This is an optimization exercise on Yosys and OpenROAD, whose aim is small area, not a production implementation. Function was checked by simulation only, so behaviour that the tests miss may differ from the original. Some runs may be left out. An edit can pass the tests and still lose a function that they never use. The clock cells of runs 9 to 12 come from the design's own scripts or RTL, not from TritonCTS. The clock input has no modelled driver; a real chip could not lean on it and would need a root buffer or a full tree.

<file path="run.sh">
#!/bin/bash
# synth_recipe.tcl (not shown) runs the flow's synth.tcl, then flattens the netlist and writes it again
# the make line also repeats each setting of config.mk as NAME=value (left out here)
make -C /OpenROAD-flow-scripts/flow DESIGN_CONFIG=/design/flow/config.mk WORK_HOME=/design/flow/orfs CLKGATE_MAP_FILE= SYNTH_SCRIPT=/design/flow/synth_recipe.tcl finish
</file>
<file path="config.mk">
export PLATFORM = sky130hd
export DESIGN_NAME = top_tx
export DESIGN_NICKNAME = top_tx
export VERILOG_FILES = /design/flow/design.v
export SDC_FILE = /design/flow/constraint.sdc
export NUM_CORES = 4
export LEC_CHECK = 0
export CAP_MARGIN = 20
export CORE_MARGIN = 2
export CORE_UTILIZATION = 40
export SLEW_MARGIN = 20
</file>
<file path="constraint.sdc">
create_clock -name core_clock -period 10.0 [get_ports {clock}]
set_input_delay 2.0000 -clock core_clock [delete_from_list [all_inputs] [get_ports {clock}]]
set_output_delay 2.0000 -clock core_clock [all_outputs]
set_load 0.01 [all_outputs]
</file>
<file path="design.v">
module PRBS #(parameter NB = 9, 
		      parameter SEED = 9'h1AA,
		      parameter HIGH = 9,
		      parameter LOW = 5)(
	output o_data,
	input i_reset, i_valid, clock, i_enable);
reg [NB-1:0] shift_reg;
always @(posedge clock) begin
	if (i_reset) begin
		shift_reg <= SEED;
	end
	else if (i_enable && i_valid) begin
		shift_reg <= {shift_reg[NB-2-:NB-1],shift_reg[LOW-1]^shift_reg[HIGH-9]};  
	end
	else 
		shift_reg <= shift_reg;
end
assign o_data = shift_reg[NB-1];
endmodule
module fir_filter #(parameter NB_COEFF = 10, NBF_COEFF = 8, OVER_SAMP = 8, N_BAUDS = 7, NB_COUNT = 3, NB_OUTPUT = 13)(
	input clk, i_enable, i_valid, i_prbs, i_rst,
	output [NB_OUTPUT-1:0]o_data
);
wire signed [NB_COEFF-1:0] coeffs [(OVER_SAMP*N_BAUDS)-1:0];  
wire signed [NB_OUTPUT-1:0] sample_add_w [OVER_SAMP - 1:0];
reg [N_BAUDS-1:0] shift_reg;
reg [ NB_COUNT-1:0]counter;
reg signed [NB_OUTPUT-1:0] sample_add;
assign coeffs[0] = 10'd0;
assign coeffs[1] = 10'd0;
assign coeffs[2] = 10'd1;
assign coeffs[3] = 10'd3;
assign coeffs[4] = 10'd4;
assign coeffs[5] = 10'd6;
assign coeffs[6] = 10'd6;
assign coeffs[7] = 10'd4;
assign coeffs[8] = 10'd0;
assign coeffs[9] = 10'd1018;
assign coeffs[10] = 10'd1009;
assign coeffs[11] = 10'd1001;
assign coeffs[12] = 10'd993;
assign coeffs[13] = 10'd990;
assign coeffs[14] = 10'd993;
assign coeffs[15] = 10'd1004;
assign coeffs[16] = 10'd0;
assign coeffs[17] = 10'd30;
assign coeffs[18] = 10'd67;
assign coeffs[19] = 10'd110;
assign coeffs[20] = 10'd154;
assign coeffs[21] = 10'd194;
assign coeffs[22] = 10'd227;
assign coeffs[23] = 10'd249;
assign coeffs[24] = 10'd256;
assign coeffs[25] = 10'd249;
assign coeffs[26] = 10'd227;
assign coeffs[27] = 10'd194;
assign coeffs[28] = 10'd154;
assign coeffs[29] = 10'd110;
assign coeffs[30] = 10'd67;
assign coeffs[31] = 10'd30;
assign coeffs[32] = 10'd0;
assign coeffs[33] = 10'd1004;
assign coeffs[34] = 10'd993;
assign coeffs[35] = 10'd990;
assign coeffs[36] = 10'd993;
assign coeffs[37] = 10'd1001;
assign coeffs[38] = 10'd1009;
assign coeffs[39] = 10'd1018;
assign coeffs[40] = 10'd0;
assign coeffs[41] = 10'd4;
assign coeffs[42] = 10'd6;
assign coeffs[43] = 10'd6;
assign coeffs[44] = 10'd4;
assign coeffs[45] = 10'd3;
assign coeffs[46] = 10'd1;
assign coeffs[47] = 10'd0;
assign coeffs[48] = 10'd0;
assign coeffs[49] = 10'd0;
assign coeffs[50] = 10'd1;
assign coeffs[51] = 10'd1;
assign coeffs[52] = 10'd1;
assign coeffs[53] = 10'd1;
assign coeffs[54] = 10'd1;
assign coeffs[55] = 10'd1;
assign o_data = sample_add;
always @(posedge clk) begin
	if (i_rst) begin
		shift_reg <= {N_BAUDS{1'b0}};
	end
	else if (i_enable && i_valid) begin
		shift_reg <= {shift_reg[N_BAUDS-2-:N_BAUDS-1],i_prbs};
	end else begin
		shift_reg <= shift_reg;
	end
end
 always @(posedge clk) begin
    if (i_rst) begin
      counter <= {NB_COUNT{1'b0}}; 
      sample_add <= {NB_OUTPUT{1'b0}};
    end 
    else begin
     	if (i_enable) begin
    		counter <= counter + 1'b1;
    		sample_add <= sample_add_w[counter];
    	end 
    	else begin
    		counter <= counter;
    		sample_add <= sample_add;
    	end
    end
 end        
 generate
 	genvar ptr;
 	for(ptr = 0; ptr < OVER_SAMP; ptr = ptr + 1) begin :adds  
 		assign sample_add_w[ptr] = $signed((shift_reg[0])? -coeffs[ptr + (OVER_SAMP*0)]:coeffs[ptr + (OVER_SAMP*0)]) +    
 								   $signed((shift_reg[1])? -coeffs[ptr + (OVER_SAMP*1)]:coeffs[ptr + (OVER_SAMP*1)]) + 
 								   $signed((shift_reg[2])? -coeffs[ptr + (OVER_SAMP*2)]:coeffs[ptr + (OVER_SAMP*2)]) + 
 								   $signed((shift_reg[3])? -coeffs[ptr + (OVER_SAMP*3)]:coeffs[ptr + (OVER_SAMP*3)]) + 
 								   $signed((shift_reg[4])? -coeffs[ptr + (OVER_SAMP*4)]:coeffs[ptr + (OVER_SAMP*4)]) + 
 								   $signed((shift_reg[5])? -coeffs[ptr + (OVER_SAMP*5)]:coeffs[ptr + (OVER_SAMP*5)]) + 
 								   $signed((shift_reg[6])? -coeffs[ptr + (OVER_SAMP*6)]:coeffs[ptr + (OVER_SAMP*6)]) ; 		
 	end
 endgenerate
endmodule
module top_tx #(parameter NB_COUNT = 3)( 
			input i_reset,
			input [3:0] i_enable,
			input clock,
			output [3:0] o_leds,
			output [12:0] fir_out
			);
reg [NB_COUNT-1:0] count;
wire valid;
wire data_prbs;
assign o_leds = i_enable;
always@(posedge clock) begin
		if (i_reset) 
			count <= {NB_COUNT{1'b0}};
		else 
			if (i_enable[0])
				count <= count + 1;
			else 
				count <= count;
end
assign valid = (count == {NB_COUNT{1'b1}})?1'b1:1'b0;
	PRBS
		u_prbs
		   (.o_data(data_prbs),
			.i_reset(i_reset),
			.i_valid(valid),
			.clock(clock),
			.i_enable(i_enable[1]));
	fir_filter
		u_fir( .clk(clock),
			   .i_rst(i_reset),
			   .i_valid(valid),
			   .i_enable(i_enable[2]),
			   .i_prbs(data_prbs),
			   .o_data(fir_out)
		);
endmodule
</file>
==> run_1/m1.png <==
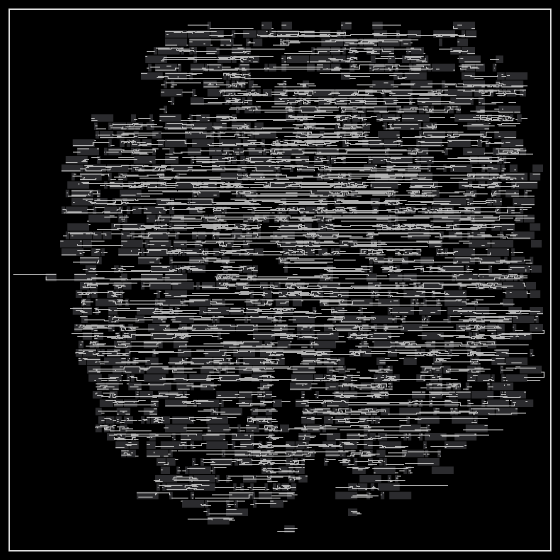
The layer carries 14400 microns of wire. The wires run mostly horizontal. The layer holds 47% of the routed length. The longest straight run is 48.8 microns.

==> run_1/class_map.png <==
Fill, decap, tap and diode cells in gray.
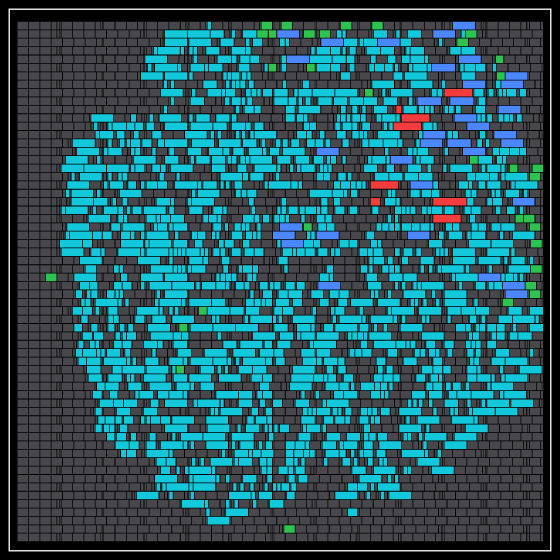
Red shows clock drivers and dummy loads, cells 8, share of their area 1.4%. Cyan shows remaining logic cells, cells 1262, share of their area 90%. Green shows remaining buffers and delay cells, cells 33, share of their area 2.5%. Blue shows registers, cells 35, share of their area 5.9%.

==> results.json, run 1 <==
{
  "wl_met2_microns": 14400,
  "portBuffers": 20,
  "yosysTopAreaCellShare_pct": 31.6,
  "setup_viol": 0,
  "wl_met3_microns": 1410,
  "wl_met1_microns": 14400,
  "cts_tree": "yes",
  "final_nets": 1702,
  "synth.distinct_cells": 64,
  "min_period_ps": 8060,
  "clock-sinks": 35,
  "outcome": "finished clean",
  "grt_use_met1_pct": 29.5,
  "start_util_pct": 40.7,
  "synth_top_family_by_area": "adder cells",
  "tapCellCount": 384,
  "final_area_sq_um": 12500,
  "wl_microns": 30700,
  "yosysMostFrequentCell": "inv_1",
  "multi_input_area_share_pct": 78.7,
  "cp-end-kind": "flip-flop",
  "grt_use_met2_pct": 34.9,
  "seq_share_pct": 5.63,
  "slew_violations": 0,
  "synth_nets": 1690,
  "n_all_buffers": 33,
  "crit_top_cell": "inv_1",
  "synth_compound_area_share_pct": 15.3,
  "largest_reg_flops": 13,
  "coreArea_sq_um": 28800,
  "grt_pass1_wl_microns": 50100,
  "drive_gt1_share_pct": 2.99,
  "final_common_cell": "inv_1",
  "reg2reg_depth": 26
}
==> run_1/ff_map.png <==
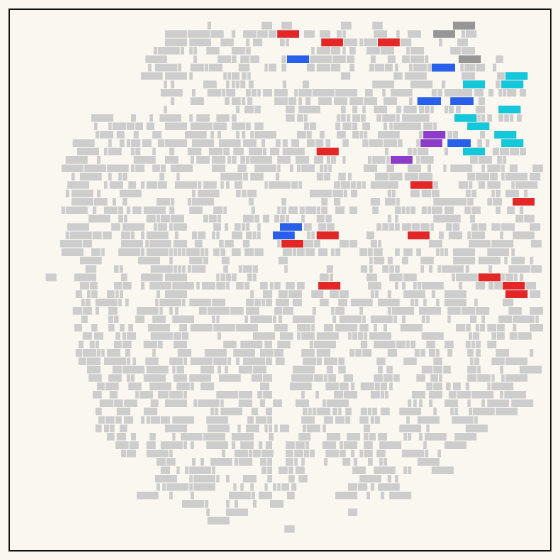
Red shows `u_fir.sample_add`, sequential cells 13. Purple shows `u_fir.counter`, sequential cells 3. Blue shows `u_fir.shift_reg`, sequential cells 7, where top right. Cyan shows `u_prbs.shift_reg`, sequential cells 9, where top right.

run 1: through the flow:
step           hold WS (ps)  std cells  setup slack, ps
3_3_place_gp            435       1714             2270
4_1_cts                 457       1722             2010
2_1_floorplan           427       1325             2780
3_5_place_dp            449       1714             2030
6_report                455       1722             1940
5_1_grt                 472       1722             1220
run 1: how the worst max path moves through the flow:
stage                                 to  cells after the start               start  slack [ps]
floorplan           u_fir.sample_add[12]                     26  u_fir.shift_reg[1]        2780
global placement    u_fir.sample_add[12]                     26  u_fir.shift_reg[0]        2270
detailed placement  u_fir.sample_add[12]                     26  u_fir.shift_reg[0]        2030
CTS                 u_fir.sample_add[12]                     26  u_fir.shift_reg[0]        2010
global route        u_fir.sample_add[12]                     26  u_fir.shift_reg[0]        1220
finish              u_fir.sample_add[12]                     26  u_fir.shift_reg[0]        1940
==> run_1/m3.png <==
Scale bar: 50 microns.
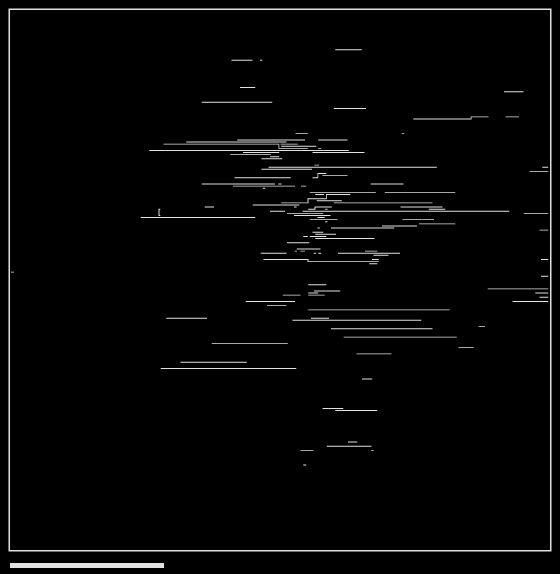

## Run 2: files that changed since run 1, shown whole
==> design.v <==
module PRBS #(parameter NB = 9, parameter SEED = 9'h1AA)(
	output o_data,
	input i_reset, i_valid, clock, i_enable);
reg [NB-1:0] shift_reg;
always @(posedge clock) begin
	if (i_reset)
		shift_reg <= SEED;
	else if (i_enable && i_valid)
		shift_reg <= {shift_reg[NB-2:0], shift_reg[4] ^ shift_reg[0]};
end
assign o_data = shift_reg[NB-1];
endmodule
module fir_filter (
	input clk, i_enable, i_valid, i_prbs, i_rst,
	output [12:0] o_data
);
reg [6:0] so;
reg pend, b, z;
reg [2:0] k;
reg [8:0] x0;
always @(*) begin
	case ({so[3], so[2], k})
		5'd0: x0 = 9'd119;
		5'd1: x0 = 9'd118;
		5'd2: x0 = 9'd118;
		5'd3: x0 = 9'd118;
		5'd4: x0 = 9'd118;
		5'd5: x0 = 9'd117;
		5'd6: x0 = 9'd118;
		5'd7: x0 = 9'd118;
		5'd8: x0 = 9'd382;
		5'd9: x0 = 9'd118;
		5'd10: x0 = 9'd88;
		5'd11: x0 = 9'd51;
		5'd12: x0 = 9'd8;
		5'd13: x0 = 9'd475;
		5'd14: x0 = 9'd436;
		5'd15: x0 = 9'd403;
		5'd16: x0 = 9'd89;
		5'd17: x0 = 9'd374;
		5'd18: x0 = 9'd381;
		5'd19: x0 = 9'd403;
		5'd20: x0 = 9'd436;
		5'd21: x0 = 9'd475;
		5'd22: x0 = 9'd8;
		5'd23: x0 = 9'd51;
		5'd24: x0 = 9'd352;
		5'd25: x0 = 9'd374;
		5'd26: x0 = 9'd351;
		5'd27: x0 = 9'd336;
		5'd28: x0 = 9'd326;
		5'd29: x0 = 9'd321;
		5'd30: x0 = 9'd326;
		5'd31: x0 = 9'd336;
	endcase
end
reg [5:0] x1;
always @(*) begin
	case ({so[4], so[1], k})
		5'd0: x1 = 6'd0;
		5'd1: x1 = 6'd0;
		5'd2: x1 = 6'd0;
		5'd3: x1 = 6'd0;
		5'd4: x1 = 6'd0;
		5'd5: x1 = 6'd0;
		5'd6: x1 = 6'd0;
		5'd7: x1 = 6'd0;
		5'd8: x1 = 6'd20;
		5'd9: x1 = 6'd0;
		5'd10: x1 = 6'd6;
		5'd11: x1 = 6'd15;
		5'd12: x1 = 6'd23;
		5'd13: x1 = 6'd31;
		5'd14: x1 = 6'd34;
		5'd15: x1 = 6'd31;
		5'd16: x1 = 6'd6;
		5'd17: x1 = 6'd0;
		5'd18: x1 = 6'd20;
		5'd19: x1 = 6'd31;
		5'd20: x1 = 6'd34;
		5'd21: x1 = 6'd31;
		5'd22: x1 = 6'd23;
		5'd23: x1 = 6'd15;
		5'd24: x1 = 6'd26;
		5'd25: x1 = 6'd0;
		5'd26: x1 = 6'd26;
		5'd27: x1 = 6'd46;
		5'd28: x1 = 6'd57;
		5'd29: x1 = 6'd62;
		5'd30: x1 = 6'd57;
		5'd31: x1 = 6'd46;
	endcase
end
reg [3:0] x2;
always @(*) begin
	case ({so[6], so[5], so[0], k})
		6'd0: x2 = 4'd10;
		6'd1: x2 = 4'd10;
		6'd2: x2 = 4'd10;
		6'd3: x2 = 4'd10;
		6'd4: x2 = 4'd10;
		6'd5: x2 = 4'd10;
		6'd6: x2 = 4'd10;
		6'd7: x2 = 4'd10;
		6'd8: x2 = 4'd6;
		6'd9: x2 = 4'd10;
		6'd10: x2 = 4'd10;
		6'd11: x2 = 4'd9;
		6'd12: x2 = 4'd7;
		6'd13: x2 = 4'd6;
		6'd14: x2 = 4'd4;
		6'd15: x2 = 4'd4;
		6'd16: x2 = 4'd10;
		6'd17: x2 = 4'd10;
		6'd18: x2 = 4'd6;
		6'd19: x2 = 4'd4;
		6'd20: x2 = 4'd4;
		6'd21: x2 = 4'd6;
		6'd22: x2 = 4'd7;
		6'd23: x2 = 4'd9;
		6'd24: x2 = 4'd6;
		6'd25: x2 = 4'd10;
		6'd26: x2 = 4'd6;
		6'd27: x2 = 4'd3;
		6'd28: x2 = 4'd1;
		6'd29: x2 = 4'd2;
		6'd30: x2 = 4'd1;
		6'd31: x2 = 4'd3;
		6'd32: x2 = 4'd9;
		6'd33: x2 = 4'd10;
		6'd34: x2 = 4'd10;
		6'd35: x2 = 4'd9;
		6'd36: x2 = 4'd9;
		6'd37: x2 = 4'd9;
		6'd38: x2 = 4'd9;
		6'd39: x2 = 4'd9;
		6'd40: x2 = 4'd5;
		6'd41: x2 = 4'd10;
		6'd42: x2 = 4'd10;
		6'd43: x2 = 4'd8;
		6'd44: x2 = 4'd6;
		6'd45: x2 = 4'd5;
		6'd46: x2 = 4'd3;
		6'd47: x2 = 4'd3;
		6'd48: x2 = 4'd9;
		6'd49: x2 = 4'd10;
		6'd50: x2 = 4'd6;
		6'd51: x2 = 4'd3;
		6'd52: x2 = 4'd3;
		6'd53: x2 = 4'd5;
		6'd54: x2 = 4'd6;
		6'd55: x2 = 4'd8;
		6'd56: x2 = 4'd5;
		6'd57: x2 = 4'd10;
		6'd58: x2 = 4'd6;
		6'd59: x2 = 4'd2;
		6'd60: x2 = 4'd0;
		6'd61: x2 = 4'd1;
		6'd62: x2 = 4'd0;
		6'd63: x2 = 4'd2;
	endcase
end
reg p0;
always @(*) begin
	case (k)
		3'd0: p0 = 1'b0;
		3'd1: p0 = 1'b0;
		3'd2: p0 = 1'b1;
		3'd3: p0 = 1'b0;
		3'd4: p0 = 1'b1;
		3'd5: p0 = 1'b1;
		3'd6: p0 = 1'b1;
		3'd7: p0 = 1'b0;
	endcase
end
wire [8:0] fh = x0 + x1 + x2;
wire [9:0] f = {fh, p0};
always @(posedge clk) begin
	if (i_rst)
		so <= 7'd0;
	else if (i_enable && pend)
		so <= {so[5:0], b};
end
always @(posedge clk) begin
	if (i_rst) begin
		pend <= 1'b0;
		z <= 1'b1;
		k <= 3'd0;
	end else if (i_enable) begin
		pend <= i_valid;
		z <= 1'b0;
		k <= k + 1'b1;
	end
end
always @(posedge clk)
	if (i_enable)
		b <= i_prbs;
wire [9:0] fz = z ? 10'd0 : f;
assign o_data = {{3{fz[9]}}, fz};
endmodule
module top_tx #(parameter NB_COUNT = 3)(
			input i_reset,
			input [3:0] i_enable,
			input clock,
			output [3:0] o_leds,
			output [12:0] fir_out
			);
reg [NB_COUNT-1:0] count;
wire valid;
wire data_prbs;
assign o_leds = i_enable;
always @(posedge clock) begin
	if (i_reset)
		count <= {NB_COUNT{1'b0}};
	else if (i_enable[0])
		count <= count + 1'b1;
end
assign valid = &count;
PRBS u_prbs (.o_data(data_prbs), .i_reset(i_reset), .i_valid(valid), .clock(clock), .i_enable(i_enable[1]));
fir_filter u_fir (.clk(clock), .i_rst(i_reset), .i_valid(valid), .i_enable(i_enable[2]), .i_prbs(data_prbs), .o_data(fir_out));
endmodule
==> config.mk <==
export PLATFORM = sky130hd
export DESIGN_NAME = top_tx
export DESIGN_NICKNAME = top_tx
export VERILOG_FILES = /design/flow/design.v
export SDC_FILE = /design/flow/constraint.sdc
export NUM_CORES = 4
export LEC_CHECK = 0
export ABC_AREA = 1
export CAP_MARGIN = 20
export CORE_MARGIN = 2
export CORE_UTILIZATION = 40
export SLEW_MARGIN = 20
==> run_2/m3.png <==
Scale bar: 20 microns.
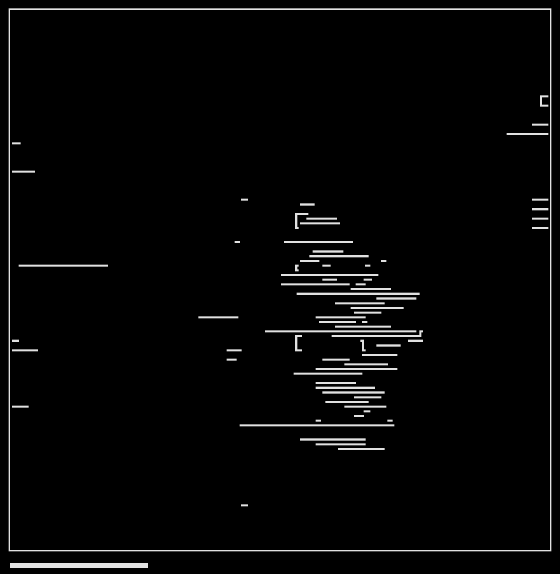
The layer holds 6.1% of the routed length. The wires run mostly horizontal. 51 nets have wire on it. The layer carries 354 microns of wire. The longest straight run is 22.1 microns.

==> run_2/m1.png <==
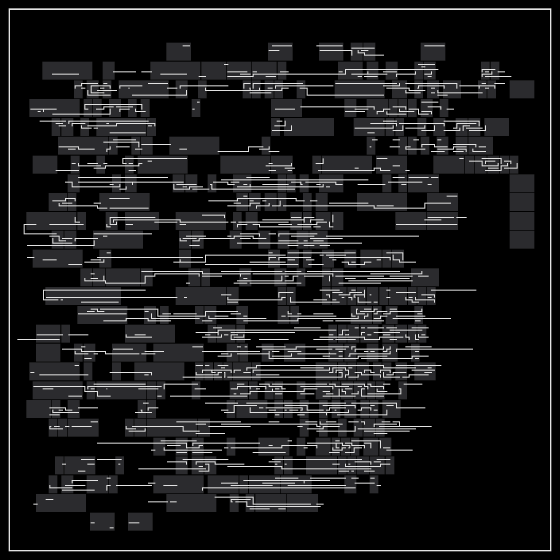
The wires run mostly horizontal. The layer carries 2510 microns of wire. 333 nets have wire on it.

==> results.json, run 2 <==
{
  "seq_share_pct": 22.0,
  "multi_input_area_share_pct": 57.4,
  "yosysMostFrequentCell": "nand2_1",
  "outcome": "finished clean",
  "start_util_pct": 42.2,
  "regArea_sq_um": 531,
  "final_util_pct": 46.4,
  "min_period_ps": 6290,
  "wl_microns": 5850,
  "wl_met1_microns": 2510,
  "synth.distinct_cells": 37,
  "grt_use_met2_pct": 35.8,
  "synth_ff_type": "dfxtp_1",
  "fillers": 564,
  "die_width_microns": 78.1,
  "grt_pass1_vias": 2115,
  "inv_count": 44,
  "place_inst": 404,
  "slew_violations": 0,
  "dr.first_iter.drc_count": 343,
  "vias_per_cell": 5.53,
  "synth_nets": 360,
  "drive_gt1_share_pct": 3.55,
  "final-instance-count-excl-fill": 408,
  "cp-end-kind": "output pin",
  "cts_tree": "yes",
  "r2r-start": "u_fir.k[2]",
  "coreArea_sq_um": 5200,
  "clock-sinks": 26,
  "hold_slack_ps": 466,
  "crit_start": "u_fir.k[0]",
  "largest_reg_flops": 9,
  "n_all_buffers": 20,
  "clock_area_share_pct": 1.87,
  "final_area_sq_um": 2410,
  "setup_ws_ps": 3710,
  "place_ws_ps": 4020,
  "syn_inst": 331,
  "synth-async-reset-ratio_pct": 0,
  "wl_met3_microns": 354,
  "post_cts_buffers": 0,
  "portBuffers": 20,
  "setup_viol": 0,
  "yosysTopAreaCellShare_pct": 22.8,
  "wl_met2_microns": 2790,
  "grt_use_met1_pct": 25.9,
  "final_common_cell": "nand2_1",
  "tns_ps": 0,
  "cts_buffer_depth": 2,
  "grt_pass1_wl_microns": 9960,
  "tapCellCount": 70,
  "final_nets": 368
}
==> run_2/class_map.png <==
Fill, decap, tap and diode cells in gray.
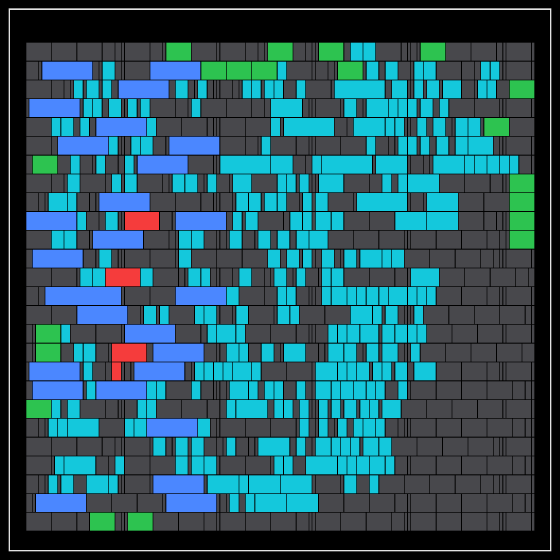
Blue shows registers, cells 26, share of their area 23%. Green shows remaining buffers and delay cells, cells 20, share of their area 8.6%. Cyan shows remaining logic cells, cells 288, share of their area 67%. Red shows clock drivers and dummy loads, cells 4, share of their area 1.9%.

[run 2: worst max-delay path: stages, from the launching register on]
cell and delay [ps]:
dfxtp_1 440, clkinv_1 300, ha_1 420, inv_1 70
nor2_1 230, inv_1 100, o21ai_0 190, o21ai_0 140
fa_1 480, ha_1 250, fa_1 430, nand4_1 130
o211ai_1 100, nand2_1 70, nand2_1 40, nor2_1 90
clkdlybuf4s50_1 540
[run 2: worst paths after layout]
| kind | end | slack (ps) | depth (start not counted) |
|---|---|---|---|
| worst max-delay path | fir_out[8] | 3710 | 16 |
| worst min-delay path | u_prbs.shift_reg[7] | 470 | 2 |
| worst max register to register | u_fir.p0 | 8250 | 6 |
| worst min register to register | u_prbs.shift_reg[7] | 470 | 2 |
[run 2: kinds of logic (layout without fill, tap and decap cells)]
logic type,Yosys count,count (layout),share of synthesized area (%)
AO/OA/AOI/OAI,80,80,21.0
XOR/XNOR,1,1,0.399
buffers and inverters,61,68,12.8
flip-flops,26,26,24.1
AND/OR/NAND/NOR,140,140,26.9
adder cells (fa/ha/maj),23,23,14.8
==> run_2/ff_map.png <==
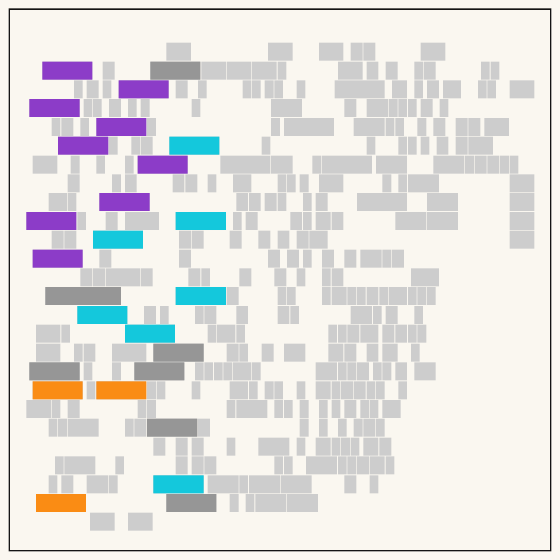

==> run 3: a larger rewrite; changed files in full <==
removed: run.sh
==> design.v <==
module PRBS #(parameter NB = 9, parameter SEED = 9'h1AA)(
	output o_data,
	input i_reset, i_valid, clock, i_enable);
reg [NB-1:0] shift_reg;
always @(posedge clock) begin
	if (i_reset)
		shift_reg <= SEED;
	else if (i_enable && i_valid)
		shift_reg <= {shift_reg[NB-2:0], shift_reg[4] ^ shift_reg[0]};
end
assign o_data = shift_reg[NB-1];
endmodule
module fir_filter (
	input clk, i_enable, i_valid, i_prbs, i_rst,
	output [12:0] o_data
);
reg [6:0] so;
reg pend, b, z;
reg [2:0] k;
reg [2:0] k_next;
wire [9:0] f;
fir_F u_f (.s(so), .k(k), .z(z), .f(f));
always @(*) begin
	case (k)
		3'd0: k_next = 3'd1;
		3'd1: k_next = 3'd3;
		3'd3: k_next = 3'd7;
		3'd7: k_next = 3'd5;
		3'd5: k_next = 3'd2;
		3'd2: k_next = 3'd6;
		3'd6: k_next = 3'd4;
		3'd4: k_next = 3'd0;
	endcase
end
always @(posedge clk) begin
	if (i_rst)
		so <= 7'd0;
	else if (i_enable && pend)
		so <= {so[5:0], b};
end
always @(posedge clk) begin
	if (i_rst) begin
		pend <= 1'b0;
		z <= 1'b1;
		k <= 3'd0;
	end else if (i_enable) begin
		pend <= i_valid;
		z <= 1'b0;
		k <= k_next;
	end
end
always @(posedge clk)
	if (i_enable)
		b <= i_prbs;
assign o_data = {{3{f[9]}}, f};
endmodule
module fir_F (input [6:0] s, input [2:0] k, input z, output [9:0] f);
wire n22, n23, n24, n25, n26, n27, n29, n30, n31, n32;
wire n33, n34, n35, n36, n37, n38, n39, n40, n41, n42;
wire n43, n44, n45, n46, n47, n48, n49, n50, n51, n52;
wire n53, n54, n55, n56, n57, n58, n59, n60, n61, n62;
wire n63, n64, n65, n66, n67, n68, n69, n70, n71, n72;
wire n73, n74, n76, n77, n78, n79, n80, n81, n82, n83;
wire n84, n85, n86, n87, n88, n89, n90, n91, n92, n93;
wire n94, n95, n96, n97, n98, n99, n100, n101, n102, n103;
wire n104, n105, n106, n107, n108, n109, n110, n111, n112, n114;
wire n115, n116, n117, n118, n119, n120, n121, n122, n123, n124;
wire n125, n126, n127, n128, n129, n130, n131, n132, n133, n134;
wire n135, n136, n137, n138, n139, n140, n141, n143, n144, n145;
wire n146, n147, n148, n149, n150, n151, n152, n153, n154, n155;
wire n156, n157, n158, n159, n160, n161, n162, n163, n164, n165;
wire n166, n167, n168, n170, n171, n172, n173, n174, n175, n176;
wire n177, n178, n179, n180, n181, n183, n184, n185, n186, n187;
wire n188, n189, n190, n191, n192, n193, n194, n195, n197, n198;
wire n199, n200, n201, n202, n204, n205, n206, n207, n208;
assign n22 = k[0] & k[1];
assign n23 = ~k[0] & ~k[1];
assign n24 = ~n22 & ~n23;
assign n25 = k[2] & n24;
assign n26 = k[1] & ~k[2];
assign n27 = ~n25 & ~n26;
assign f[0] = ~z & ~n27;
assign n29 = ~s[1] & ~s[4];
assign n30 = s[1] & s[4];
assign n31 = ~n29 & ~n30;
assign n32 = ~k[1] & ~k[2];
assign n33 = s[2] & ~s[3];
assign n34 = ~s[2] & s[3];
assign n35 = ~n33 & ~n34;
assign n36 = ~n32 & ~n35;
assign n37 = k[0] & ~k[2];
assign n38 = ~n25 & ~n37;
assign n39 = n36 & n38;
assign n40 = ~k[0] & ~k[2];
assign n41 = ~n39 & ~n40;
assign n42 = n31 & n41;
assign n43 = ~n26 & ~n39;
assign n44 = ~n31 & ~n43;
assign n45 = ~s[2] & n32;
assign n46 = n38 & ~n45;
assign n47 = ~n44 & n46;
assign n48 = ~n42 & n47;
assign n49 = k[0] & k[2];
assign n50 = ~k[1] & n49;
assign n51 = ~n40 & ~n50;
assign n52 = ~s[4] & n23;
assign n53 = n51 & ~n52;
assign n54 = s[1] & ~n53;
assign n55 = s[1] & n49;
assign n56 = s[4] & k[1];
assign n57 = ~n55 & n56;
assign n58 = ~n54 & ~n57;
assign n59 = n25 & n58;
assign n60 = ~n48 & ~n59;
assign n61 = ~s[0] & k[0];
assign n62 = ~s[5] & ~k[0];
assign n63 = k[2] & ~n62;
assign n64 = ~n61 & n63;
assign n65 = ~s[6] & ~n64;
assign n66 = ~n37 & n65;
assign n67 = s[6] & n64;
assign n68 = s[3] & n37;
assign n69 = k[1] & n68;
assign n70 = ~n67 & ~n69;
assign n71 = ~n66 & n70;
assign n72 = ~n60 & ~n71;
assign n73 = n60 & n71;
assign n74 = ~z & ~n73;
assign f[1] = ~n72 & n74;
assign n76 = ~s[1] & ~n43;
assign n77 = ~s[4] & ~n41;
assign n78 = ~k[1] & n37;
assign n79 = ~n29 & ~n78;
assign n80 = n25 & n30;
assign n81 = n79 & ~n80;
assign n82 = ~n77 & n81;
assign n83 = ~n76 & n82;
assign n84 = s[0] & ~n22;
assign n85 = s[5] & ~n23;
assign n86 = ~n84 & ~n85;
assign n87 = n84 & n85;
assign n88 = k[2] & ~n87;
assign n89 = ~n86 & n88;
assign n90 = n83 & n89;
assign n91 = ~n83 & ~n89;
assign n92 = ~n90 & ~n91;
assign n93 = s[2] & ~n32;
assign n94 = ~s[3] & ~n93;
assign n95 = ~n26 & ~n34;
assign n96 = ~k[0] & ~n95;
assign n97 = s[2] & ~k[0];
assign n98 = ~s[3] & ~n97;
assign n99 = ~n96 & ~n98;
assign n100 = ~n38 & n99;
assign n101 = ~n94 & ~n100;
assign n102 = ~n36 & ~n96;
assign n103 = ~n101 & n102;
assign n104 = ~n39 & ~n103;
assign n105 = n92 & ~n104;
assign n106 = ~n92 & n104;
assign n107 = ~n105 & ~n106;
assign n108 = n60 & ~n67;
assign n109 = ~n65 & ~n108;
assign n110 = ~n107 & ~n109;
assign n111 = n107 & n109;
assign n112 = ~n110 & ~n111;
assign f[2] = ~z & ~n112;
assign n114 = s[0] & ~s[5];
assign n115 = ~n51 & n114;
assign n116 = ~s[0] & ~k[0];
assign n117 = n85 & n116;
assign n118 = ~k[2] & ~n24;
assign n119 = ~n86 & n118;
assign n120 = ~n117 & ~n119;
assign n121 = ~n115 & n120;
assign n122 = n101 & n121;
assign n123 = ~n101 & ~n121;
assign n124 = ~n122 & ~n123;
assign n125 = n79 & ~n118;
assign n126 = ~n25 & n125;
assign n127 = n31 & ~n59;
assign n128 = ~n78 & n127;
assign n129 = ~n126 & ~n128;
assign n130 = ~n124 & ~n129;
assign n131 = n124 & n129;
assign n132 = ~n130 & ~n131;
assign n133 = ~n43 & n47;
assign n134 = ~n90 & ~n133;
assign n135 = n132 & n134;
assign n136 = ~n132 & ~n134;
assign n137 = ~n135 & ~n136;
assign n138 = ~n106 & ~n111;
assign n139 = ~n137 & ~n138;
assign n140 = n137 & n138;
assign n141 = ~z & ~n140;
assign f[3] = ~n139 & n141;
assign n143 = ~n122 & ~n131;
assign n144 = n35 & ~n68;
assign n145 = k[1] & k[2];
assign n146 = s[3] & n145;
assign n147 = ~k[0] & n146;
assign n148 = ~n35 & ~n98;
assign n149 = ~n51 & ~n94;
assign n150 = ~n148 & n149;
assign n151 = ~n147 & ~n150;
assign n152 = k[2] & n151;
assign n153 = ~n144 & ~n152;
assign n154 = ~n30 & ~n126;
assign n155 = ~n86 & n154;
assign n156 = n86 & ~n154;
assign n157 = ~n155 & ~n156;
assign n158 = ~n153 & n157;
assign n159 = n153 & ~n157;
assign n160 = ~n78 & ~n159;
assign n161 = ~n158 & n160;
assign n162 = n143 & ~n161;
assign n163 = ~n143 & n161;
assign n164 = ~n162 & ~n163;
assign n165 = ~n136 & ~n140;
assign n166 = n164 & ~n165;
assign n167 = ~n164 & n165;
assign n168 = ~z & ~n167;
assign f[4] = ~n166 & n168;
assign n170 = n58 & ~n151;
assign n171 = ~n58 & n151;
assign n172 = ~n170 & ~n171;
assign n173 = ~n155 & ~n158;
assign n174 = ~n162 & ~n173;
assign n175 = ~n166 & n174;
assign n176 = n172 & ~n175;
assign n177 = ~n172 & n175;
assign n178 = n153 & ~n154;
assign n179 = n166 & n178;
assign n180 = ~z & ~n179;
assign n181 = ~n177 & n180;
assign f[5] = ~n176 & n181;
assign n183 = n171 & ~n179;
assign n184 = ~n176 & ~n183;
assign n185 = n125 & ~n127;
assign n186 = n93 & ~n145;
assign n187 = n34 & n40;
assign n188 = ~n146 & ~n187;
assign n189 = ~n186 & n188;
assign n190 = n185 & n189;
assign n191 = ~n185 & ~n189;
assign n192 = ~n190 & ~n191;
assign n193 = ~n184 & n192;
assign n194 = n184 & ~n192;
assign n195 = ~z & ~n194;
assign f[6] = ~n193 & n195;
assign n197 = k[2] & ~n35;
assign n198 = ~n179 & ~n190;
assign n199 = ~n193 & n198;
assign n200 = ~n197 & ~n199;
assign n201 = n197 & n199;
assign n202 = ~z & ~n201;
assign f[7] = ~n200 & n202;
assign n204 = ~n35 & ~n199;
assign n205 = n26 & ~n204;
assign n206 = n96 & ~n205;
assign n207 = ~z & ~n206;
assign n208 = ~n148 & ~n200;
assign f[8] = n207 & ~n208;
assign f[9] = ~n98 & n207;
endmodule
module top_tx #(parameter NB_COUNT = 3)(
			input i_reset,
			input [3:0] i_enable,
			input clock,
			output [3:0] o_leds,
			output [12:0] fir_out
			);
reg [NB_COUNT-1:0] count;
wire valid;
wire data_prbs;
assign o_leds = i_enable;
always @(posedge clock) begin
	if (i_reset)
		count <= {NB_COUNT{1'b0}};
	else if (i_enable[0])
		count <= count + 1'b1;
end
assign valid = &count;
PRBS u_prbs (.o_data(data_prbs), .i_reset(i_reset), .i_valid(valid), .clock(clock), .i_enable(i_enable[1]));
fir_filter u_fir (.clk(clock), .i_rst(i_reset), .i_valid(valid), .i_enable(i_enable[2]), .i_prbs(data_prbs), .o_data(fir_out));
endmodule
==> flow/run.sh <==
#!/bin/bash
bash standard.sh > standard.log 2>&1
==> standard.sh <==
#!/bin/bash
# synth_recipe.tcl (not shown) runs the flow's synth.tcl, then flattens the netlist and writes it again
# the make line also repeats each setting of config.mk as NAME=value (left out here)
make -C /OpenROAD-flow-scripts/flow DESIGN_CONFIG=/design/flow/config.mk WORK_HOME=/design/flow/orfs CLKGATE_MAP_FILE= SYNTH_SCRIPT=/design/flow/synth_recipe.tcl "${@:-finish}"
==> run_3/ff_map.png <==
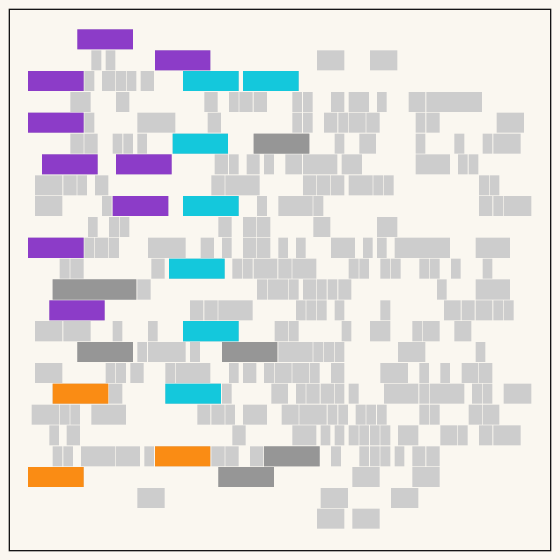
Cyan shows `u_fir.so`, sequential cells 7. Purple shows `u_prbs.shift_reg`, sequential cells 9. Orange shows `count`, sequential cells 3.
Another 6 sequential cells are not colored.

==> run_3/m1.png <==
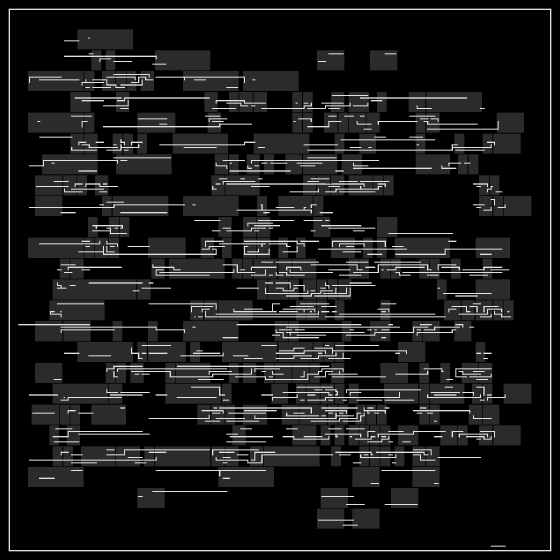
The longest straight run is 19.8 microns. The wires run mostly horizontal.

==> results.json, run 3 <==
{
  "cts_tree": "yes",
  "dr.first_iter.drc_count": 60,
  "die_width_microns": 70.5,
  "tns_ps": 0,
  "fillers": 459,
  "inv_count": 40,
  "synth_nets": 281,
  "grt_use_met2_pct": 26.1,
  "final_area_sq_um": 2000,
  "synth-async-reset-ratio_pct": 0,
  "clock-sinks": 25,
  "grt_use_met1_pct": 21.8,
  "wl_met2_microns": 1720,
  "hold_slack_ps": 446,
  "portBuffers": 20,
  "syn_inst": 260,
  "n_all_buffers": 20,
  "r2r_setup_slack_ps": 8450,
  "r2r_end": "u_prbs.shift_reg[0]",
  "path_buf_inv": 5,
  "multi_input_area_share_pct": 51.0,
  "min_to": "u_fir.b",
  "seq_share_pct": 25.6,
  "place_ws_ps": 3440,
  "yosysMostFrequentCell": "nand2_1",
  "setup_ws_ps": 3130,
  "start_util_pct": 41.2,
  "wl_microns": 3750,
  "cp_top_family": "simple AND/OR/NAND/NOR gates",
  "coreArea_sq_um": 4290,
  "final_util_pct": 46.5,
  "post_cts_buffers": 0,
  "min_period_ps": 6870,
  "final-instance-count-excl-fill": 324,
  "hold_path_depth": 0,
  "regArea_sq_um": 510,
  "slew_violations": 0,
  "largest_reg_flops": 9,
  "yosysTopAreaCellShare_pct": 27.2,
  "tapCellCount": 52,
  "place_inst": 320,
  "reg2reg_depth": 7,
  "outcome": "finished clean",
  "grt_pass1_vias": 1429,
  "slowest_stage": "clkdlybuf4s50_1",
  "wl_met1_microns": 1860
}
==> run_3/class_map.png <==
Fill, decap, tap and diode cells in gray.
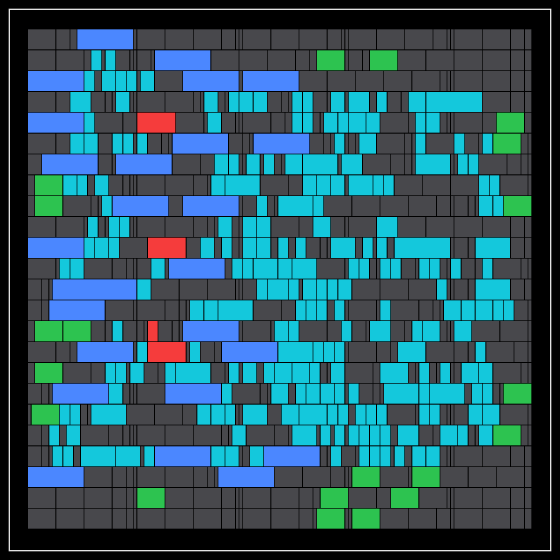
Red shows clock drivers and dummy loads, cells 4, share of their area 2.3%. Green shows remaining buffers and delay cells, cells 20, share of their area 10%. Cyan shows remaining logic cells, cells 223, share of their area 61%. Blue shows registers, cells 25, share of their area 26%.

## run 3: worst max path at each step
stage	startpoint	to	slack, ps	depth (start not counted)
floorplan	u_fir.k[0]	fir_out[10]	4260	29
global placement	u_fir.k[0]	fir_out[9]	3480	28
detailed placement	u_fir.k[0]	fir_out[12]	3440	28
CTS	u_fir.k[0]	fir_out[12]	3120	28
global route	u_fir.k[0]	fir_out[12]	2500	28
finish	u_fir.k[0]	fir_out[12]	3130	28
## run 3: logic make-up after synthesis
family | after synthesis | synth area share [%]
and+or+nand+nor | 108 | 26.8
AOI/OAI and AO/OA | 59 | 18.8
buffers and inverters | 52 | 13.6
DFF | 25 | 28.9
adders and majority gates | 15 | 11.5
xor gates and xnor gates | 1 | 0.495
==> inputs of run 4 (changes only) <==
==> run.sh (new file) <==
#!/bin/bash
# synth_recipe.tcl (not shown) runs the flow's synth.tcl, then flattens the netlist and writes it again
# the make line also repeats each setting of config.mk as NAME=value (left out here)
make -C /OpenROAD-flow-scripts/flow DESIGN_CONFIG=/design/flow/config.mk WORK_HOME=/design/flow/orfs CLKGATE_MAP_FILE= SYNTH_SCRIPT=/design/flow/synth_recipe.tcl finish
removed: flow/run.sh
removed: standard.sh
==> run_4/m3.png <==
Scale bar: 20 microns.
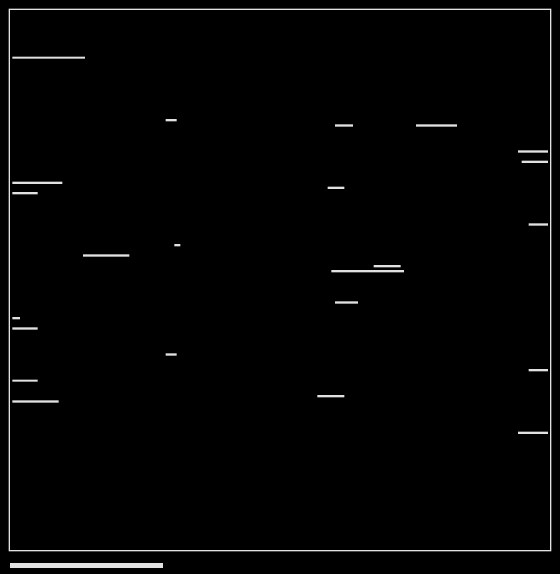
19 nets have wire on it. The layer holds 2.2% of the routed length.

==> results.json, run 4 <==
{
  "grt_pass1_vias": 1429,
  "tapCellCount": 52,
  "vias_per_cell": 4.97,
  "seq_share_pct": 25.6,
  "synth_ff_type": "dfxtp_1",
  "crit_top_cell": "nand2_1",
  "tns_ps": 0,
  "first_pass_iters": 4,
  "critPathMaxStageDelay_ps": 580,
  "wl_met1_microns": 1860,
  "post_cts_buffers": 0,
  "portBuffers": 20,
  "grt_use_met2_pct": 26.1,
  "clock-sinks": 25,
  "start_util_pct": 41.2,
  "cts_tree": "yes",
  "wl_met2_microns": 1720,
  "wl_microns": 3750,
  "drive_gt1_share_pct": 8.09,
  "largest_reg_flops": 9,
  "clock_area_share_pct": 2.26,
  "wl_met3_microns": 80,
  "synth_nets": 281,
  "final_nets": 294,
  "n_all_buffers": 20,
  "inv_count": 40,
  "min_period_ps": 6870,
  "yosysTopAreaCellShare_pct": 27.2,
  "cp_top_family": "simple AND/OR/NAND/NOR gates",
  "cts_buffer_depth": 2,
  "grt_use_met1_pct": 21.8,
  "outcome": "finished clean",
  "hold_slack_ps": 446,
  "dr.first_iter.drc_count": 60,
  "grt_pass1_wl_microns": 6610,
  "coreArea_sq_um": 4290,
  "regArea_sq_um": 510,
  "synthesis.area_sq_um": 1770,
  "max_cap_viol_count": 0,
  "yosysMostFrequentCell": "nand2_1",
  "slew_violations": 0,
  "path_buf_inv": 5,
  "final_common_cell": "nand2_1",
  "cp-end-kind": "output pin",
  "synth.distinct_cells": 36,
  "slowest_stage": "clkdlybuf4s50_1"
}
-- run 4: final timing paths --
check / start / endpoint / slack [ps] / cells past startpoint
min: u_prbs.shift_reg[8] / u_fir.b / 450 / 0
max: u_fir.k[0] / fir_out[12] / 3130 / 28
min reg2reg: u_prbs.shift_reg[8] / u_fir.b / 450 / 0
max reg2reg: count[0] / u_prbs.shift_reg[0] / 8450 / 7
-- run 4: logic make-up after synthesis --
logic type      share of synthesized area (%)
buf+inv                                  13.6
compound gates                           18.8
xor+xnor                                0.495
fa+ha+maj                                11.5
flops                                    28.9
simple gates                             26.8
-- run 4: per-stage QoR --
| stage | instances | worst slack (ps) | utilization (%) | instance area (sq um) |
|---|---|---|---|---|
| 6_report | 324 | 3130 | 46.5 | 2000 |
| 5_1_grt | 324 | 2500 | 46.5 | 2000 |
| 4_1_cts | 324 | 3120 | 46.5 | 2000 |
| 3_5_place_dp | 320 | 3440 | 45.4 | 1950 |
| 3_3_place_gp | 320 | 3480 | 45.4 | 1950 |
| 2_1_floorplan | 260 | 4260 | - | 1770 |
==> inputs of run 5 (changes only) <==
--- a/config.mk
+++ b/config.mk
@@ -10,3 +10,6 @@
 export CORE_MARGIN = 2
 export CORE_UTILIZATION = 40
+export CTS_BUF_LIST = sky130_fd_sc_hd__clkbuf_4
+export CTS_CLUSTER_DIAMETER = 200
+export CTS_CLUSTER_SIZE = 40
 export SLEW_MARGIN = 20
==> run_5/ff_map.png <==
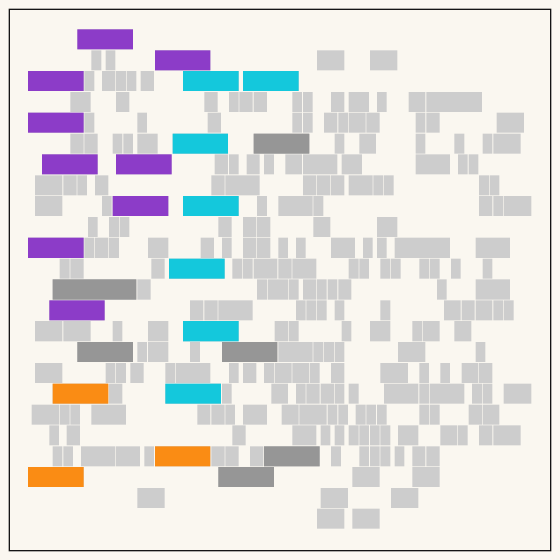
Cyan shows `u_fir.so`, sequential cells 7. Purple shows `u_prbs.shift_reg`, sequential cells 9. Orange shows `count`, sequential cells 3.
Another 6 sequential cells are not colored.

==> run_5/class_map.png <==
Fill, decap, tap and diode cells in gray.
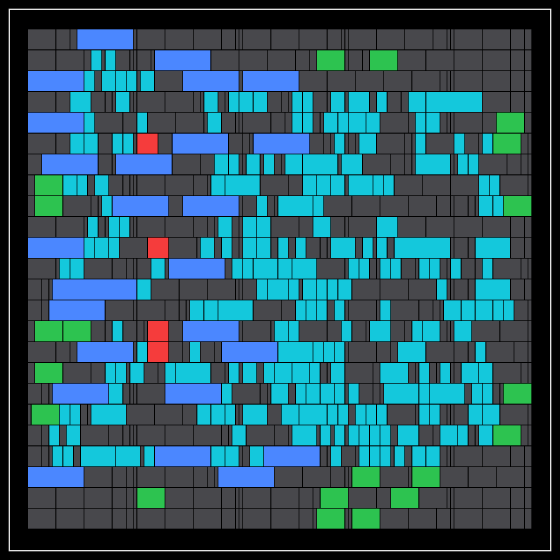
Green shows remaining buffers and delay cells, cells 20, share of their area 10%. Cyan shows remaining logic cells, cells 223, share of their area 61%. Blue shows registers, cells 25, share of their area 27%. Red shows clock drivers and dummy loads, cells 4, share of their area 1.6%.

==> run_5/m3.png <==
Scale bar: 20 microns.
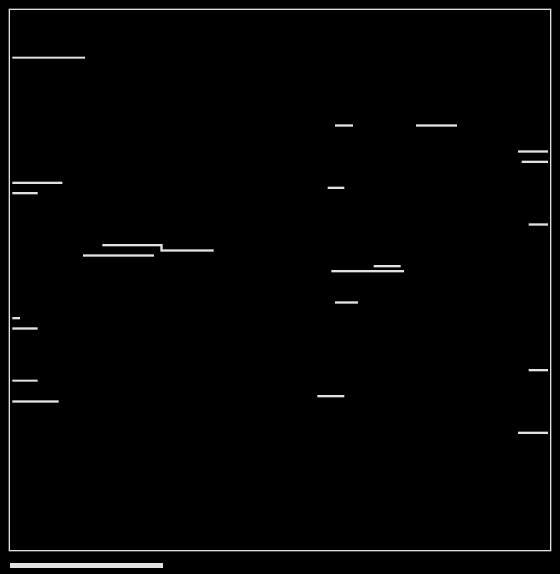
The longest straight run is 9.20 microns. 19 nets have wire on it. The layer carries 96.5 microns of wire. The wires run mostly horizontal.

==> results.json, run 5 <==
{
  "clock-sinks": 25,
  "drive_gt1_share_pct": 8.46,
  "post_cts_buffers": 0,
  "cp_top_family": "simple AND/OR/NAND/NOR gates",
  "first_pass_iters": 4,
  "slowest_stage": "clkdlybuf4s50_1",
  "setup_viol": 0,
  "hold_slack_ps": 456,
  "yosysMostFrequentCell": "nand2_1",
  "setup_ws_ps": 3080,
  "synthesis.area_sq_um": 1770,
  "vias_per_cell": 4.96,
  "multi_input_area_share_pct": 51.4,
  "regArea_sq_um": 510,
  "grt_pass1_vias": 1443,
  "synth-async-reset-ratio_pct": 0,
  "seq_share_pct": 25.8,
  "final_util_pct": 46.1,
  "synth_nets": 281,
  "fin_crit_sh_pct": 69.2,
  "portBuffers": 20,
  "outcome": "finished clean",
  "n_all_buffers": 20,
  "wl_microns": 3730,
  "crit_top_cell": "nand2_1",
  "dr.first_iter.drc_count": 74,
  "final_common_cell": "nand2_1",
  "post_dp_cell_area_sq_um": 1950,
  "tns_ps": 0,
  "cts_tree": "yes",
  "cp-end-kind": "output pin",
  "path_buf_inv": 5,
  "coreArea_sq_um": 4290,
  "die_width_microns": 70.5,
  "synth.distinct_cells": 36,
  "synth_ff_type": "dfxtp_1",
  "place_ws_ps": 3440,
  "final_nets": 294,
  "inv_count": 40,
  "yosysTopAreaCellShare_pct": 27.2,
  "slew_violations": 0,
  "min_period_ps": 6920,
  "max_cap_viol_count": 0,
  "fillers": 458,
  "start_util_pct": 41.2,
  "syn_inst": 260
}
-- run 5: final timing paths --
check	start	to	slack, ps	depth (start not counted)
min	u_prbs.shift_reg[8]	u_fir.b	460	0
min reg2reg	u_prbs.shift_reg[8]	u_fir.b	460	0
max reg2reg	count[0]	u_prbs.shift_reg[0]	8440	7
max	u_fir.k[0]	fir_out[12]	3080	28
-- run 5: layer usage --
metal	vias up	part of all wire, %	global-route usage (%)
li1	858	-	-
met1	717	49	21.7
met2	28	47	26.3
met3	4	2.6	1.01
met4	0	1.3	5.98
met5	-	0	0
-- run 5: cell families (layout without fill, tap and decap cells) --
logic type	count (synthesis)	after routing	share of synthesized area (%)
compound gates	59	59	18.8
xor+xnor	1	1	0.495
fa+ha+maj	15	15	11.5
buf+inv	52	64	13.6
flops	25	25	28.9
simple gates	108	108	26.8
==> run_5/m1.png <==
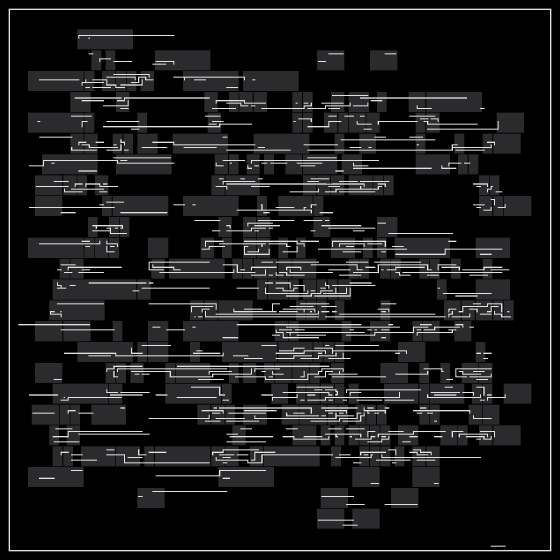

==> inputs of run 6 (changes only) <==
==> flow/run.sh (new file) <==
#!/bin/bash
# Standard layout, except that the port buffers are the smallest buffer cell.
export BUFFER_PORTS_ARGS="-buffer_cell sky130_fd_sc_hd__buf_1"
bash standard.sh > standard.log 2>&1
==> standard.sh (new file) <==
#!/bin/bash
# synth_recipe.tcl (not shown) runs the flow's synth.tcl, then flattens the netlist and writes it again
# the make line also repeats each setting of config.mk as NAME=value (left out here)
make -C /OpenROAD-flow-scripts/flow DESIGN_CONFIG=/design/flow/config.mk WORK_HOME=/design/flow/orfs CLKGATE_MAP_FILE= SYNTH_SCRIPT=/design/flow/synth_recipe.tcl "${@:-finish}"
--- a/config.mk
+++ b/config.mk
@@ -10,6 +10,3 @@
 export CORE_MARGIN = 2
 export CORE_UTILIZATION = 40
-export CTS_BUF_LIST = sky130_fd_sc_hd__clkbuf_4
-export CTS_CLUSTER_DIAMETER = 200
-export CTS_CLUSTER_SIZE = 40
 export SLEW_MARGIN = 20
removed: run.sh
==> run_6/m1.png <==
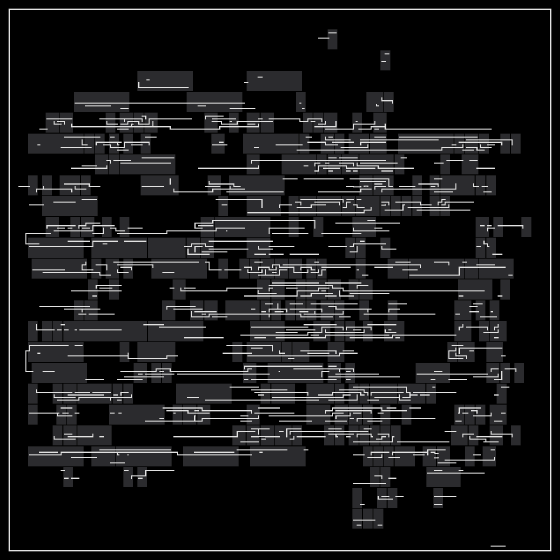
The layer carries 1770 microns of wire. The wires run mostly horizontal. The longest straight run is 22.1 microns. The layer holds 48% of the routed length.

==> run_6/ff_map.png <==
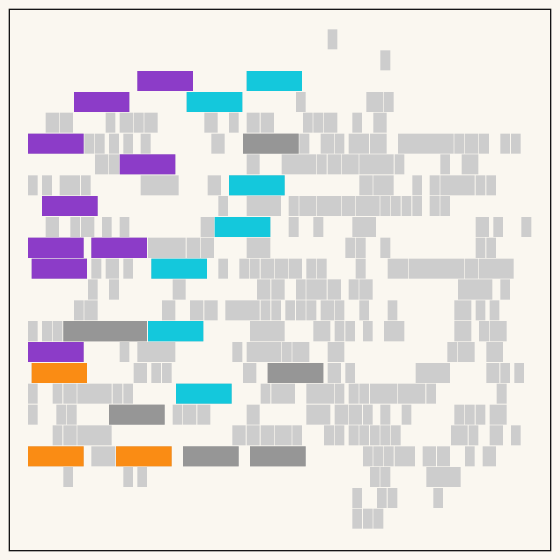
Cyan shows `u_fir.so`, sequential cells 7. Purple shows `u_prbs.shift_reg`, sequential cells 9. Orange shows `count`, sequential cells 3.

==> results.json, run 6 <==
{
  "synth_nets": 281,
  "clock-sinks": 25,
  "post_dp_cell_area_sq_um": 1830,
  "clock_area_share_pct": 2.41,
  "synth.distinct_cells": 36,
  "slew_violations": 0,
  "outcome": "finished clean",
  "regArea_sq_um": 510,
  "top_layer_used": "met4",
  "start_util_pct": 41.2,
  "fillers": 460,
  "inv_count": 40,
  "grt_pass1_vias": 1479,
  "yosysMostFrequentCell": "nand2_1",
  "seq_share_pct": 27.3,
  "grt_use_met1_pct": 22.0,
  "wl_microns": 3670,
  "setup_viol": 0,
  "synth-async-reset-ratio_pct": 0,
  "drive_gt1_share_pct": 8.09,
  "tns_ps": 0,
  "cts_tree": "yes",
  "use_met3_pct": 1.30,
  "final-instance-count-excl-fill": 324,
  "final_nets": 294,
  "vias_per_cell": 4.94,
  "place_ws_ps": 3870,
  "crit_top_cell": "nand2_1",
  "wl_met2_microns": 1720,
  "first_pass_iters": 5,
  "busiest_layer": "met2",
  "dr.first_iter.drc_count": 76,
  "post_cts_buffers": 0,
  "max_cap_viol_count": 0,
  "min_period_ps": 6430,
  "coreArea_sq_um": 4290,
  "portBuffers": 20,
  "grt_pass1_wl_microns": 6640,
  "cts_buffer_depth": 2,
  "final_util_pct": 43.6,
  "multi_input_area_share_pct": 54.4,
  "synth_ff_type": "dfxtp_1",
  "cp-end-kind": "output pin",
  "die_width_microns": 70.5,
  "yosysTopAreaCellShare_pct": 27.2,
  "place_inst": 320,
  "fin_crit_sh_pct": 64.3,
  "grt_use_met2_pct": 26.6,
  "syn_inst": 260
}
==> run_6/class_map.png <==
Fill, decap, tap and diode cells in gray.
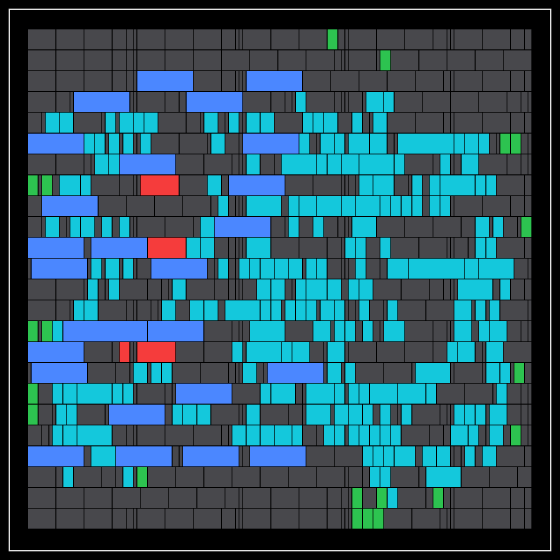
Cyan shows remaining logic cells, cells 223, share of their area 65%. Red shows clock drivers and dummy loads, cells 4, share of their area 2.5%. Green shows remaining buffers and delay cells, cells 20, share of their area 4.2%. Blue shows registers, cells 25, share of their area 28%.

[run 6: final timing paths]
kind | start | to | slack (ps) | depth (start not counted)
worst max-delay path | u_fir.k[0] | fir_out[9] | 3570 | 28
worst max register to register | count[0] | u_prbs.shift_reg[0] | 8470 | 7
worst min register to register | u_prbs.shift_reg[8] | u_fir.b | 430 | 0
worst min-delay path | u_prbs.shift_reg[8] | u_fir.b | 430 | 0
[run 6: worst max-delay path: cells and delay by family, from the launching register on]
kind            cells  cell delay, ps
flops               1             540
fa+ha+maj           2             710
simple gates       18            2010
buf+inv             5             480
compound gates      3             420
[run 6: cell families after synthesis]
family / count (synthesis) / synth area share (%)
AOI/OAI and AO/OA: 59 / 18.8
xor gates and xnor gates: 1 / 0.495
adders and majority gates: 15 / 11.5
buffers and inverters: 52 / 13.6
DFF: 25 / 28.9
and+or+nand+nor: 108 / 26.8
==> run_6/m3.png <==
Scale bar: 20 microns.
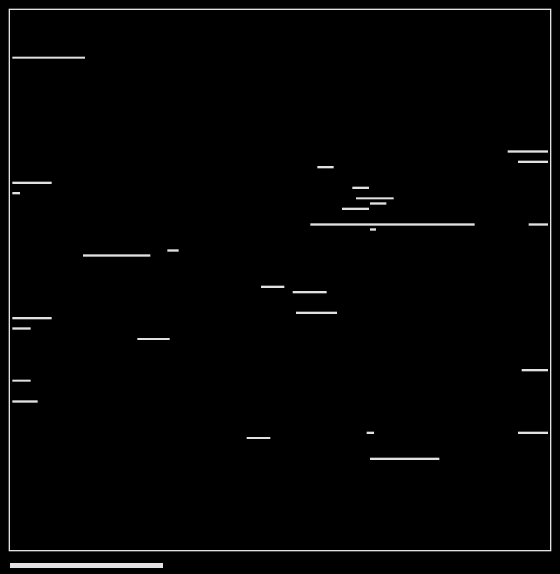

==> inputs of run 7 (changes only) <==
==> flow/run.sh (replaced) <==
#!/bin/bash
# Own layout flow: the standard layout (standard.sh), with three changes:
#  - Yosys's ABC step maps the combinational logic with an area-oriented script
#    (flow/abc_area_map.script: amap instead of delay-oriented map plus buffering/upsizing),
#  - no full/half-adder cell extraction before ABC (ADDER_MAP_FILE empty),
#  - port buffers are the smallest buffer cell (buf_1).
# Registers, their names and cell types are those of the standard synthesis.
set -euo pipefail
W=$(pwd)
{
  echo "proc abc {args} { set i [lsearch \$args -script]; if {\$i >= 0} { lset args [expr {\$i+1}] $W/flow/abc_area_map.script }; yosys abc {*}\$args }"
  cat synth_recipe.tcl
} > flow_synth.tcl
sed -e "s#SYNTH_SCRIPT=[^ ]*#SYNTH_SCRIPT=$W/flow_synth.tcl ADDER_MAP_FILE=#" standard.sh > flow_standard.sh
grep -q "flow_synth.tcl ADDER_MAP_FILE=" flow_standard.sh
export BUFFER_PORTS_ARGS="-buffer_cell sky130_fd_sc_hd__buf_1"
bash flow_standard.sh > flow_standard.log 2>&1
==> flow/abc_area_map.script (new file) <==
strash
dch
amap
strash
dch
amap
==> run_7/m3.png <==
Scale bar: 20 microns.
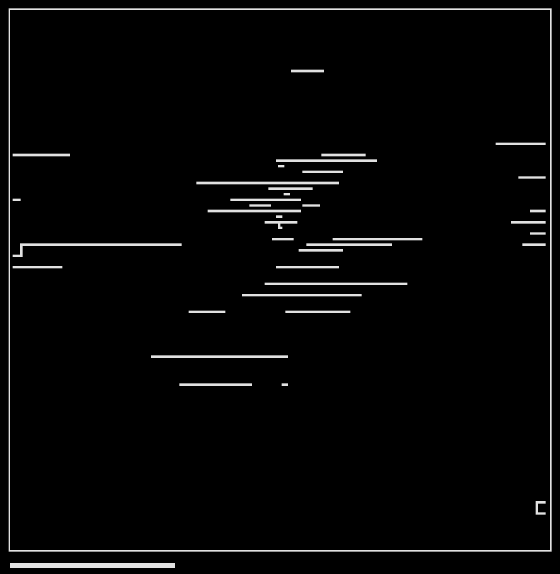
The layer holds 6.8% of the routed length. 31 nets have wire on it.

==> run_7/m1.png <==
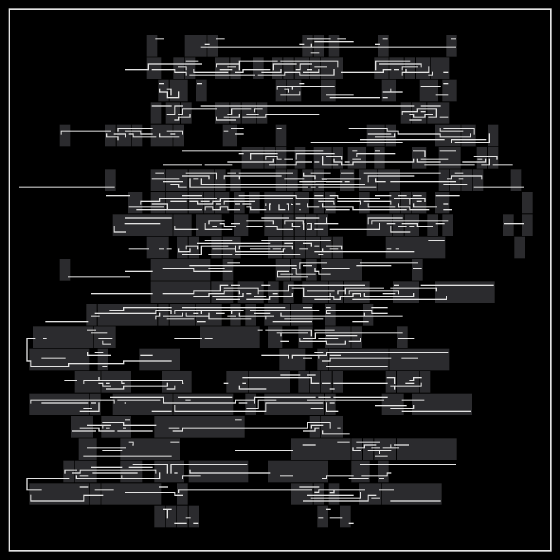
The layer carries 1790 microns of wire. The wires run mostly horizontal. The layer holds 51% of the routed length. The longest straight run is 30.8 microns.

==> results.json, run 7 <==
{
  "setup_viol": 0,
  "dr.first_iter.drc_count": 111,
  "tapCellCount": 48,
  "start_util_pct": 41.4,
  "grt_pass1_wl_microns": 5840,
  "synth_ff_type": "dfxtp_1",
  "multi_input_area_share_pct": 52.7,
  "cts_tree": "yes",
  "hold_slack_ps": 450,
  "wl_met2_microns": 1420,
  "wl_met3_microns": 235,
  "grt_use_met1_pct": 24.8,
  "die_width_microns": 65.5,
  "seq_share_pct": 31.1,
  "critPathMaxStageDelay_ps": 470,
  "outcome": "finished clean",
  "drive_gt1_share_pct": 1.29,
  "crit_top_cell": "nor2_1",
  "tns_ps": 0,
  "use_met3_pct": 3.77,
  "cp-end-kind": "output pin",
  "slew_violations": 0,
  "path_buf_inv": 4,
  "inv_count": 23,
  "syn_inst": 216,
  "wl_microns": 3480,
  "portBuffers": 20,
  "clock-sinks": 25,
  "min_period_ps": 7120,
  "setup_ws_ps": 2880,
  "largest_reg_flops": 9,
  "busiest_layer": "met2",
  "yosysTopAreaCellShare_pct": 31.7,
  "n_all_buffers": 20,
  "cp_top_family": "simple AND/OR/NAND/NOR gates",
  "synthesis.area_sq_um": 1520,
  "synth_nets": 222,
  "fin_crit_sh_pct": 71.2,
  "place_ws_ps": 3290,
  "grt_pass1_vias": 1307,
  "top_layer_used": "met4"
}
==> run_7/ff_map.png <==
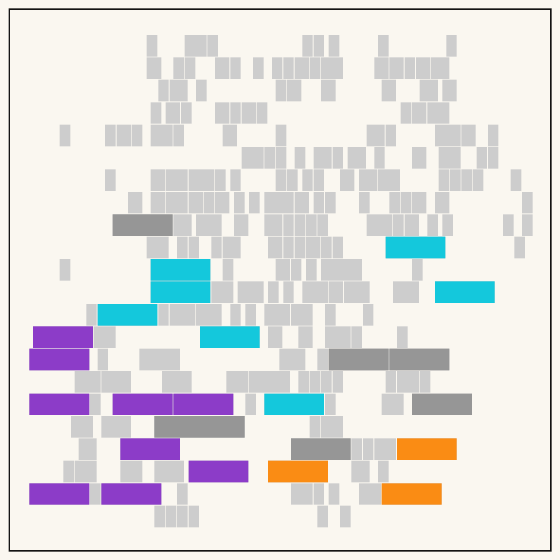
Orange shows `count`, sequential cells 3. Purple shows `u_prbs.shift_reg`, sequential cells 9, where bottom left. Cyan shows `u_fir.so`, sequential cells 7.
Another 6 sequential cells are not colored.

-- run 7: cell count changes in the layout (fill, tap and decap cells not counted), moves of 9 or more --
cell      before  now
inv_1         36    0
nand2_1       47   16
clkinv_1       0   23
nor2_1        33   56
ha_1          13    0
nand2_2        9    0
-- run 7: through the flow --
step / util (%) / instances / instance area, sq um
2_1_floorplan: - / 216 / 1520
3_3_place_gp: 43.6 / 277 / 1600
3_5_place_dp: 43.6 / 277 / 1600
4_1_cts: 44.9 / 281 / 1640
5_1_grt: 44.9 / 281 / 1640
6_report: 44.9 / 281 / 1640
-- run 7: final timing paths --
path	startpoint	to	slack, ps	cells after the start
hold / removal	u_prbs.shift_reg[8]	u_fir.b	450	0
hold reg to reg	u_prbs.shift_reg[8]	u_fir.b	450	0
setup / recovery	u_fir.k[0]	fir_out[12]	2880	27
setup reg to reg	count[2]	u_prbs.shift_reg[7]	8470	4
-- run 7: cell families (layout without fill, tap and decap cells) --
group / Yosys count / count (layout) / synth area share, %
flip-flops: 25 / 25 / 33.7
AND/OR/NAND/NOR: 88 / 88 / 23.9
buffers and inverters: 30 / 47 / 9.17
AO/OA/AOI/OAI: 73 / 73 / 33.2
==> run_7/class_map.png <==
Fill, decap, tap and diode cells in gray.
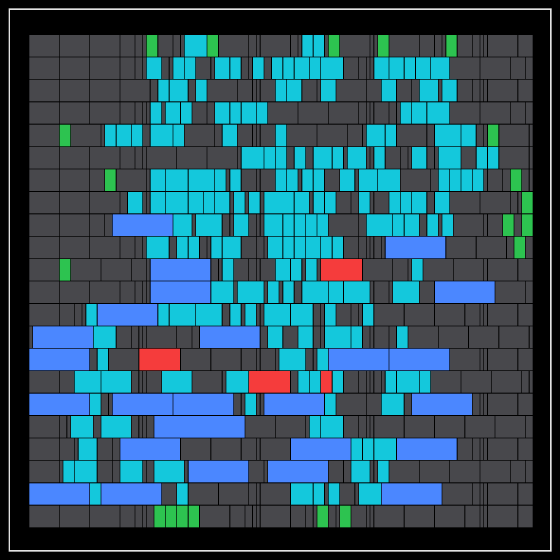

--- run 8 (changed files replaced; the others as in run 7) ---
==> design.v <==
module PRBS #(parameter NB = 9, parameter SEED = 9'h1AA)(
	output o_data,
	input i_reset, i_valid, clock, i_enable);
reg [NB-1:0] shift_reg;
always @(posedge clock) begin
	if (i_reset)
		shift_reg <= SEED;
	else if (i_enable && i_valid)
		shift_reg <= {shift_reg[NB-2:0], shift_reg[4] ^ shift_reg[0]};
end
assign o_data = shift_reg[NB-1];
endmodule
module fir_filter (
	input clk, i_enable, i_valid, i_prbs, i_rst,
	output [12:0] o_data
);
reg [6:0] so;
reg u, v;
reg [2:0] k;
wire [6:0] so_d;
wire u_d, v_d;
wire [2:0] k_d;
wire [9:0] f;
fir_logic u_logic (.so(so), .u(u), .v(v), .k(k), .en(i_enable), .valid(i_valid), .prbs(i_prbs), .rst(i_rst),
	.so_d(so_d), .u_d(u_d), .v_d(v_d), .k_d(k_d), .fo(f));
always @(posedge clk) begin
	so <= so_d;
	u <= u_d;
	v <= v_d;
	k <= k_d;
end
assign o_data = {{3{f[9]}}, f};
endmodule
module fir_logic(input [6:0] so, input u, input v, input [2:0] k, input en, input valid, input prbs, input rst,
  output [6:0] so_d, output u_d, output v_d, output [2:0] k_d, output [9:0] fo);
wire n39, n40, n41, n42, n43, n45, n46, n48, n49, n51;
wire n52, n54, n55, n57, n58, n60, n61, n63, n64, n66;
wire n67, n68, n70, n71, n72, n73, n74, n76, n77, n78;
wire n79, n81, n83, n84, n85, n86, n87, n88, n90, n91;
wire n92, n93, n94, n95, n96, n97, n98, n99, n100, n101;
wire n102, n103, n104, n105, n106, n107, n108, n109, n110, n111;
wire n112, n113, n114, n115, n116, n117, n118, n119, n120, n121;
wire n122, n123, n124, n125, n126, n127, n128, n129, n130, n131;
wire n132, n133, n134, n135, n137, n138, n139, n140, n141, n142;
wire n143, n144, n145, n146, n147, n148, n149, n150, n151, n152;
wire n153, n154, n155, n156, n157, n158, n159, n160, n161, n162;
wire n163, n164, n165, n166, n167, n168, n169, n170, n171, n173;
wire n174, n175, n176, n177, n178, n179, n180, n181, n182, n183;
wire n184, n185, n186, n187, n188, n189, n190, n191, n192, n193;
wire n194, n195, n197, n198, n199, n200, n201, n202, n203, n204;
wire n205, n206, n207, n208, n209, n210, n211, n212, n213, n214;
wire n215, n216, n217, n218, n219, n220, n222, n223, n224, n225;
wire n226, n227, n228, n229, n230, n231, n232, n233, n234, n235;
wire n236, n237, n238, n239, n241, n242, n243, n244, n245, n246;
wire n247, n248, n249, n250, n251, n252, n254, n255, n256, n257;
wire n258, n259, n261, n262, n263, n264, n265, n266, n267, n268;
wire n269, n271;
assign n39 = en & ~rst;
assign n40 = u & n39;
assign n41 = ~rst & ~n40;
assign n42 = so[0] & n41;
assign n43 = v & n40;
assign so_d[0] = n42 | n43;
assign n45 = so[0] & n40;
assign n46 = so[1] & n41;
assign so_d[1] = n45 | n46;
assign n48 = so[1] & n40;
assign n49 = so[2] & n41;
assign so_d[2] = n48 | n49;
assign n51 = so[2] & n40;
assign n52 = so[3] & n41;
assign so_d[3] = n51 | n52;
assign n54 = so[3] & n40;
assign n55 = so[4] & n41;
assign so_d[4] = n54 | n55;
assign n57 = so[4] & n40;
assign n58 = so[5] & n41;
assign so_d[5] = n57 | n58;
assign n60 = so[5] & n40;
assign n61 = so[6] & n41;
assign so_d[6] = n60 | n61;
assign n63 = valid & n39;
assign n64 = u & n41;
assign u_d = n63 | n64;
assign n66 = prbs & n63;
assign n67 = v & ~en;
assign n68 = ~rst & ~n67;
assign v_d = n66 | ~n68;
assign n70 = ~k[1] & ~k[2];
assign n71 = n39 & n70;
assign n72 = ~k[1] & en;
assign n73 = ~rst & ~n72;
assign n74 = k[0] & n73;
assign k_d[0] = n71 | n74;
assign n76 = k[2] & en;
assign n77 = k[1] & ~n76;
assign n78 = k[0] & n72;
assign n79 = ~n77 & ~n78;
assign k_d[1] = ~rst & ~n79;
assign n81 = ~k[2] & ~en;
assign k_d[2] = n73 & ~n81;
assign n83 = k[0] & k[1];
assign n84 = ~k[0] & ~k[1];
assign n85 = ~n83 & ~n84;
assign n86 = k[2] & ~n85;
assign n87 = ~u & v;
assign n88 = ~n70 & ~n87;
assign fo[0] = ~n86 & n88;
assign n90 = ~so[1] & ~so[4];
assign n91 = so[1] & so[4];
assign n92 = ~n90 & ~n91;
assign n93 = k[1] & ~k[2];
assign n94 = ~k[0] & n93;
assign n95 = ~n86 & ~n94;
assign n96 = so[2] & so[3];
assign n97 = ~so[2] & ~so[3];
assign n98 = ~n96 & ~n97;
assign n99 = ~n70 & n98;
assign n100 = ~n94 & ~n99;
assign n101 = ~n95 & ~n100;
assign n102 = n92 & n101;
assign n103 = so[1] & ~n95;
assign n104 = so[4] & k[1];
assign n105 = k[1] & k[2];
assign n106 = k[0] & ~k[2];
assign n107 = so[1] & ~n106;
assign n108 = ~n105 & n107;
assign n109 = ~n104 & ~n108;
assign n110 = n85 & n109;
assign n111 = n92 & ~n110;
assign n112 = ~n103 & ~n111;
assign n113 = k[2] & ~n90;
assign n114 = n112 & n113;
assign n115 = k[2] & ~n92;
assign n116 = ~n114 & n115;
assign n117 = so[2] & ~k[0];
assign n118 = ~k[2] & n117;
assign n119 = ~n110 & ~n118;
assign n120 = ~n116 & n119;
assign n121 = ~n101 & ~n120;
assign n122 = ~n102 & ~n121;
assign n123 = so[6] & ~n106;
assign n124 = ~so[0] & k[0];
assign n125 = ~so[5] & ~k[0];
assign n126 = k[2] & ~n125;
assign n127 = ~n124 & n126;
assign n128 = ~n123 & ~n127;
assign n129 = so[6] & n127;
assign n130 = ~n128 & ~n129;
assign n131 = n122 & n130;
assign n132 = ~n122 & ~n130;
assign n133 = ~so[3] & n106;
assign n134 = ~n87 & ~n133;
assign n135 = ~n132 & n134;
assign fo[1] = ~n131 & n135;
assign n137 = n102 & n128;
assign n138 = ~n102 & ~n128;
assign n139 = ~n137 & ~n138;
assign n140 = ~n131 & ~n139;
assign n141 = n105 & n117;
assign n142 = k[0] & ~k[1];
assign n143 = so[3] & ~n106;
assign n144 = ~n142 & n143;
assign n145 = so[2] & n99;
assign n146 = ~n144 & ~n145;
assign n147 = ~n141 & ~n146;
assign n148 = n100 & ~n147;
assign n149 = ~n95 & n99;
assign n150 = ~n148 & ~n149;
assign n151 = so[1] & ~n70;
assign n152 = so[4] & ~n106;
assign n153 = ~n151 & ~n152;
assign n154 = n151 & n152;
assign n155 = n95 & n154;
assign n156 = ~n153 & ~n155;
assign n157 = so[5] & ~n84;
assign n158 = so[0] & ~n83;
assign n159 = ~n157 & ~n158;
assign n160 = n157 & n158;
assign n161 = k[2] & ~n160;
assign n162 = ~n159 & n161;
assign n163 = n156 & n162;
assign n164 = ~n156 & ~n162;
assign n165 = ~n163 & ~n164;
assign n166 = n150 & ~n165;
assign n167 = ~n150 & n165;
assign n168 = ~n166 & ~n167;
assign n169 = ~n140 & n168;
assign n170 = n140 & ~n168;
assign n171 = ~n87 & ~n170;
assign fo[2] = ~n169 & n171;
assign n173 = ~n137 & ~n169;
assign n174 = k[2] & ~n142;
assign n175 = so[0] & ~n106;
assign n176 = ~n157 & n175;
assign n177 = ~n174 & n176;
assign n178 = k[0] & k[2];
assign n179 = so[5] & k[1];
assign n180 = ~n178 & n179;
assign n181 = ~n158 & n180;
assign n182 = ~n177 & ~n181;
assign n183 = n147 & n182;
assign n184 = ~n147 & ~n182;
assign n185 = ~n183 & ~n184;
assign n186 = n112 & ~n185;
assign n187 = ~n112 & n185;
assign n188 = ~n186 & ~n187;
assign n189 = ~n163 & ~n167;
assign n190 = n188 & ~n189;
assign n191 = ~n188 & n189;
assign n192 = ~n190 & ~n191;
assign n193 = ~n173 & n192;
assign n194 = n173 & ~n192;
assign n195 = ~n87 & ~n194;
assign fo[3] = ~n193 & n195;
assign n197 = so[3] & ~n178;
assign n198 = ~n86 & n197;
assign n199 = ~so[2] & n198;
assign n200 = so[2] & ~n143;
assign n201 = ~n174 & n200;
assign n202 = ~n199 & ~n201;
assign n203 = n159 & ~n202;
assign n204 = ~n159 & n202;
assign n205 = ~n203 & ~n204;
assign n206 = ~n90 & ~n95;
assign n207 = ~n91 & ~n206;
assign n208 = ~n205 & n207;
assign n209 = n205 & ~n207;
assign n210 = ~n208 & ~n209;
assign n211 = ~n184 & ~n187;
assign n212 = n210 & ~n211;
assign n213 = ~k[1] & n106;
assign n214 = ~n210 & ~n213;
assign n215 = n211 & n214;
assign n216 = ~n212 & ~n215;
assign n217 = ~n190 & ~n193;
assign n218 = ~n216 & n217;
assign n219 = n216 & ~n217;
assign n220 = ~n87 & ~n219;
assign fo[4] = ~n218 & n220;
assign n222 = ~n212 & ~n219;
assign n223 = ~n203 & ~n209;
assign n224 = n222 & n223;
assign n225 = ~n109 & ~n116;
assign n226 = ~k[2] & ~n117;
assign n227 = n198 & ~n226;
assign n228 = so[2] & ~n70;
assign n229 = ~n105 & n228;
assign n230 = n178 & n229;
assign n231 = ~n227 & ~n230;
assign n232 = n225 & n231;
assign n233 = ~n225 & ~n231;
assign n234 = ~n232 & ~n233;
assign n235 = ~n224 & n234;
assign n236 = n224 & ~n234;
assign n237 = ~n222 & ~n223;
assign n238 = ~n87 & ~n237;
assign n239 = ~n236 & n238;
assign fo[5] = ~n235 & n239;
assign n241 = n232 & ~n237;
assign n242 = ~n235 & ~n241;
assign n243 = ~n105 & n202;
assign n244 = n143 & ~n243;
assign n245 = ~n229 & ~n244;
assign n246 = ~n114 & ~n154;
assign n247 = n245 & ~n246;
assign n248 = ~n245 & n246;
assign n249 = ~n247 & ~n248;
assign n250 = ~n242 & n249;
assign n251 = n242 & ~n249;
assign n252 = ~n87 & ~n251;
assign fo[6] = ~n250 & n252;
assign n254 = k[2] & n98;
assign n255 = ~n237 & ~n247;
assign n256 = ~n250 & n255;
assign n257 = ~n254 & ~n256;
assign n258 = n254 & n256;
assign n259 = ~n87 & ~n258;
assign fo[7] = ~n257 & n259;
assign n261 = ~so[3] & ~n117;
assign n262 = n93 & fo[7];
assign n263 = so[2] & ~n93;
assign n264 = ~k[0] & ~n263;
assign n265 = ~n262 & n264;
assign n266 = ~n261 & ~n265;
assign n267 = n99 & ~n266;
assign n268 = ~n99 & n256;
assign n269 = ~n87 & ~n268;
assign fo[8] = ~n267 & n269;
assign n271 = ~n96 & ~n266;
assign fo[9] = ~n87 & ~n271;
endmodule
module top_tx #(parameter NB_COUNT = 3)(
			input i_reset,
			input [3:0] i_enable,
			input clock,
			output [3:0] o_leds,
			output [12:0] fir_out
			);
reg [NB_COUNT-1:0] count;
wire valid;
wire data_prbs;
assign o_leds = i_enable;
always @(posedge clock) begin
	if (i_reset)
		count <= {NB_COUNT{1'b0}};
	else if (i_enable[0])
		count <= count + 1'b1;
end
assign valid = &count;
PRBS u_prbs (.o_data(data_prbs), .i_reset(i_reset), .i_valid(valid), .clock(clock), .i_enable(i_enable[1]));
fir_filter u_fir (.clk(clock), .i_rst(i_reset), .i_valid(valid), .i_enable(i_enable[2]), .i_prbs(data_prbs), .o_data(fir_out));
endmodule
==> run_8/class_map.png <==
Fill, decap, tap and diode cells in gray.
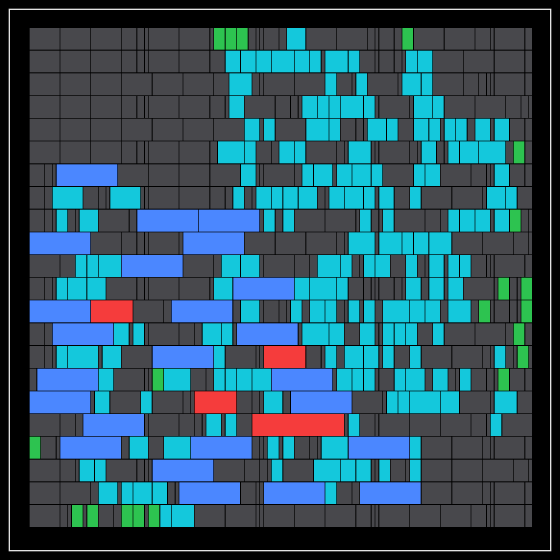
Cyan shows remaining logic cells, cells 183, share of their area 60%. Green shows remaining buffers and delay cells, cells 20, share of their area 4.8%. Blue shows registers, cells 24, share of their area 31%. Red shows clock drivers and dummy loads, cells 4, share of their area 4.6%.

==> run_8/m3.png <==
Scale bar: 20 microns.
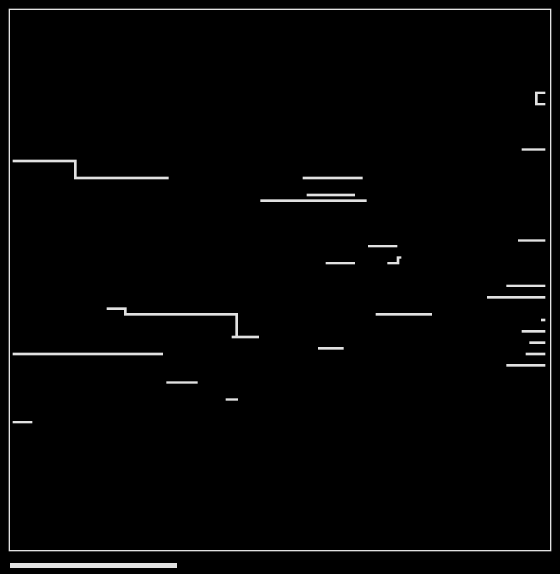
The wires run mostly horizontal. The longest straight run is 17.7 microns. The layer carries 139 microns of wire.

==> results.json, run 8 <==
{
  "r2r_end": "u_prbs.shift_reg[7]",
  "post_dp_cell_area_sq_um": 1550,
  "first_pass_iters": 4,
  "inv_count": 22,
  "critPathMaxStageDelay_ps": 490,
  "clock_area_share_pct": 4.39,
  "die_width_microns": 64.7,
  "slowest_stage": "dfxtp_1",
  "final_common_cell": "nor2_1",
  "final_nets": 238,
  "dr.first_iter.drc_count": 113,
  "synth_nets": 220,
  "hold_slack_ps": 474,
  "r2r_setup_slack_ps": 8580,
  "slew_violations": 0,
  "syn_inst": 214,
  "clock-sinks": 24,
  "setup_viol": 0,
  "outcome": "finished clean",
  "top_layer_used": "met4",
  "grt_pass1_vias": 1296,
  "wl_met2_microns": 1610,
  "coreArea_sq_um": 3610,
  "reg2reg_depth": 3,
  "min_period_ps": 7730,
  "wl_met3_microns": 139,
  "worstHoldStart": "u_prbs.shift_reg[8]",
  "min_to": "u_prbs.shift_reg[8]",
  "fillers": 384,
  "final-instance-count-excl-fill": 279,
  "start_util_pct": 40.8,
  "max_cap_viol_count": 0,
  "cts_buffer_depth": 2,
  "place_inst": 275,
  "portBuffers": 20,
  "yosysMostFrequentCell": "nor2_1",
  "tns_ps": 0,
  "synth-async-reset-ratio_pct": 0,
  "final_area_sq_um": 1630,
  "regArea_sq_um": 480,
  "crit_path_end": "fir_out[8]",
  "n_all_buffers": 20,
  "synth.distinct_cells": 31,
  "synthesis.area_sq_um": 1470
}
==> run_8/m1.png <==
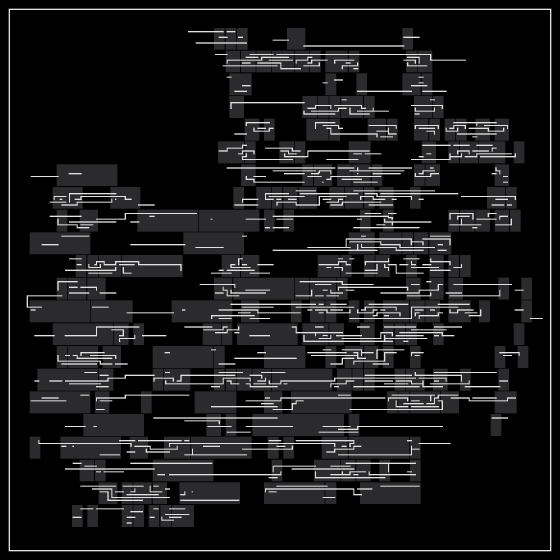
The longest straight run is 19.8 microns. The layer carries 1630 microns of wire. 219 nets have wire on it.

==> run 8: changes by cell type in the layout (fill, tap and decap cells not counted), sizes merged, moves of 5 or more <==
cell	change
a221oi	-6
o22ai	+12
nor3	+11
nor2	-10
a22oi	-5
==> run 8: kinds of logic (layout without fill, tap and decap cells) <==
logic type,count (synthesis),in the layout,synth area share [%]
AOI/OAI and AO/OA,70,70,30.8
buffers and inverters,29,46,9.18
DFF,24,24,32.7
and+or+nand+nor,91,91,27.4
==> run 8: worst max-delay path, delay by kind of cell (launching register included) <==
| family | cells | cell delay [ps] |
|---|---|---|
| AO/OA/AOI/OAI | 10 | 2020 |
| buffers and inverters | 4 | 790 |
| flip-flops | 1 | 490 |
| AND/OR/NAND/NOR | 14 | 2160 |
==> run 8: stage by stage <==
step | setup WS (ps)
floorplan | 3210
global placement | 2640
CTS | 2310
detailed placement | 2650
global route | 1760
finish | 2270
==> run 8: metal layers <==
layer	vias to the layer above	track usage, %
met5	-	0
met4	0	5.85
met3	4	3.65
met2	32	29.8
met1	676	20.9
li1	810	-
==> run_8/ff_map.png <==
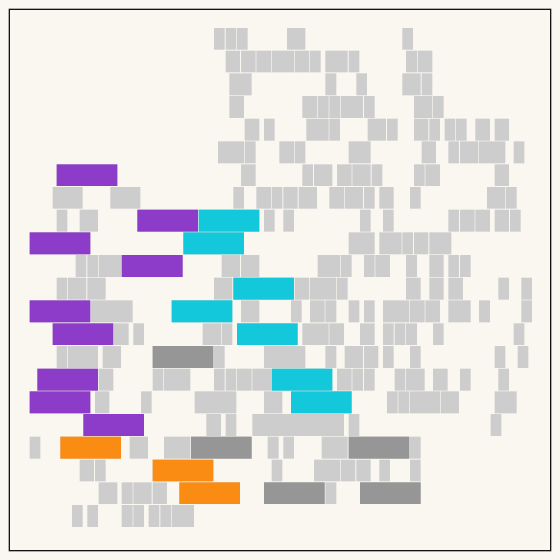

==> inputs of run 9 (changes only) <==
--- a/flow/run.sh
+++ b/flow/run.sh
@@ -1,8 +1,10 @@
 #!/bin/bash
-# Own layout flow: the standard layout (standard.sh), with three changes:
+# Own layout flow: the standard layout (standard.sh), with these changes:
 #  - Yosys's ABC step maps the combinational logic with an area-oriented script
 #    (flow/abc_area_map.script: amap instead of delay-oriented map plus buffering/upsizing),
 #  - no full/half-adder cell extraction before ABC (ADDER_MAP_FILE empty),
-#  - port buffers are the smallest buffer cell (buf_1).
+#  - port buffers are the smallest buffer cell (buf_1),
+#  - clock tree: no dummy load cells, and after CTS (flow/post_cts.tcl) one clock buffer
+#    from the clock port drives all registers.
 # Registers, their names and cell types are those of the standard synthesis.
 set -euo pipefail
@@ -15,3 +17,6 @@
 grep -q "flow_synth.tcl ADDER_MAP_FILE=" flow_standard.sh
 export BUFFER_PORTS_ARGS="-buffer_cell sky130_fd_sc_hd__buf_1"
+export CTS_ARGS="$(cat flow/cts_args.txt)"
+export POST_CTS_TCL=$W/flow/post_cts.tcl
+export CLOCK_ROOT_CELL=sky130_fd_sc_hd__clkbuf_16
 bash flow_standard.sh > flow_standard.log 2>&1
==> flow/cts_args.txt (new file) <==
-sink_clustering_enable -repair_clock_nets -dont_use_dummy_load
==> flow/post_cts.tcl (new file) <==
# After clock tree synthesis: the design is small, so the clock root buffer drives every
# register directly. The tree's other buffers are removed and their loads moved to the
# root buffer's net; the root buffer is the cell named in CLOCK_ROOT_CELL (set in run.sh), placed at the centre of the registers. Clock port -> one buffer -> registers.
set block [ord::get_db_block]
set clk_port_net [$block findNet clock]
set root ""
foreach it [$clk_port_net getITerms] {
  set inst [$it getInst]
  if {[string match "*clkbuf*" [[$inst getMaster] getName]]} { set root $inst }
}
if {$root eq ""} { error "post_cts: no clock root buffer found" }
set rootnet [[$root findITerm X] getNet]
set removed 1
while {$removed} {
  set removed 0
  foreach it [$rootnet getITerms] {
    set inst [$it getInst]
    if {$inst == $root} { continue }
    if {![string match "*clkbuf*" [[$inst getMaster] getName]]} { continue }
    set outnet [[$inst findITerm X] getNet]
    foreach sit [$outnet getITerms] {
      if {[$sit getInst] != $inst} { $sit disconnect; $sit connect $rootnet }
    }
    puts "post_cts: removing [$inst getName]"
    odb::dbInst_destroy $inst
    odb::dbNet_destroy $outnet
    set removed 1
    break
  }
}
replace_cell [$root getName] $::env(CLOCK_ROOT_CELL)
# place the root buffer at the centre of its loads (detailed_placement legalizes it)
set sx 0; set sy 0; set n 0
foreach it [$rootnet getITerms] {
  set inst [$it getInst]
  if {$inst == $root} { continue }
  set loc [$inst getLocation]
  incr sx [lindex $loc 0]; incr sy [lindex $loc 1]; incr n
}
if {$n > 0} {
  $root setPlacementStatus PLACED
  $root setLocation [expr {$sx / $n}] [expr {$sy / $n}]
}
puts "post_cts: root [$root getName] drives [llength [$rootnet getITerms]] pins"
estimate_parasitics -placement
detailed_placement
check_placement -verbose
report_clock_min_period
==> run_9/ff_map.png <==
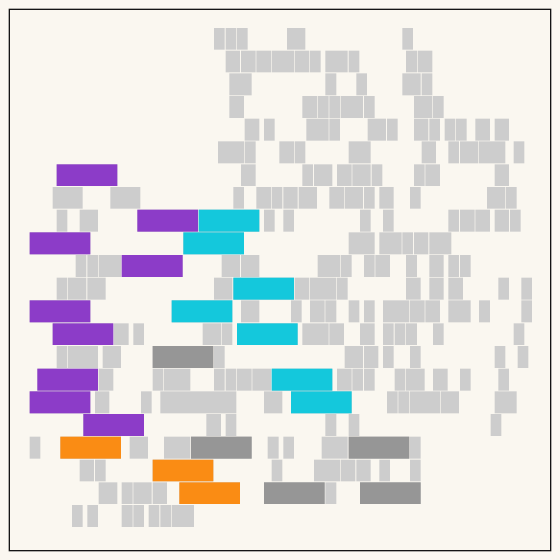
Cyan shows `u_fir.so`, sequential cells 7, where middle. Orange shows `count`, sequential cells 3. Purple shows `u_prbs.shift_reg`, sequential cells 9.
Another 5 sequential cells are not colored.

==> run_9/m1.png <==
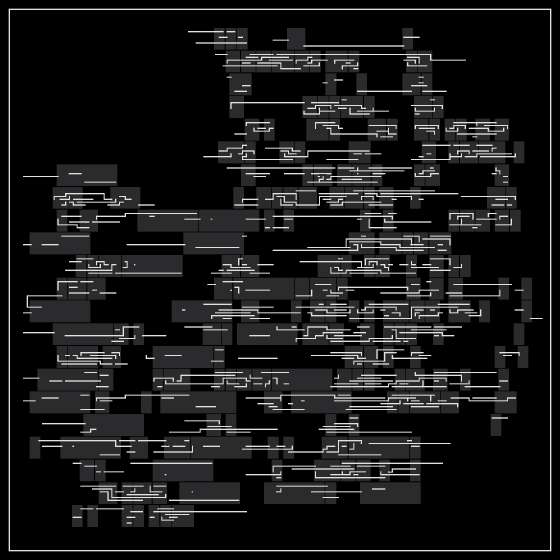
The wires run mostly horizontal. The longest straight run is 18.4 microns. The layer holds 45% of the routed length.

==> results.json, run 9 <==
{
  "outcome": "finished clean",
  "synth_top_family_by_area": "compound AO/OA/AOI/OAI gates",
  "synthesis.area_sq_um": 1470,
  "post_dp_cell_area_sq_um": 1550,
  "tns_ps": 0,
  "worstSetupPathType": "reg -> out",
  "portBuffers": 20,
  "synth-xor-area-share_pct": 0,
  "slew_violations": 0,
  "min_period_ps": 7600,
  "final_area_sq_um": 1580,
  "vias_per_cell": 5.54,
  "fin_crit_sh_pct": 76.0,
  "synth_fa_ha_area_share_pct": 0,
  "start_util_pct": 40.8,
  "largest_reg_flops": 9,
  "final_common_cell": "nor2_1",
  "first_pass_iters": 6,
  "setup_viol": 0,
  "crit_top_cell": "nor2_1",
  "final_nets": 236,
  "synth-simple-area-share_pct": 27.4,
  "grt_pass1_wl_microns": 5540,
  "die_width_microns": 64.7,
  "drive_gt1_share_pct": 0.439,
  "final-instance-count-excl-fill": 276,
  "clock-sinks": 24,
  "yosysMostFrequentCell": "nor2_1",
  "synth_compound_area_share_pct": 30.8,
  "syn_inst": 214,
  "synth_nets": 220,
  "cp-end-kind": "output pin",
  "dr.first_iter.drc_count": 149,
  "synth.distinct_cells": 31,
  "critPathMaxStageDelay_ps": 500,
  "hold_slack_ps": 481,
  "coreArea_sq_um": 3610,
  "place_ws_ps": 2650,
  "synth_ff_type": "dfxtp_1",
  "wl_microns": 3390,
  "synth-async-reset-ratio_pct": 0,
  "cp_top_family": "simple AND/OR/NAND/NOR gates",
  "setup_ws_ps": 2400,
  "io_pins": 23,
  "path_buf_inv": 4,
  "place_inst": 275,
  "yosysTopAreaCellShare_pct": 32.7,
  "max_cap_viol_count": 0
}
==> run_9/m3.png <==
Scale bar: 20 microns.
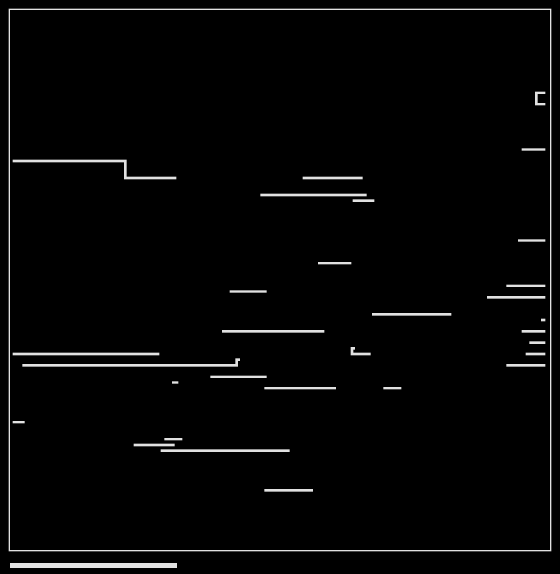
The layer carries 194 microns of wire. The layer holds 5.7% of the routed length. 28 nets have wire on it.

==> run 9: changes by cell type in the layout (fill, tap and decap cells not counted), sizes merged <==
cell,change
clkbuf,-2
bufinv,-1
==> run 9: path summary, 6_finish.rpt <==
check	start	to	slack (ps)	cells past startpoint
min	u_prbs.shift_reg[5]	u_prbs.shift_reg[5]	480	2
max reg2reg	count[0]	u_prbs.shift_reg[7]	8580	3
max	u_fir.k[1]	fir_out[8]	2400	28
min reg2reg	u_prbs.shift_reg[5]	u_prbs.shift_reg[5]	480	2
==> run 9: routing by layer <==
metal / share of wire (%) / global-route usage [%]
met4: 0.71 / 4.26
met5: 0 / 0
met1: 45 / 23.6
met2: 48 / 32.3
met3: 5.7 / 1.56
==> run 9: worst register-to-register path, stage by stage (launching register included) <==
cell and delay, ps:
dfxtp_1 350, nand4_1 300, clkinv_1 290, a221o_1 380
==> run 9: area by class of cell <==
class                      instances  area (sq um)
fill                             390          2030
multi-input combinational        161           856
sequential                        24           480
inverter                          22          82.6
timing repair buffer              20          75.1
tap                               48          60.1
clock buffer                       1          25.0
==> run_9/class_map.png <==
Fill, decap, tap and diode cells in gray.
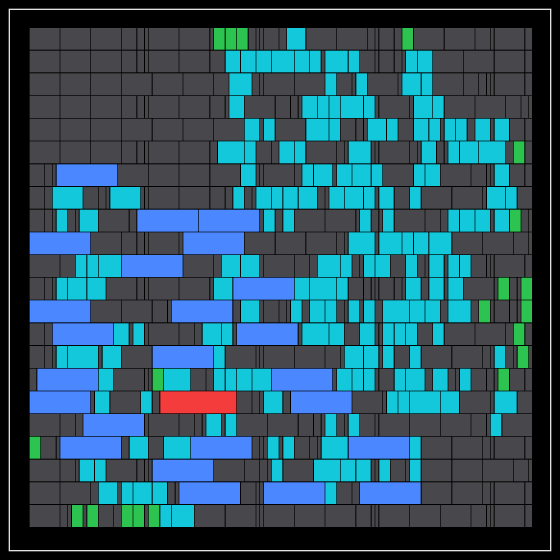

==> inputs of run 10 (changes only) <==
--- a/flow/run.sh
+++ b/flow/run.sh
@@ -19,4 +19,4 @@
 export CTS_ARGS="$(cat flow/cts_args.txt)"
 export POST_CTS_TCL=$W/flow/post_cts.tcl
-export CLOCK_ROOT_CELL=sky130_fd_sc_hd__clkbuf_16
+export CLOCK_ROOT_CELL=sky130_fd_sc_hd__buf_8
 bash flow_standard.sh > flow_standard.log 2>&1
==> run_10/class_map.png <==
Fill, decap, tap and diode cells in gray.
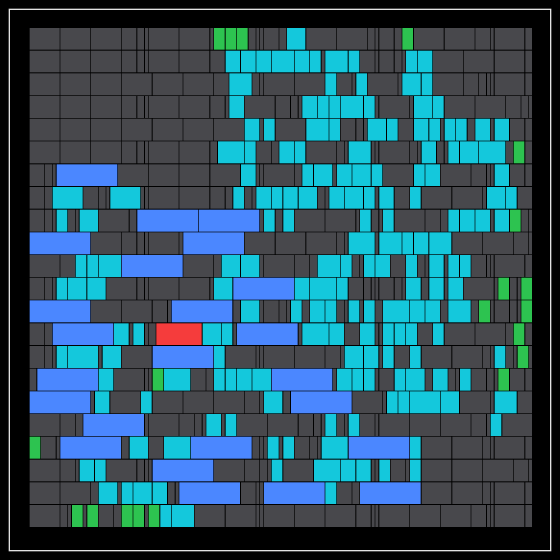
Green shows remaining buffers and delay cells, cells 20, share of their area 5.0%. Cyan shows remaining logic cells, cells 183, share of their area 62%. Blue shows registers, cells 24, share of their area 32%. Red shows clock-net drivers, cells 1, share of their area 0.99%.

==> run_10/ff_map.png <==
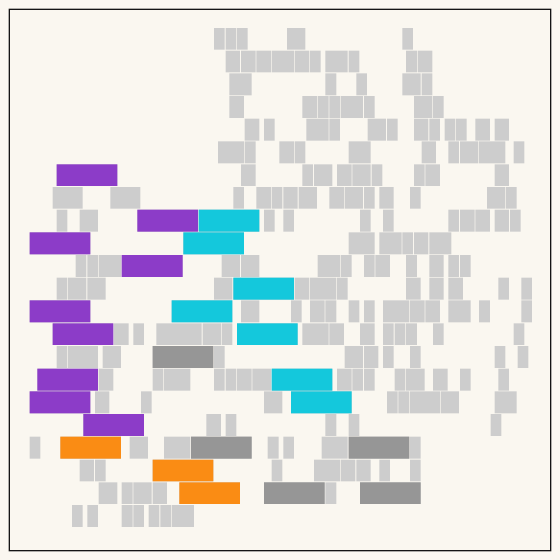
Cyan shows `u_fir.so`, sequential cells 7, where middle. Purple shows `u_prbs.shift_reg`, sequential cells 9. Orange shows `count`, sequential cells 3.

==> run_10/m3.png <==
Scale bar: 20 microns.
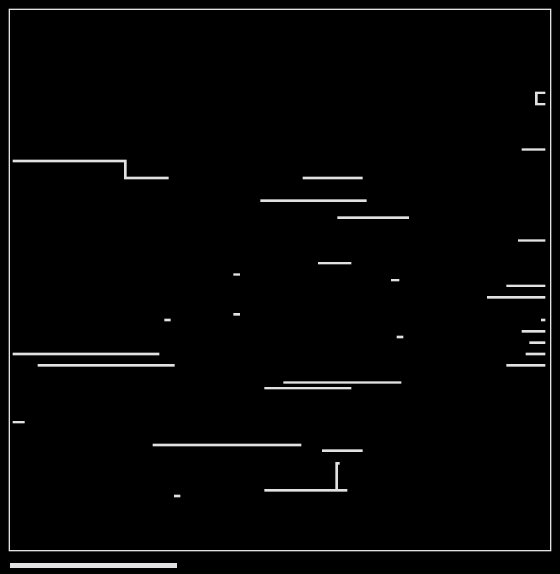
The longest straight run is 17.5 microns. The layer holds 5.3% of the routed length.

==> results.json, run 10 <==
{
  "max_cap_viol_count": 0,
  "fin_crit_sh_pct": 75.9,
  "yosysMostFrequentCell": "nor2_1",
  "yosysTopAreaCellShare_pct": 32.7,
  "place_inst": 275,
  "die_width_microns": 64.7,
  "syn_inst": 214,
  "tns_ps": 0,
  "dr.first_iter.drc_count": 146,
  "grt_pass1_vias": 1278,
  "wl_microns": 3360,
  "synth.distinct_cells": 31,
  "r2r-start": "count[0]",
  "synth_nets": 220,
  "final_common_cell": "nor2_1",
  "vias_per_cell": 5.52,
  "synth_ff_type": "dfxtp_1",
  "outcome": "finished clean",
  "critPathMaxStageDelay_ps": 510,
  "crit_start": "u_fir.k[1]",
  "portBuffers": 20,
  "setup_viol": 0,
  "r2r_setup_slack_ps": 8570,
  "fillers": 389,
  "final-instance-count-excl-fill": 276,
  "first_pass_iters": 8,
  "setup_ws_ps": 2410,
  "slowest_stage": "dfxtp_1",
  "grt_pass1_wl_microns": 5530,
  "synth-async-reset-ratio_pct": 0,
  "final_nets": 236,
  "reg2reg_depth": 3
}
run 10: cell type report:
type	count	area (sq um)	area share [%]
Clock buffer	1	15.0	0.957
Inverter	22	82.6	5.26
Multi-Input combinational cell	161	856	54.5
Sequential cell	24	480	30.6
Tap cell	48	60.1	3.83
Timing Repair Buffer	20	75.1	4.78
run 10: per-stage QoR:
stage               hold WS [ps]
floorplan                    432
detailed placement           459
global route                 501
global placement             453
finish                       485
run 10: layer usage:
metal / GRT usage, % / vias up / part of all wire, %
met5: 0 / - / 0
met4: 3.46 / 0 / 1.0
met3: 1.56 / 8 / 5.3
met2: 31.9 / 42 / 47
met1: 23.9 / 670 / 47
li1: - / 804 / -
run 10: logic make-up (layout without fill, tap and decap cells):
group | count (synthesis) | in the layout | synth area share (%)
AOI/OAI and AO/OA | 70 | 70 | 30.8
buffers and inverters | 29 | 43 | 9.18
DFF | 24 | 24 | 32.7
and+or+nand+nor | 91 | 91 | 27.4
run 10: worst max-delay path: cells and delay by family (launching register included):
kind / cells / cell delay, ps
AND/OR/NAND/NOR: 14 / 2150
flip-flops: 1 / 510
buffers and inverters: 4 / 780
AO/OA/AOI/OAI: 10 / 2010
==> run_10/m1.png <==
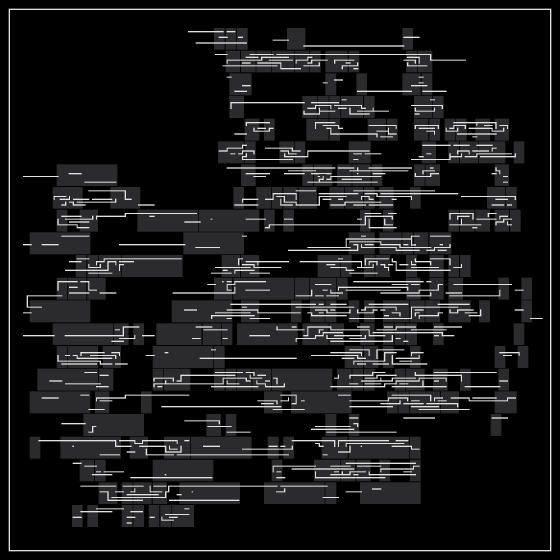

--- run 11: outline of the changes from run 10 ---
design.v: 313 -> 309 lines; modules unchanged: 3
  fir_logic: edited, 259 -> 255 lines
==> run_11/m1.png <==
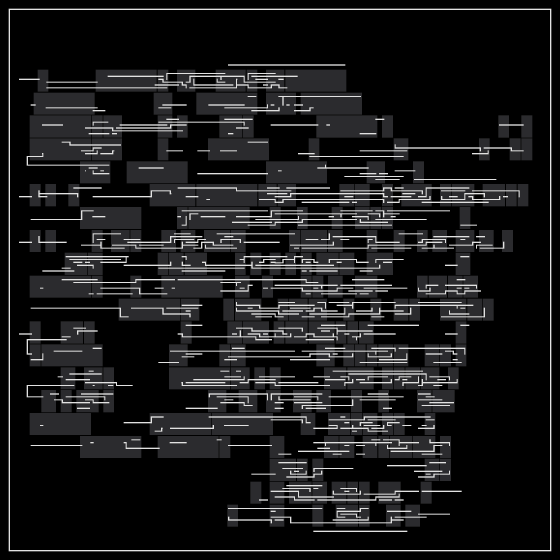
The longest straight run is 15.2 microns. The wires run mostly horizontal. The layer carries 1730 microns of wire. The layer holds 51% of the routed length. 210 nets have wire on it.

==> run_11/class_map.png <==
Fill, decap, tap and diode cells in gray.
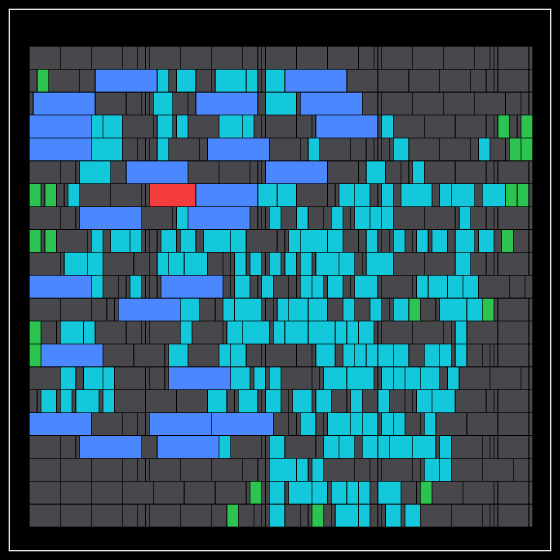
Cyan shows remaining logic cells, cells 176, share of their area 62%. Green shows remaining buffers and delay cells, cells 20, share of their area 5.1%. Red shows clock-net drivers, cells 1, share of their area 1.0%. Blue shows registers, cells 24, share of their area 32%.

==> results.json, run 11 <==
{
  "outcome": "finished clean",
  "regArea_sq_um": 480,
  "die_width_microns": 64.2,
  "grt_use_met1_pct": 26.0,
  "grt_use_met2_pct": 31.1,
  "n_all_buffers": 20,
  "wl_met1_microns": 1730,
  "clkbuf_count": 1,
  "fillers": 389,
  "grt_pass1_wl_microns": 5800,
  "inv_count": 21,
  "use_met3_pct": 2.11,
  "final_common_cell": "nor2_1",
  "path_buf_inv": 3,
  "yosysTopAreaCellShare_pct": 33.2,
  "r2r-start": "count[0]",
  "final_nets": 229,
  "wl_met3_microns": 148,
  "synthesis.area_sq_um": 1450,
  "multi_input_area_share_pct": 54.2,
  "worstSetupPathType": "reg -> out",
  "tns_ps": 0,
  "tapCellCount": 46,
  "r2r_end": "u_prbs.shift_reg[8]",
  "r2r_setup_slack_ps": 8430,
  "synth_ff_type": "dfxtp_1",
  "wl_microns": 3410,
  "crit_path_end": "fir_out[8]",
  "busiest_layer": "met2",
  "syn_inst": 207,
  "hold_path_depth": 2,
  "nonClkBufAreaFrac_pct": 4.87,
  "clock_area_share_pct": 0.973,
  "setup_ws_ps": 3300,
  "place_ws_ps": 3520,
  "start_util_pct": 42.4,
  "critical_path_cell_count": 25,
  "wl_met2_microns": 1460,
  "coreArea_sq_um": 3420,
  "crit_start": "u_fir.so[3]",
  "min_period_ps": 6700,
  "slowest_stage": "dfxtp_1",
  "synth.distinct_cells": 31,
  "cp-end-kind": "output pin",
  "io_pins": 23
}
==> run_11/m3.png <==
Scale bar: 20 microns.
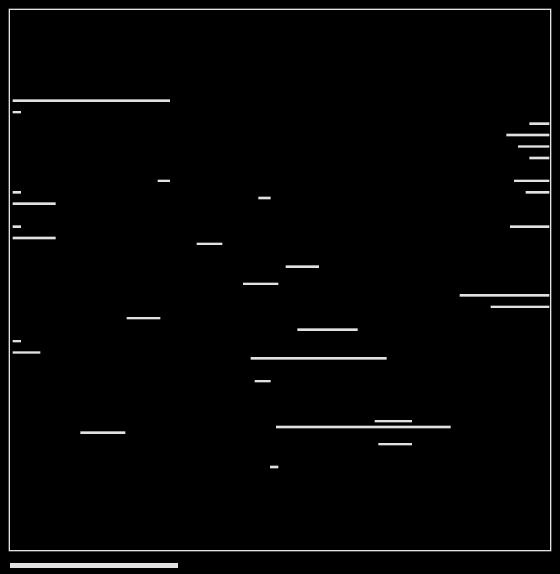
The layer carries 149 microns of wire. The layer holds 4.4% of the routed length. 25 nets have wire on it. The wires run mostly horizontal.

run 11: cell count changes after synthesis, moves of 2 or more:
cell    delta
nor2_1     -4
nor3_1     -4
and2_0     -2
o21a_1     +2
run 11: per-stage QoR:
stage / hold WS [ps] / util (%) / cells / instance area (sq um)
after detailed placement: 459 / 44.7 / 266 / 1530
after global routing: 499 / 45.2 / 267 / 1540
after floorplan: 432 / - / 207 / 1450
after global placement: 455 / 44.7 / 266 / 1530
final: 476 / 45.2 / 267 / 1540
run 11: cells by family (layout without fill, tap and decap cells):
family / Yosys count / in the layout / synth area share [%]
buffers and inverters: 28 / 42 / 9.08
AO/OA/AOI/OAI: 77 / 77 / 34.9
flip-flops: 24 / 24 / 33.2
AND/OR/NAND/NOR: 78 / 78 / 22.8
==> run_11/ff_map.png <==
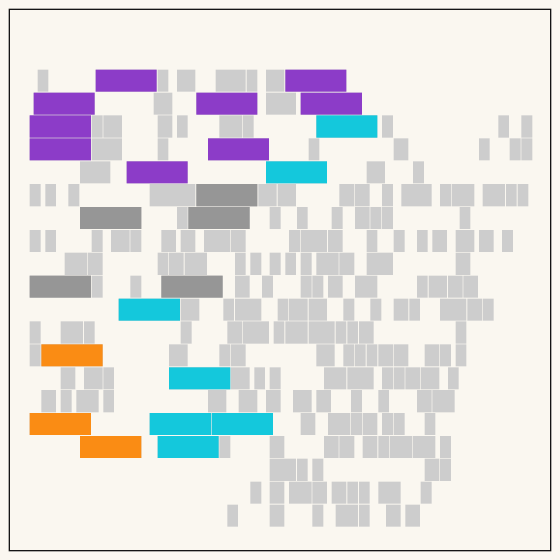

## Run 12: large edit since run 11, in outline
design.v: 309 -> 334 lines; modules unchanged: 2
  fir_filter: edited, 21 -> 19 lines
  fir_logic: edited, 255 -> 282 lines
==> module fir_filter as of run 12 <==
module fir_filter (
	input clk, i_enable, i_valid, i_prbs, i_rst,
	output [12:0] o_data
);
reg [6:0] s;
reg [2:0] k;
reg [9:0] acc;
wire [6:0] s_d;
wire [2:0] k_d;
wire [9:0] acc_d;
fir_logic u_logic (.s(s), .k(k), .acc(acc), .en(i_enable), .valid(i_valid), .prbs(i_prbs), .rst(i_rst),
	.s_d(s_d), .k_d(k_d), .acc_d(acc_d));
always @(posedge clk) begin
	s <= s_d;
	k <= k_d;
	acc <= acc_d;
end
assign o_data = {{3{acc[9]}}, acc};
endmodule
--- a/flow/run.sh
+++ b/flow/run.sh
@@ -19,4 +19,4 @@
 export CTS_ARGS="$(cat flow/cts_args.txt)"
 export POST_CTS_TCL=$W/flow/post_cts.tcl
-export CLOCK_ROOT_CELL=sky130_fd_sc_hd__buf_8
+export CLOCK_ROOT_CELL=sky130_fd_sc_hd__clkbuf_16
 bash flow_standard.sh > flow_standard.log 2>&1
==> run_12/ff_map.png <==
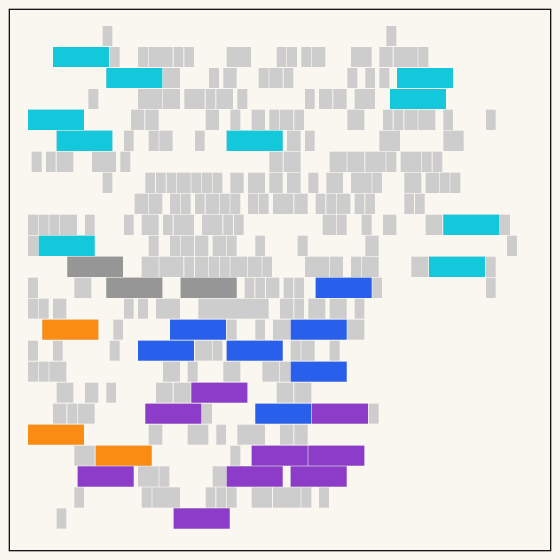
Cyan shows `u_fir.acc`, sequential cells 10. Purple shows `u_prbs.shift_reg`, sequential cells 9, where bottom middle. Blue shows `u_fir.s`, sequential cells 7. Orange shows `count`, sequential cells 3.
Another 3 sequential cells are not colored.

==> run_12/m3.png <==
Scale bar: 20 microns.
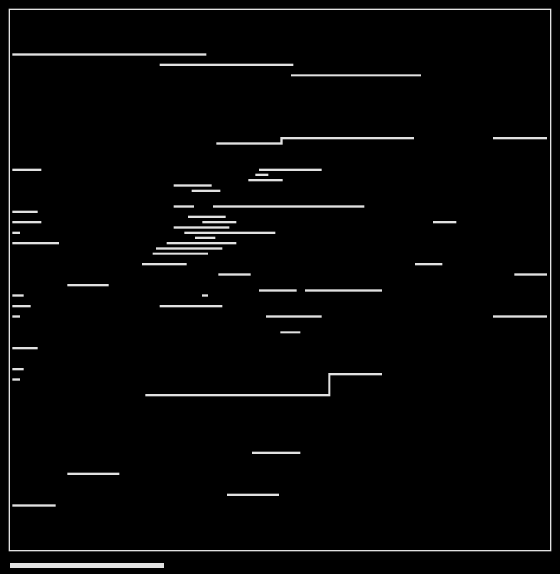
40 nets have wire on it. The layer holds 8.1% of the routed length.

==> run_12/m1.png <==
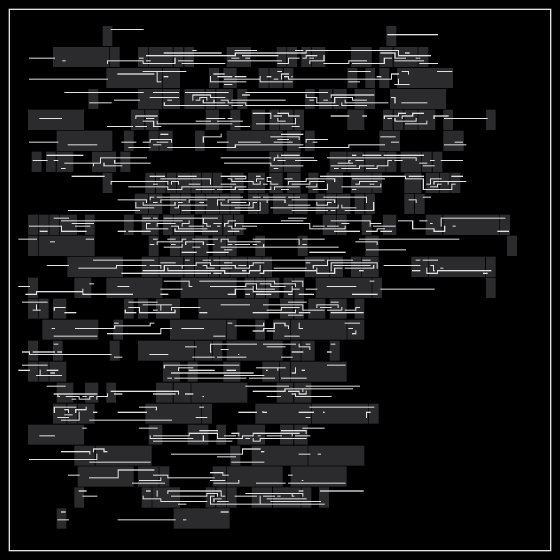
256 nets have wire on it. The wires run mostly horizontal.

==> results.json, run 12 <==
{
  "vias_per_cell": 5.58,
  "cp-end-kind": "flip-flop",
  "cp_top_family": "simple AND/OR/NAND/NOR gates",
  "drive_gt1_share_pct": 0.379,
  "final_nets": 272,
  "die_width_microns": 70.0,
  "max_cap_viol_count": 0,
  "largest_reg_flops": 10,
  "post_dp_cell_area_sq_um": 1830,
  "place_inst": 315,
  "final_common_cell": "nor2_1",
  "synth-xor-area-share_pct": 0,
  "synth_fa_ha_area_share_pct": 0,
  "tns_ps": 0,
  "synthesis.area_sq_um": 1740,
  "wl_microns": 4090,
  "synth_compound_area_share_pct": 27.5,
  "critPathMaxStageDelay_ps": 480,
  "coreArea_sq_um": 4260,
  "worstSetupPathType": "reg -> reg",
  "yosysTopAreaCellShare_pct": 36.8,
  "path_buf_inv": 3,
  "crit_top_cell": "nor2_1",
  "synth_ff_type": "dfxtp_1",
  "dr.first_iter.drc_count": 158,
  "grt_pass1_vias": 1521,
  "final-instance-count-excl-fill": 316,
  "final_area_sq_um": 1860,
  "outcome": "finished clean",
  "r2r_setup_slack_ps": 4960,
  "portBuffers": 20,
  "synth-simple-area-share_pct": 24.3
}
run 12: final cells by class:
type	count	area (sq um)
Fill cell	445	2410
Multi-Input combinational cell	172	903
Sequential cell	32	641
Inverter	39	146
Timing Repair Buffer	20	75.1
Tap cell	52	65.1
Clock buffer	1	25.0
run 12: layer usage:
metal,vias to the layer above,GRT usage (%),share of wire (%)
met2,85,30.7,45
met4,0,4.06,1.0
met3,4,1.30,8.1
met5,-,0,0
li1,903,-,-
met1,770,28.9,45
run 12: final timing paths:
| path | start | endpoint | cells past startpoint |
|---|---|---|---|
| worst max-delay path | u_fir.k[1] | u_fir.acc[8] | 25 |
| worst min-delay path | u_prbs.shift_reg[5] | u_prbs.shift_reg[6] | 2 |
| worst max register to register | u_fir.k[1] | u_fir.acc[8] | 25 |
| worst min register to register | u_prbs.shift_reg[5] | u_prbs.shift_reg[6] | 2 |
run 12: tightest hold or removal path, stage by stage (launching register included):
cell,delay (ps)
dfxtp_1,320
clkinv_1,50
a211oi_1,50

separate check: timing with driven ports:
No port has a modelled driver above. Below, the same layouts with a new extraction and two added sets of constraints.
Step 1, drivers: a clkbuf_16 drives clock and a buf_2 each remaining input, both assumed.
Step 2 adds t to the input delays and takes it off the output delays; t is the mean of the earliest and latest rising clock arrival at the registers after step 1. Input paths then give back, and output paths get back, about the clock's delay inside the block.
a / b / c = ideal / step 1 / step 2; a / b = the first two.
run | t (ns) | setup WS [ns] | latest minus earliest clock arrival (ns) | worst register clock-pin slew, ns | worst slew at a driven data input, ns
run 1 | 0.323 | 1.944 / 1.944 / 1.944 | 0.008 / 0.008 | 0.07 / 0.07 | 0.06
run 2 | 0.277 | 3.706 / 3.685 / 3.962 | 0.004 / 0.004 | 0.08 / 0.08 | 0.06
run 3 | 0.287 | 3.134 / 3.109 / 3.396 | 0.004 / 0.004 | 0.08 / 0.08 | 0.06
run 4 | 0.287 | 3.134 / 3.109 / 3.396 | 0.004 / 0.004 | 0.08 / 0.08 | 0.06
run 5 | 0.322 | 3.078 / 3.056 / 3.378 | 0.003 / 0.003 | 0.12 / 0.12 | 0.06
run 6 | 0.286 | 3.572 / 3.548 / 3.834 | 0.004 / 0.004 | 0.08 / 0.08 | 0.06
run 7 | 0.289 | 2.876 / 2.852 / 3.141 | 0.004 / 0.004 | 0.08 / 0.08 | 0.06
run 8 | 0.286 | 2.270 / 2.246 / 2.532 | 0.002 / 0.001 | 0.08 / 0.08 | 0.06
run 9 | 0.177 | 2.401 / 2.372 / 2.550 | 0.001 / 0.001 | 0.09 / 0.09 | 0.06
run 10 | 0.167 | 2.406 / 2.379 / 2.546 | 0.001 / 0.001 | 0.12 / 0.12 | 0.06
run 11 | 0.163 | 3.298 / 3.272 / 3.434 | 0.003 / 0.003 | 0.11 / 0.11 | 0.06
run 12 | 0.207 | 4.965 / 4.965 / 4.965 | 0.004 / 0.004 | 0.12 / 0.12 | 0.06
After both steps every run listed still meets setup and hold.
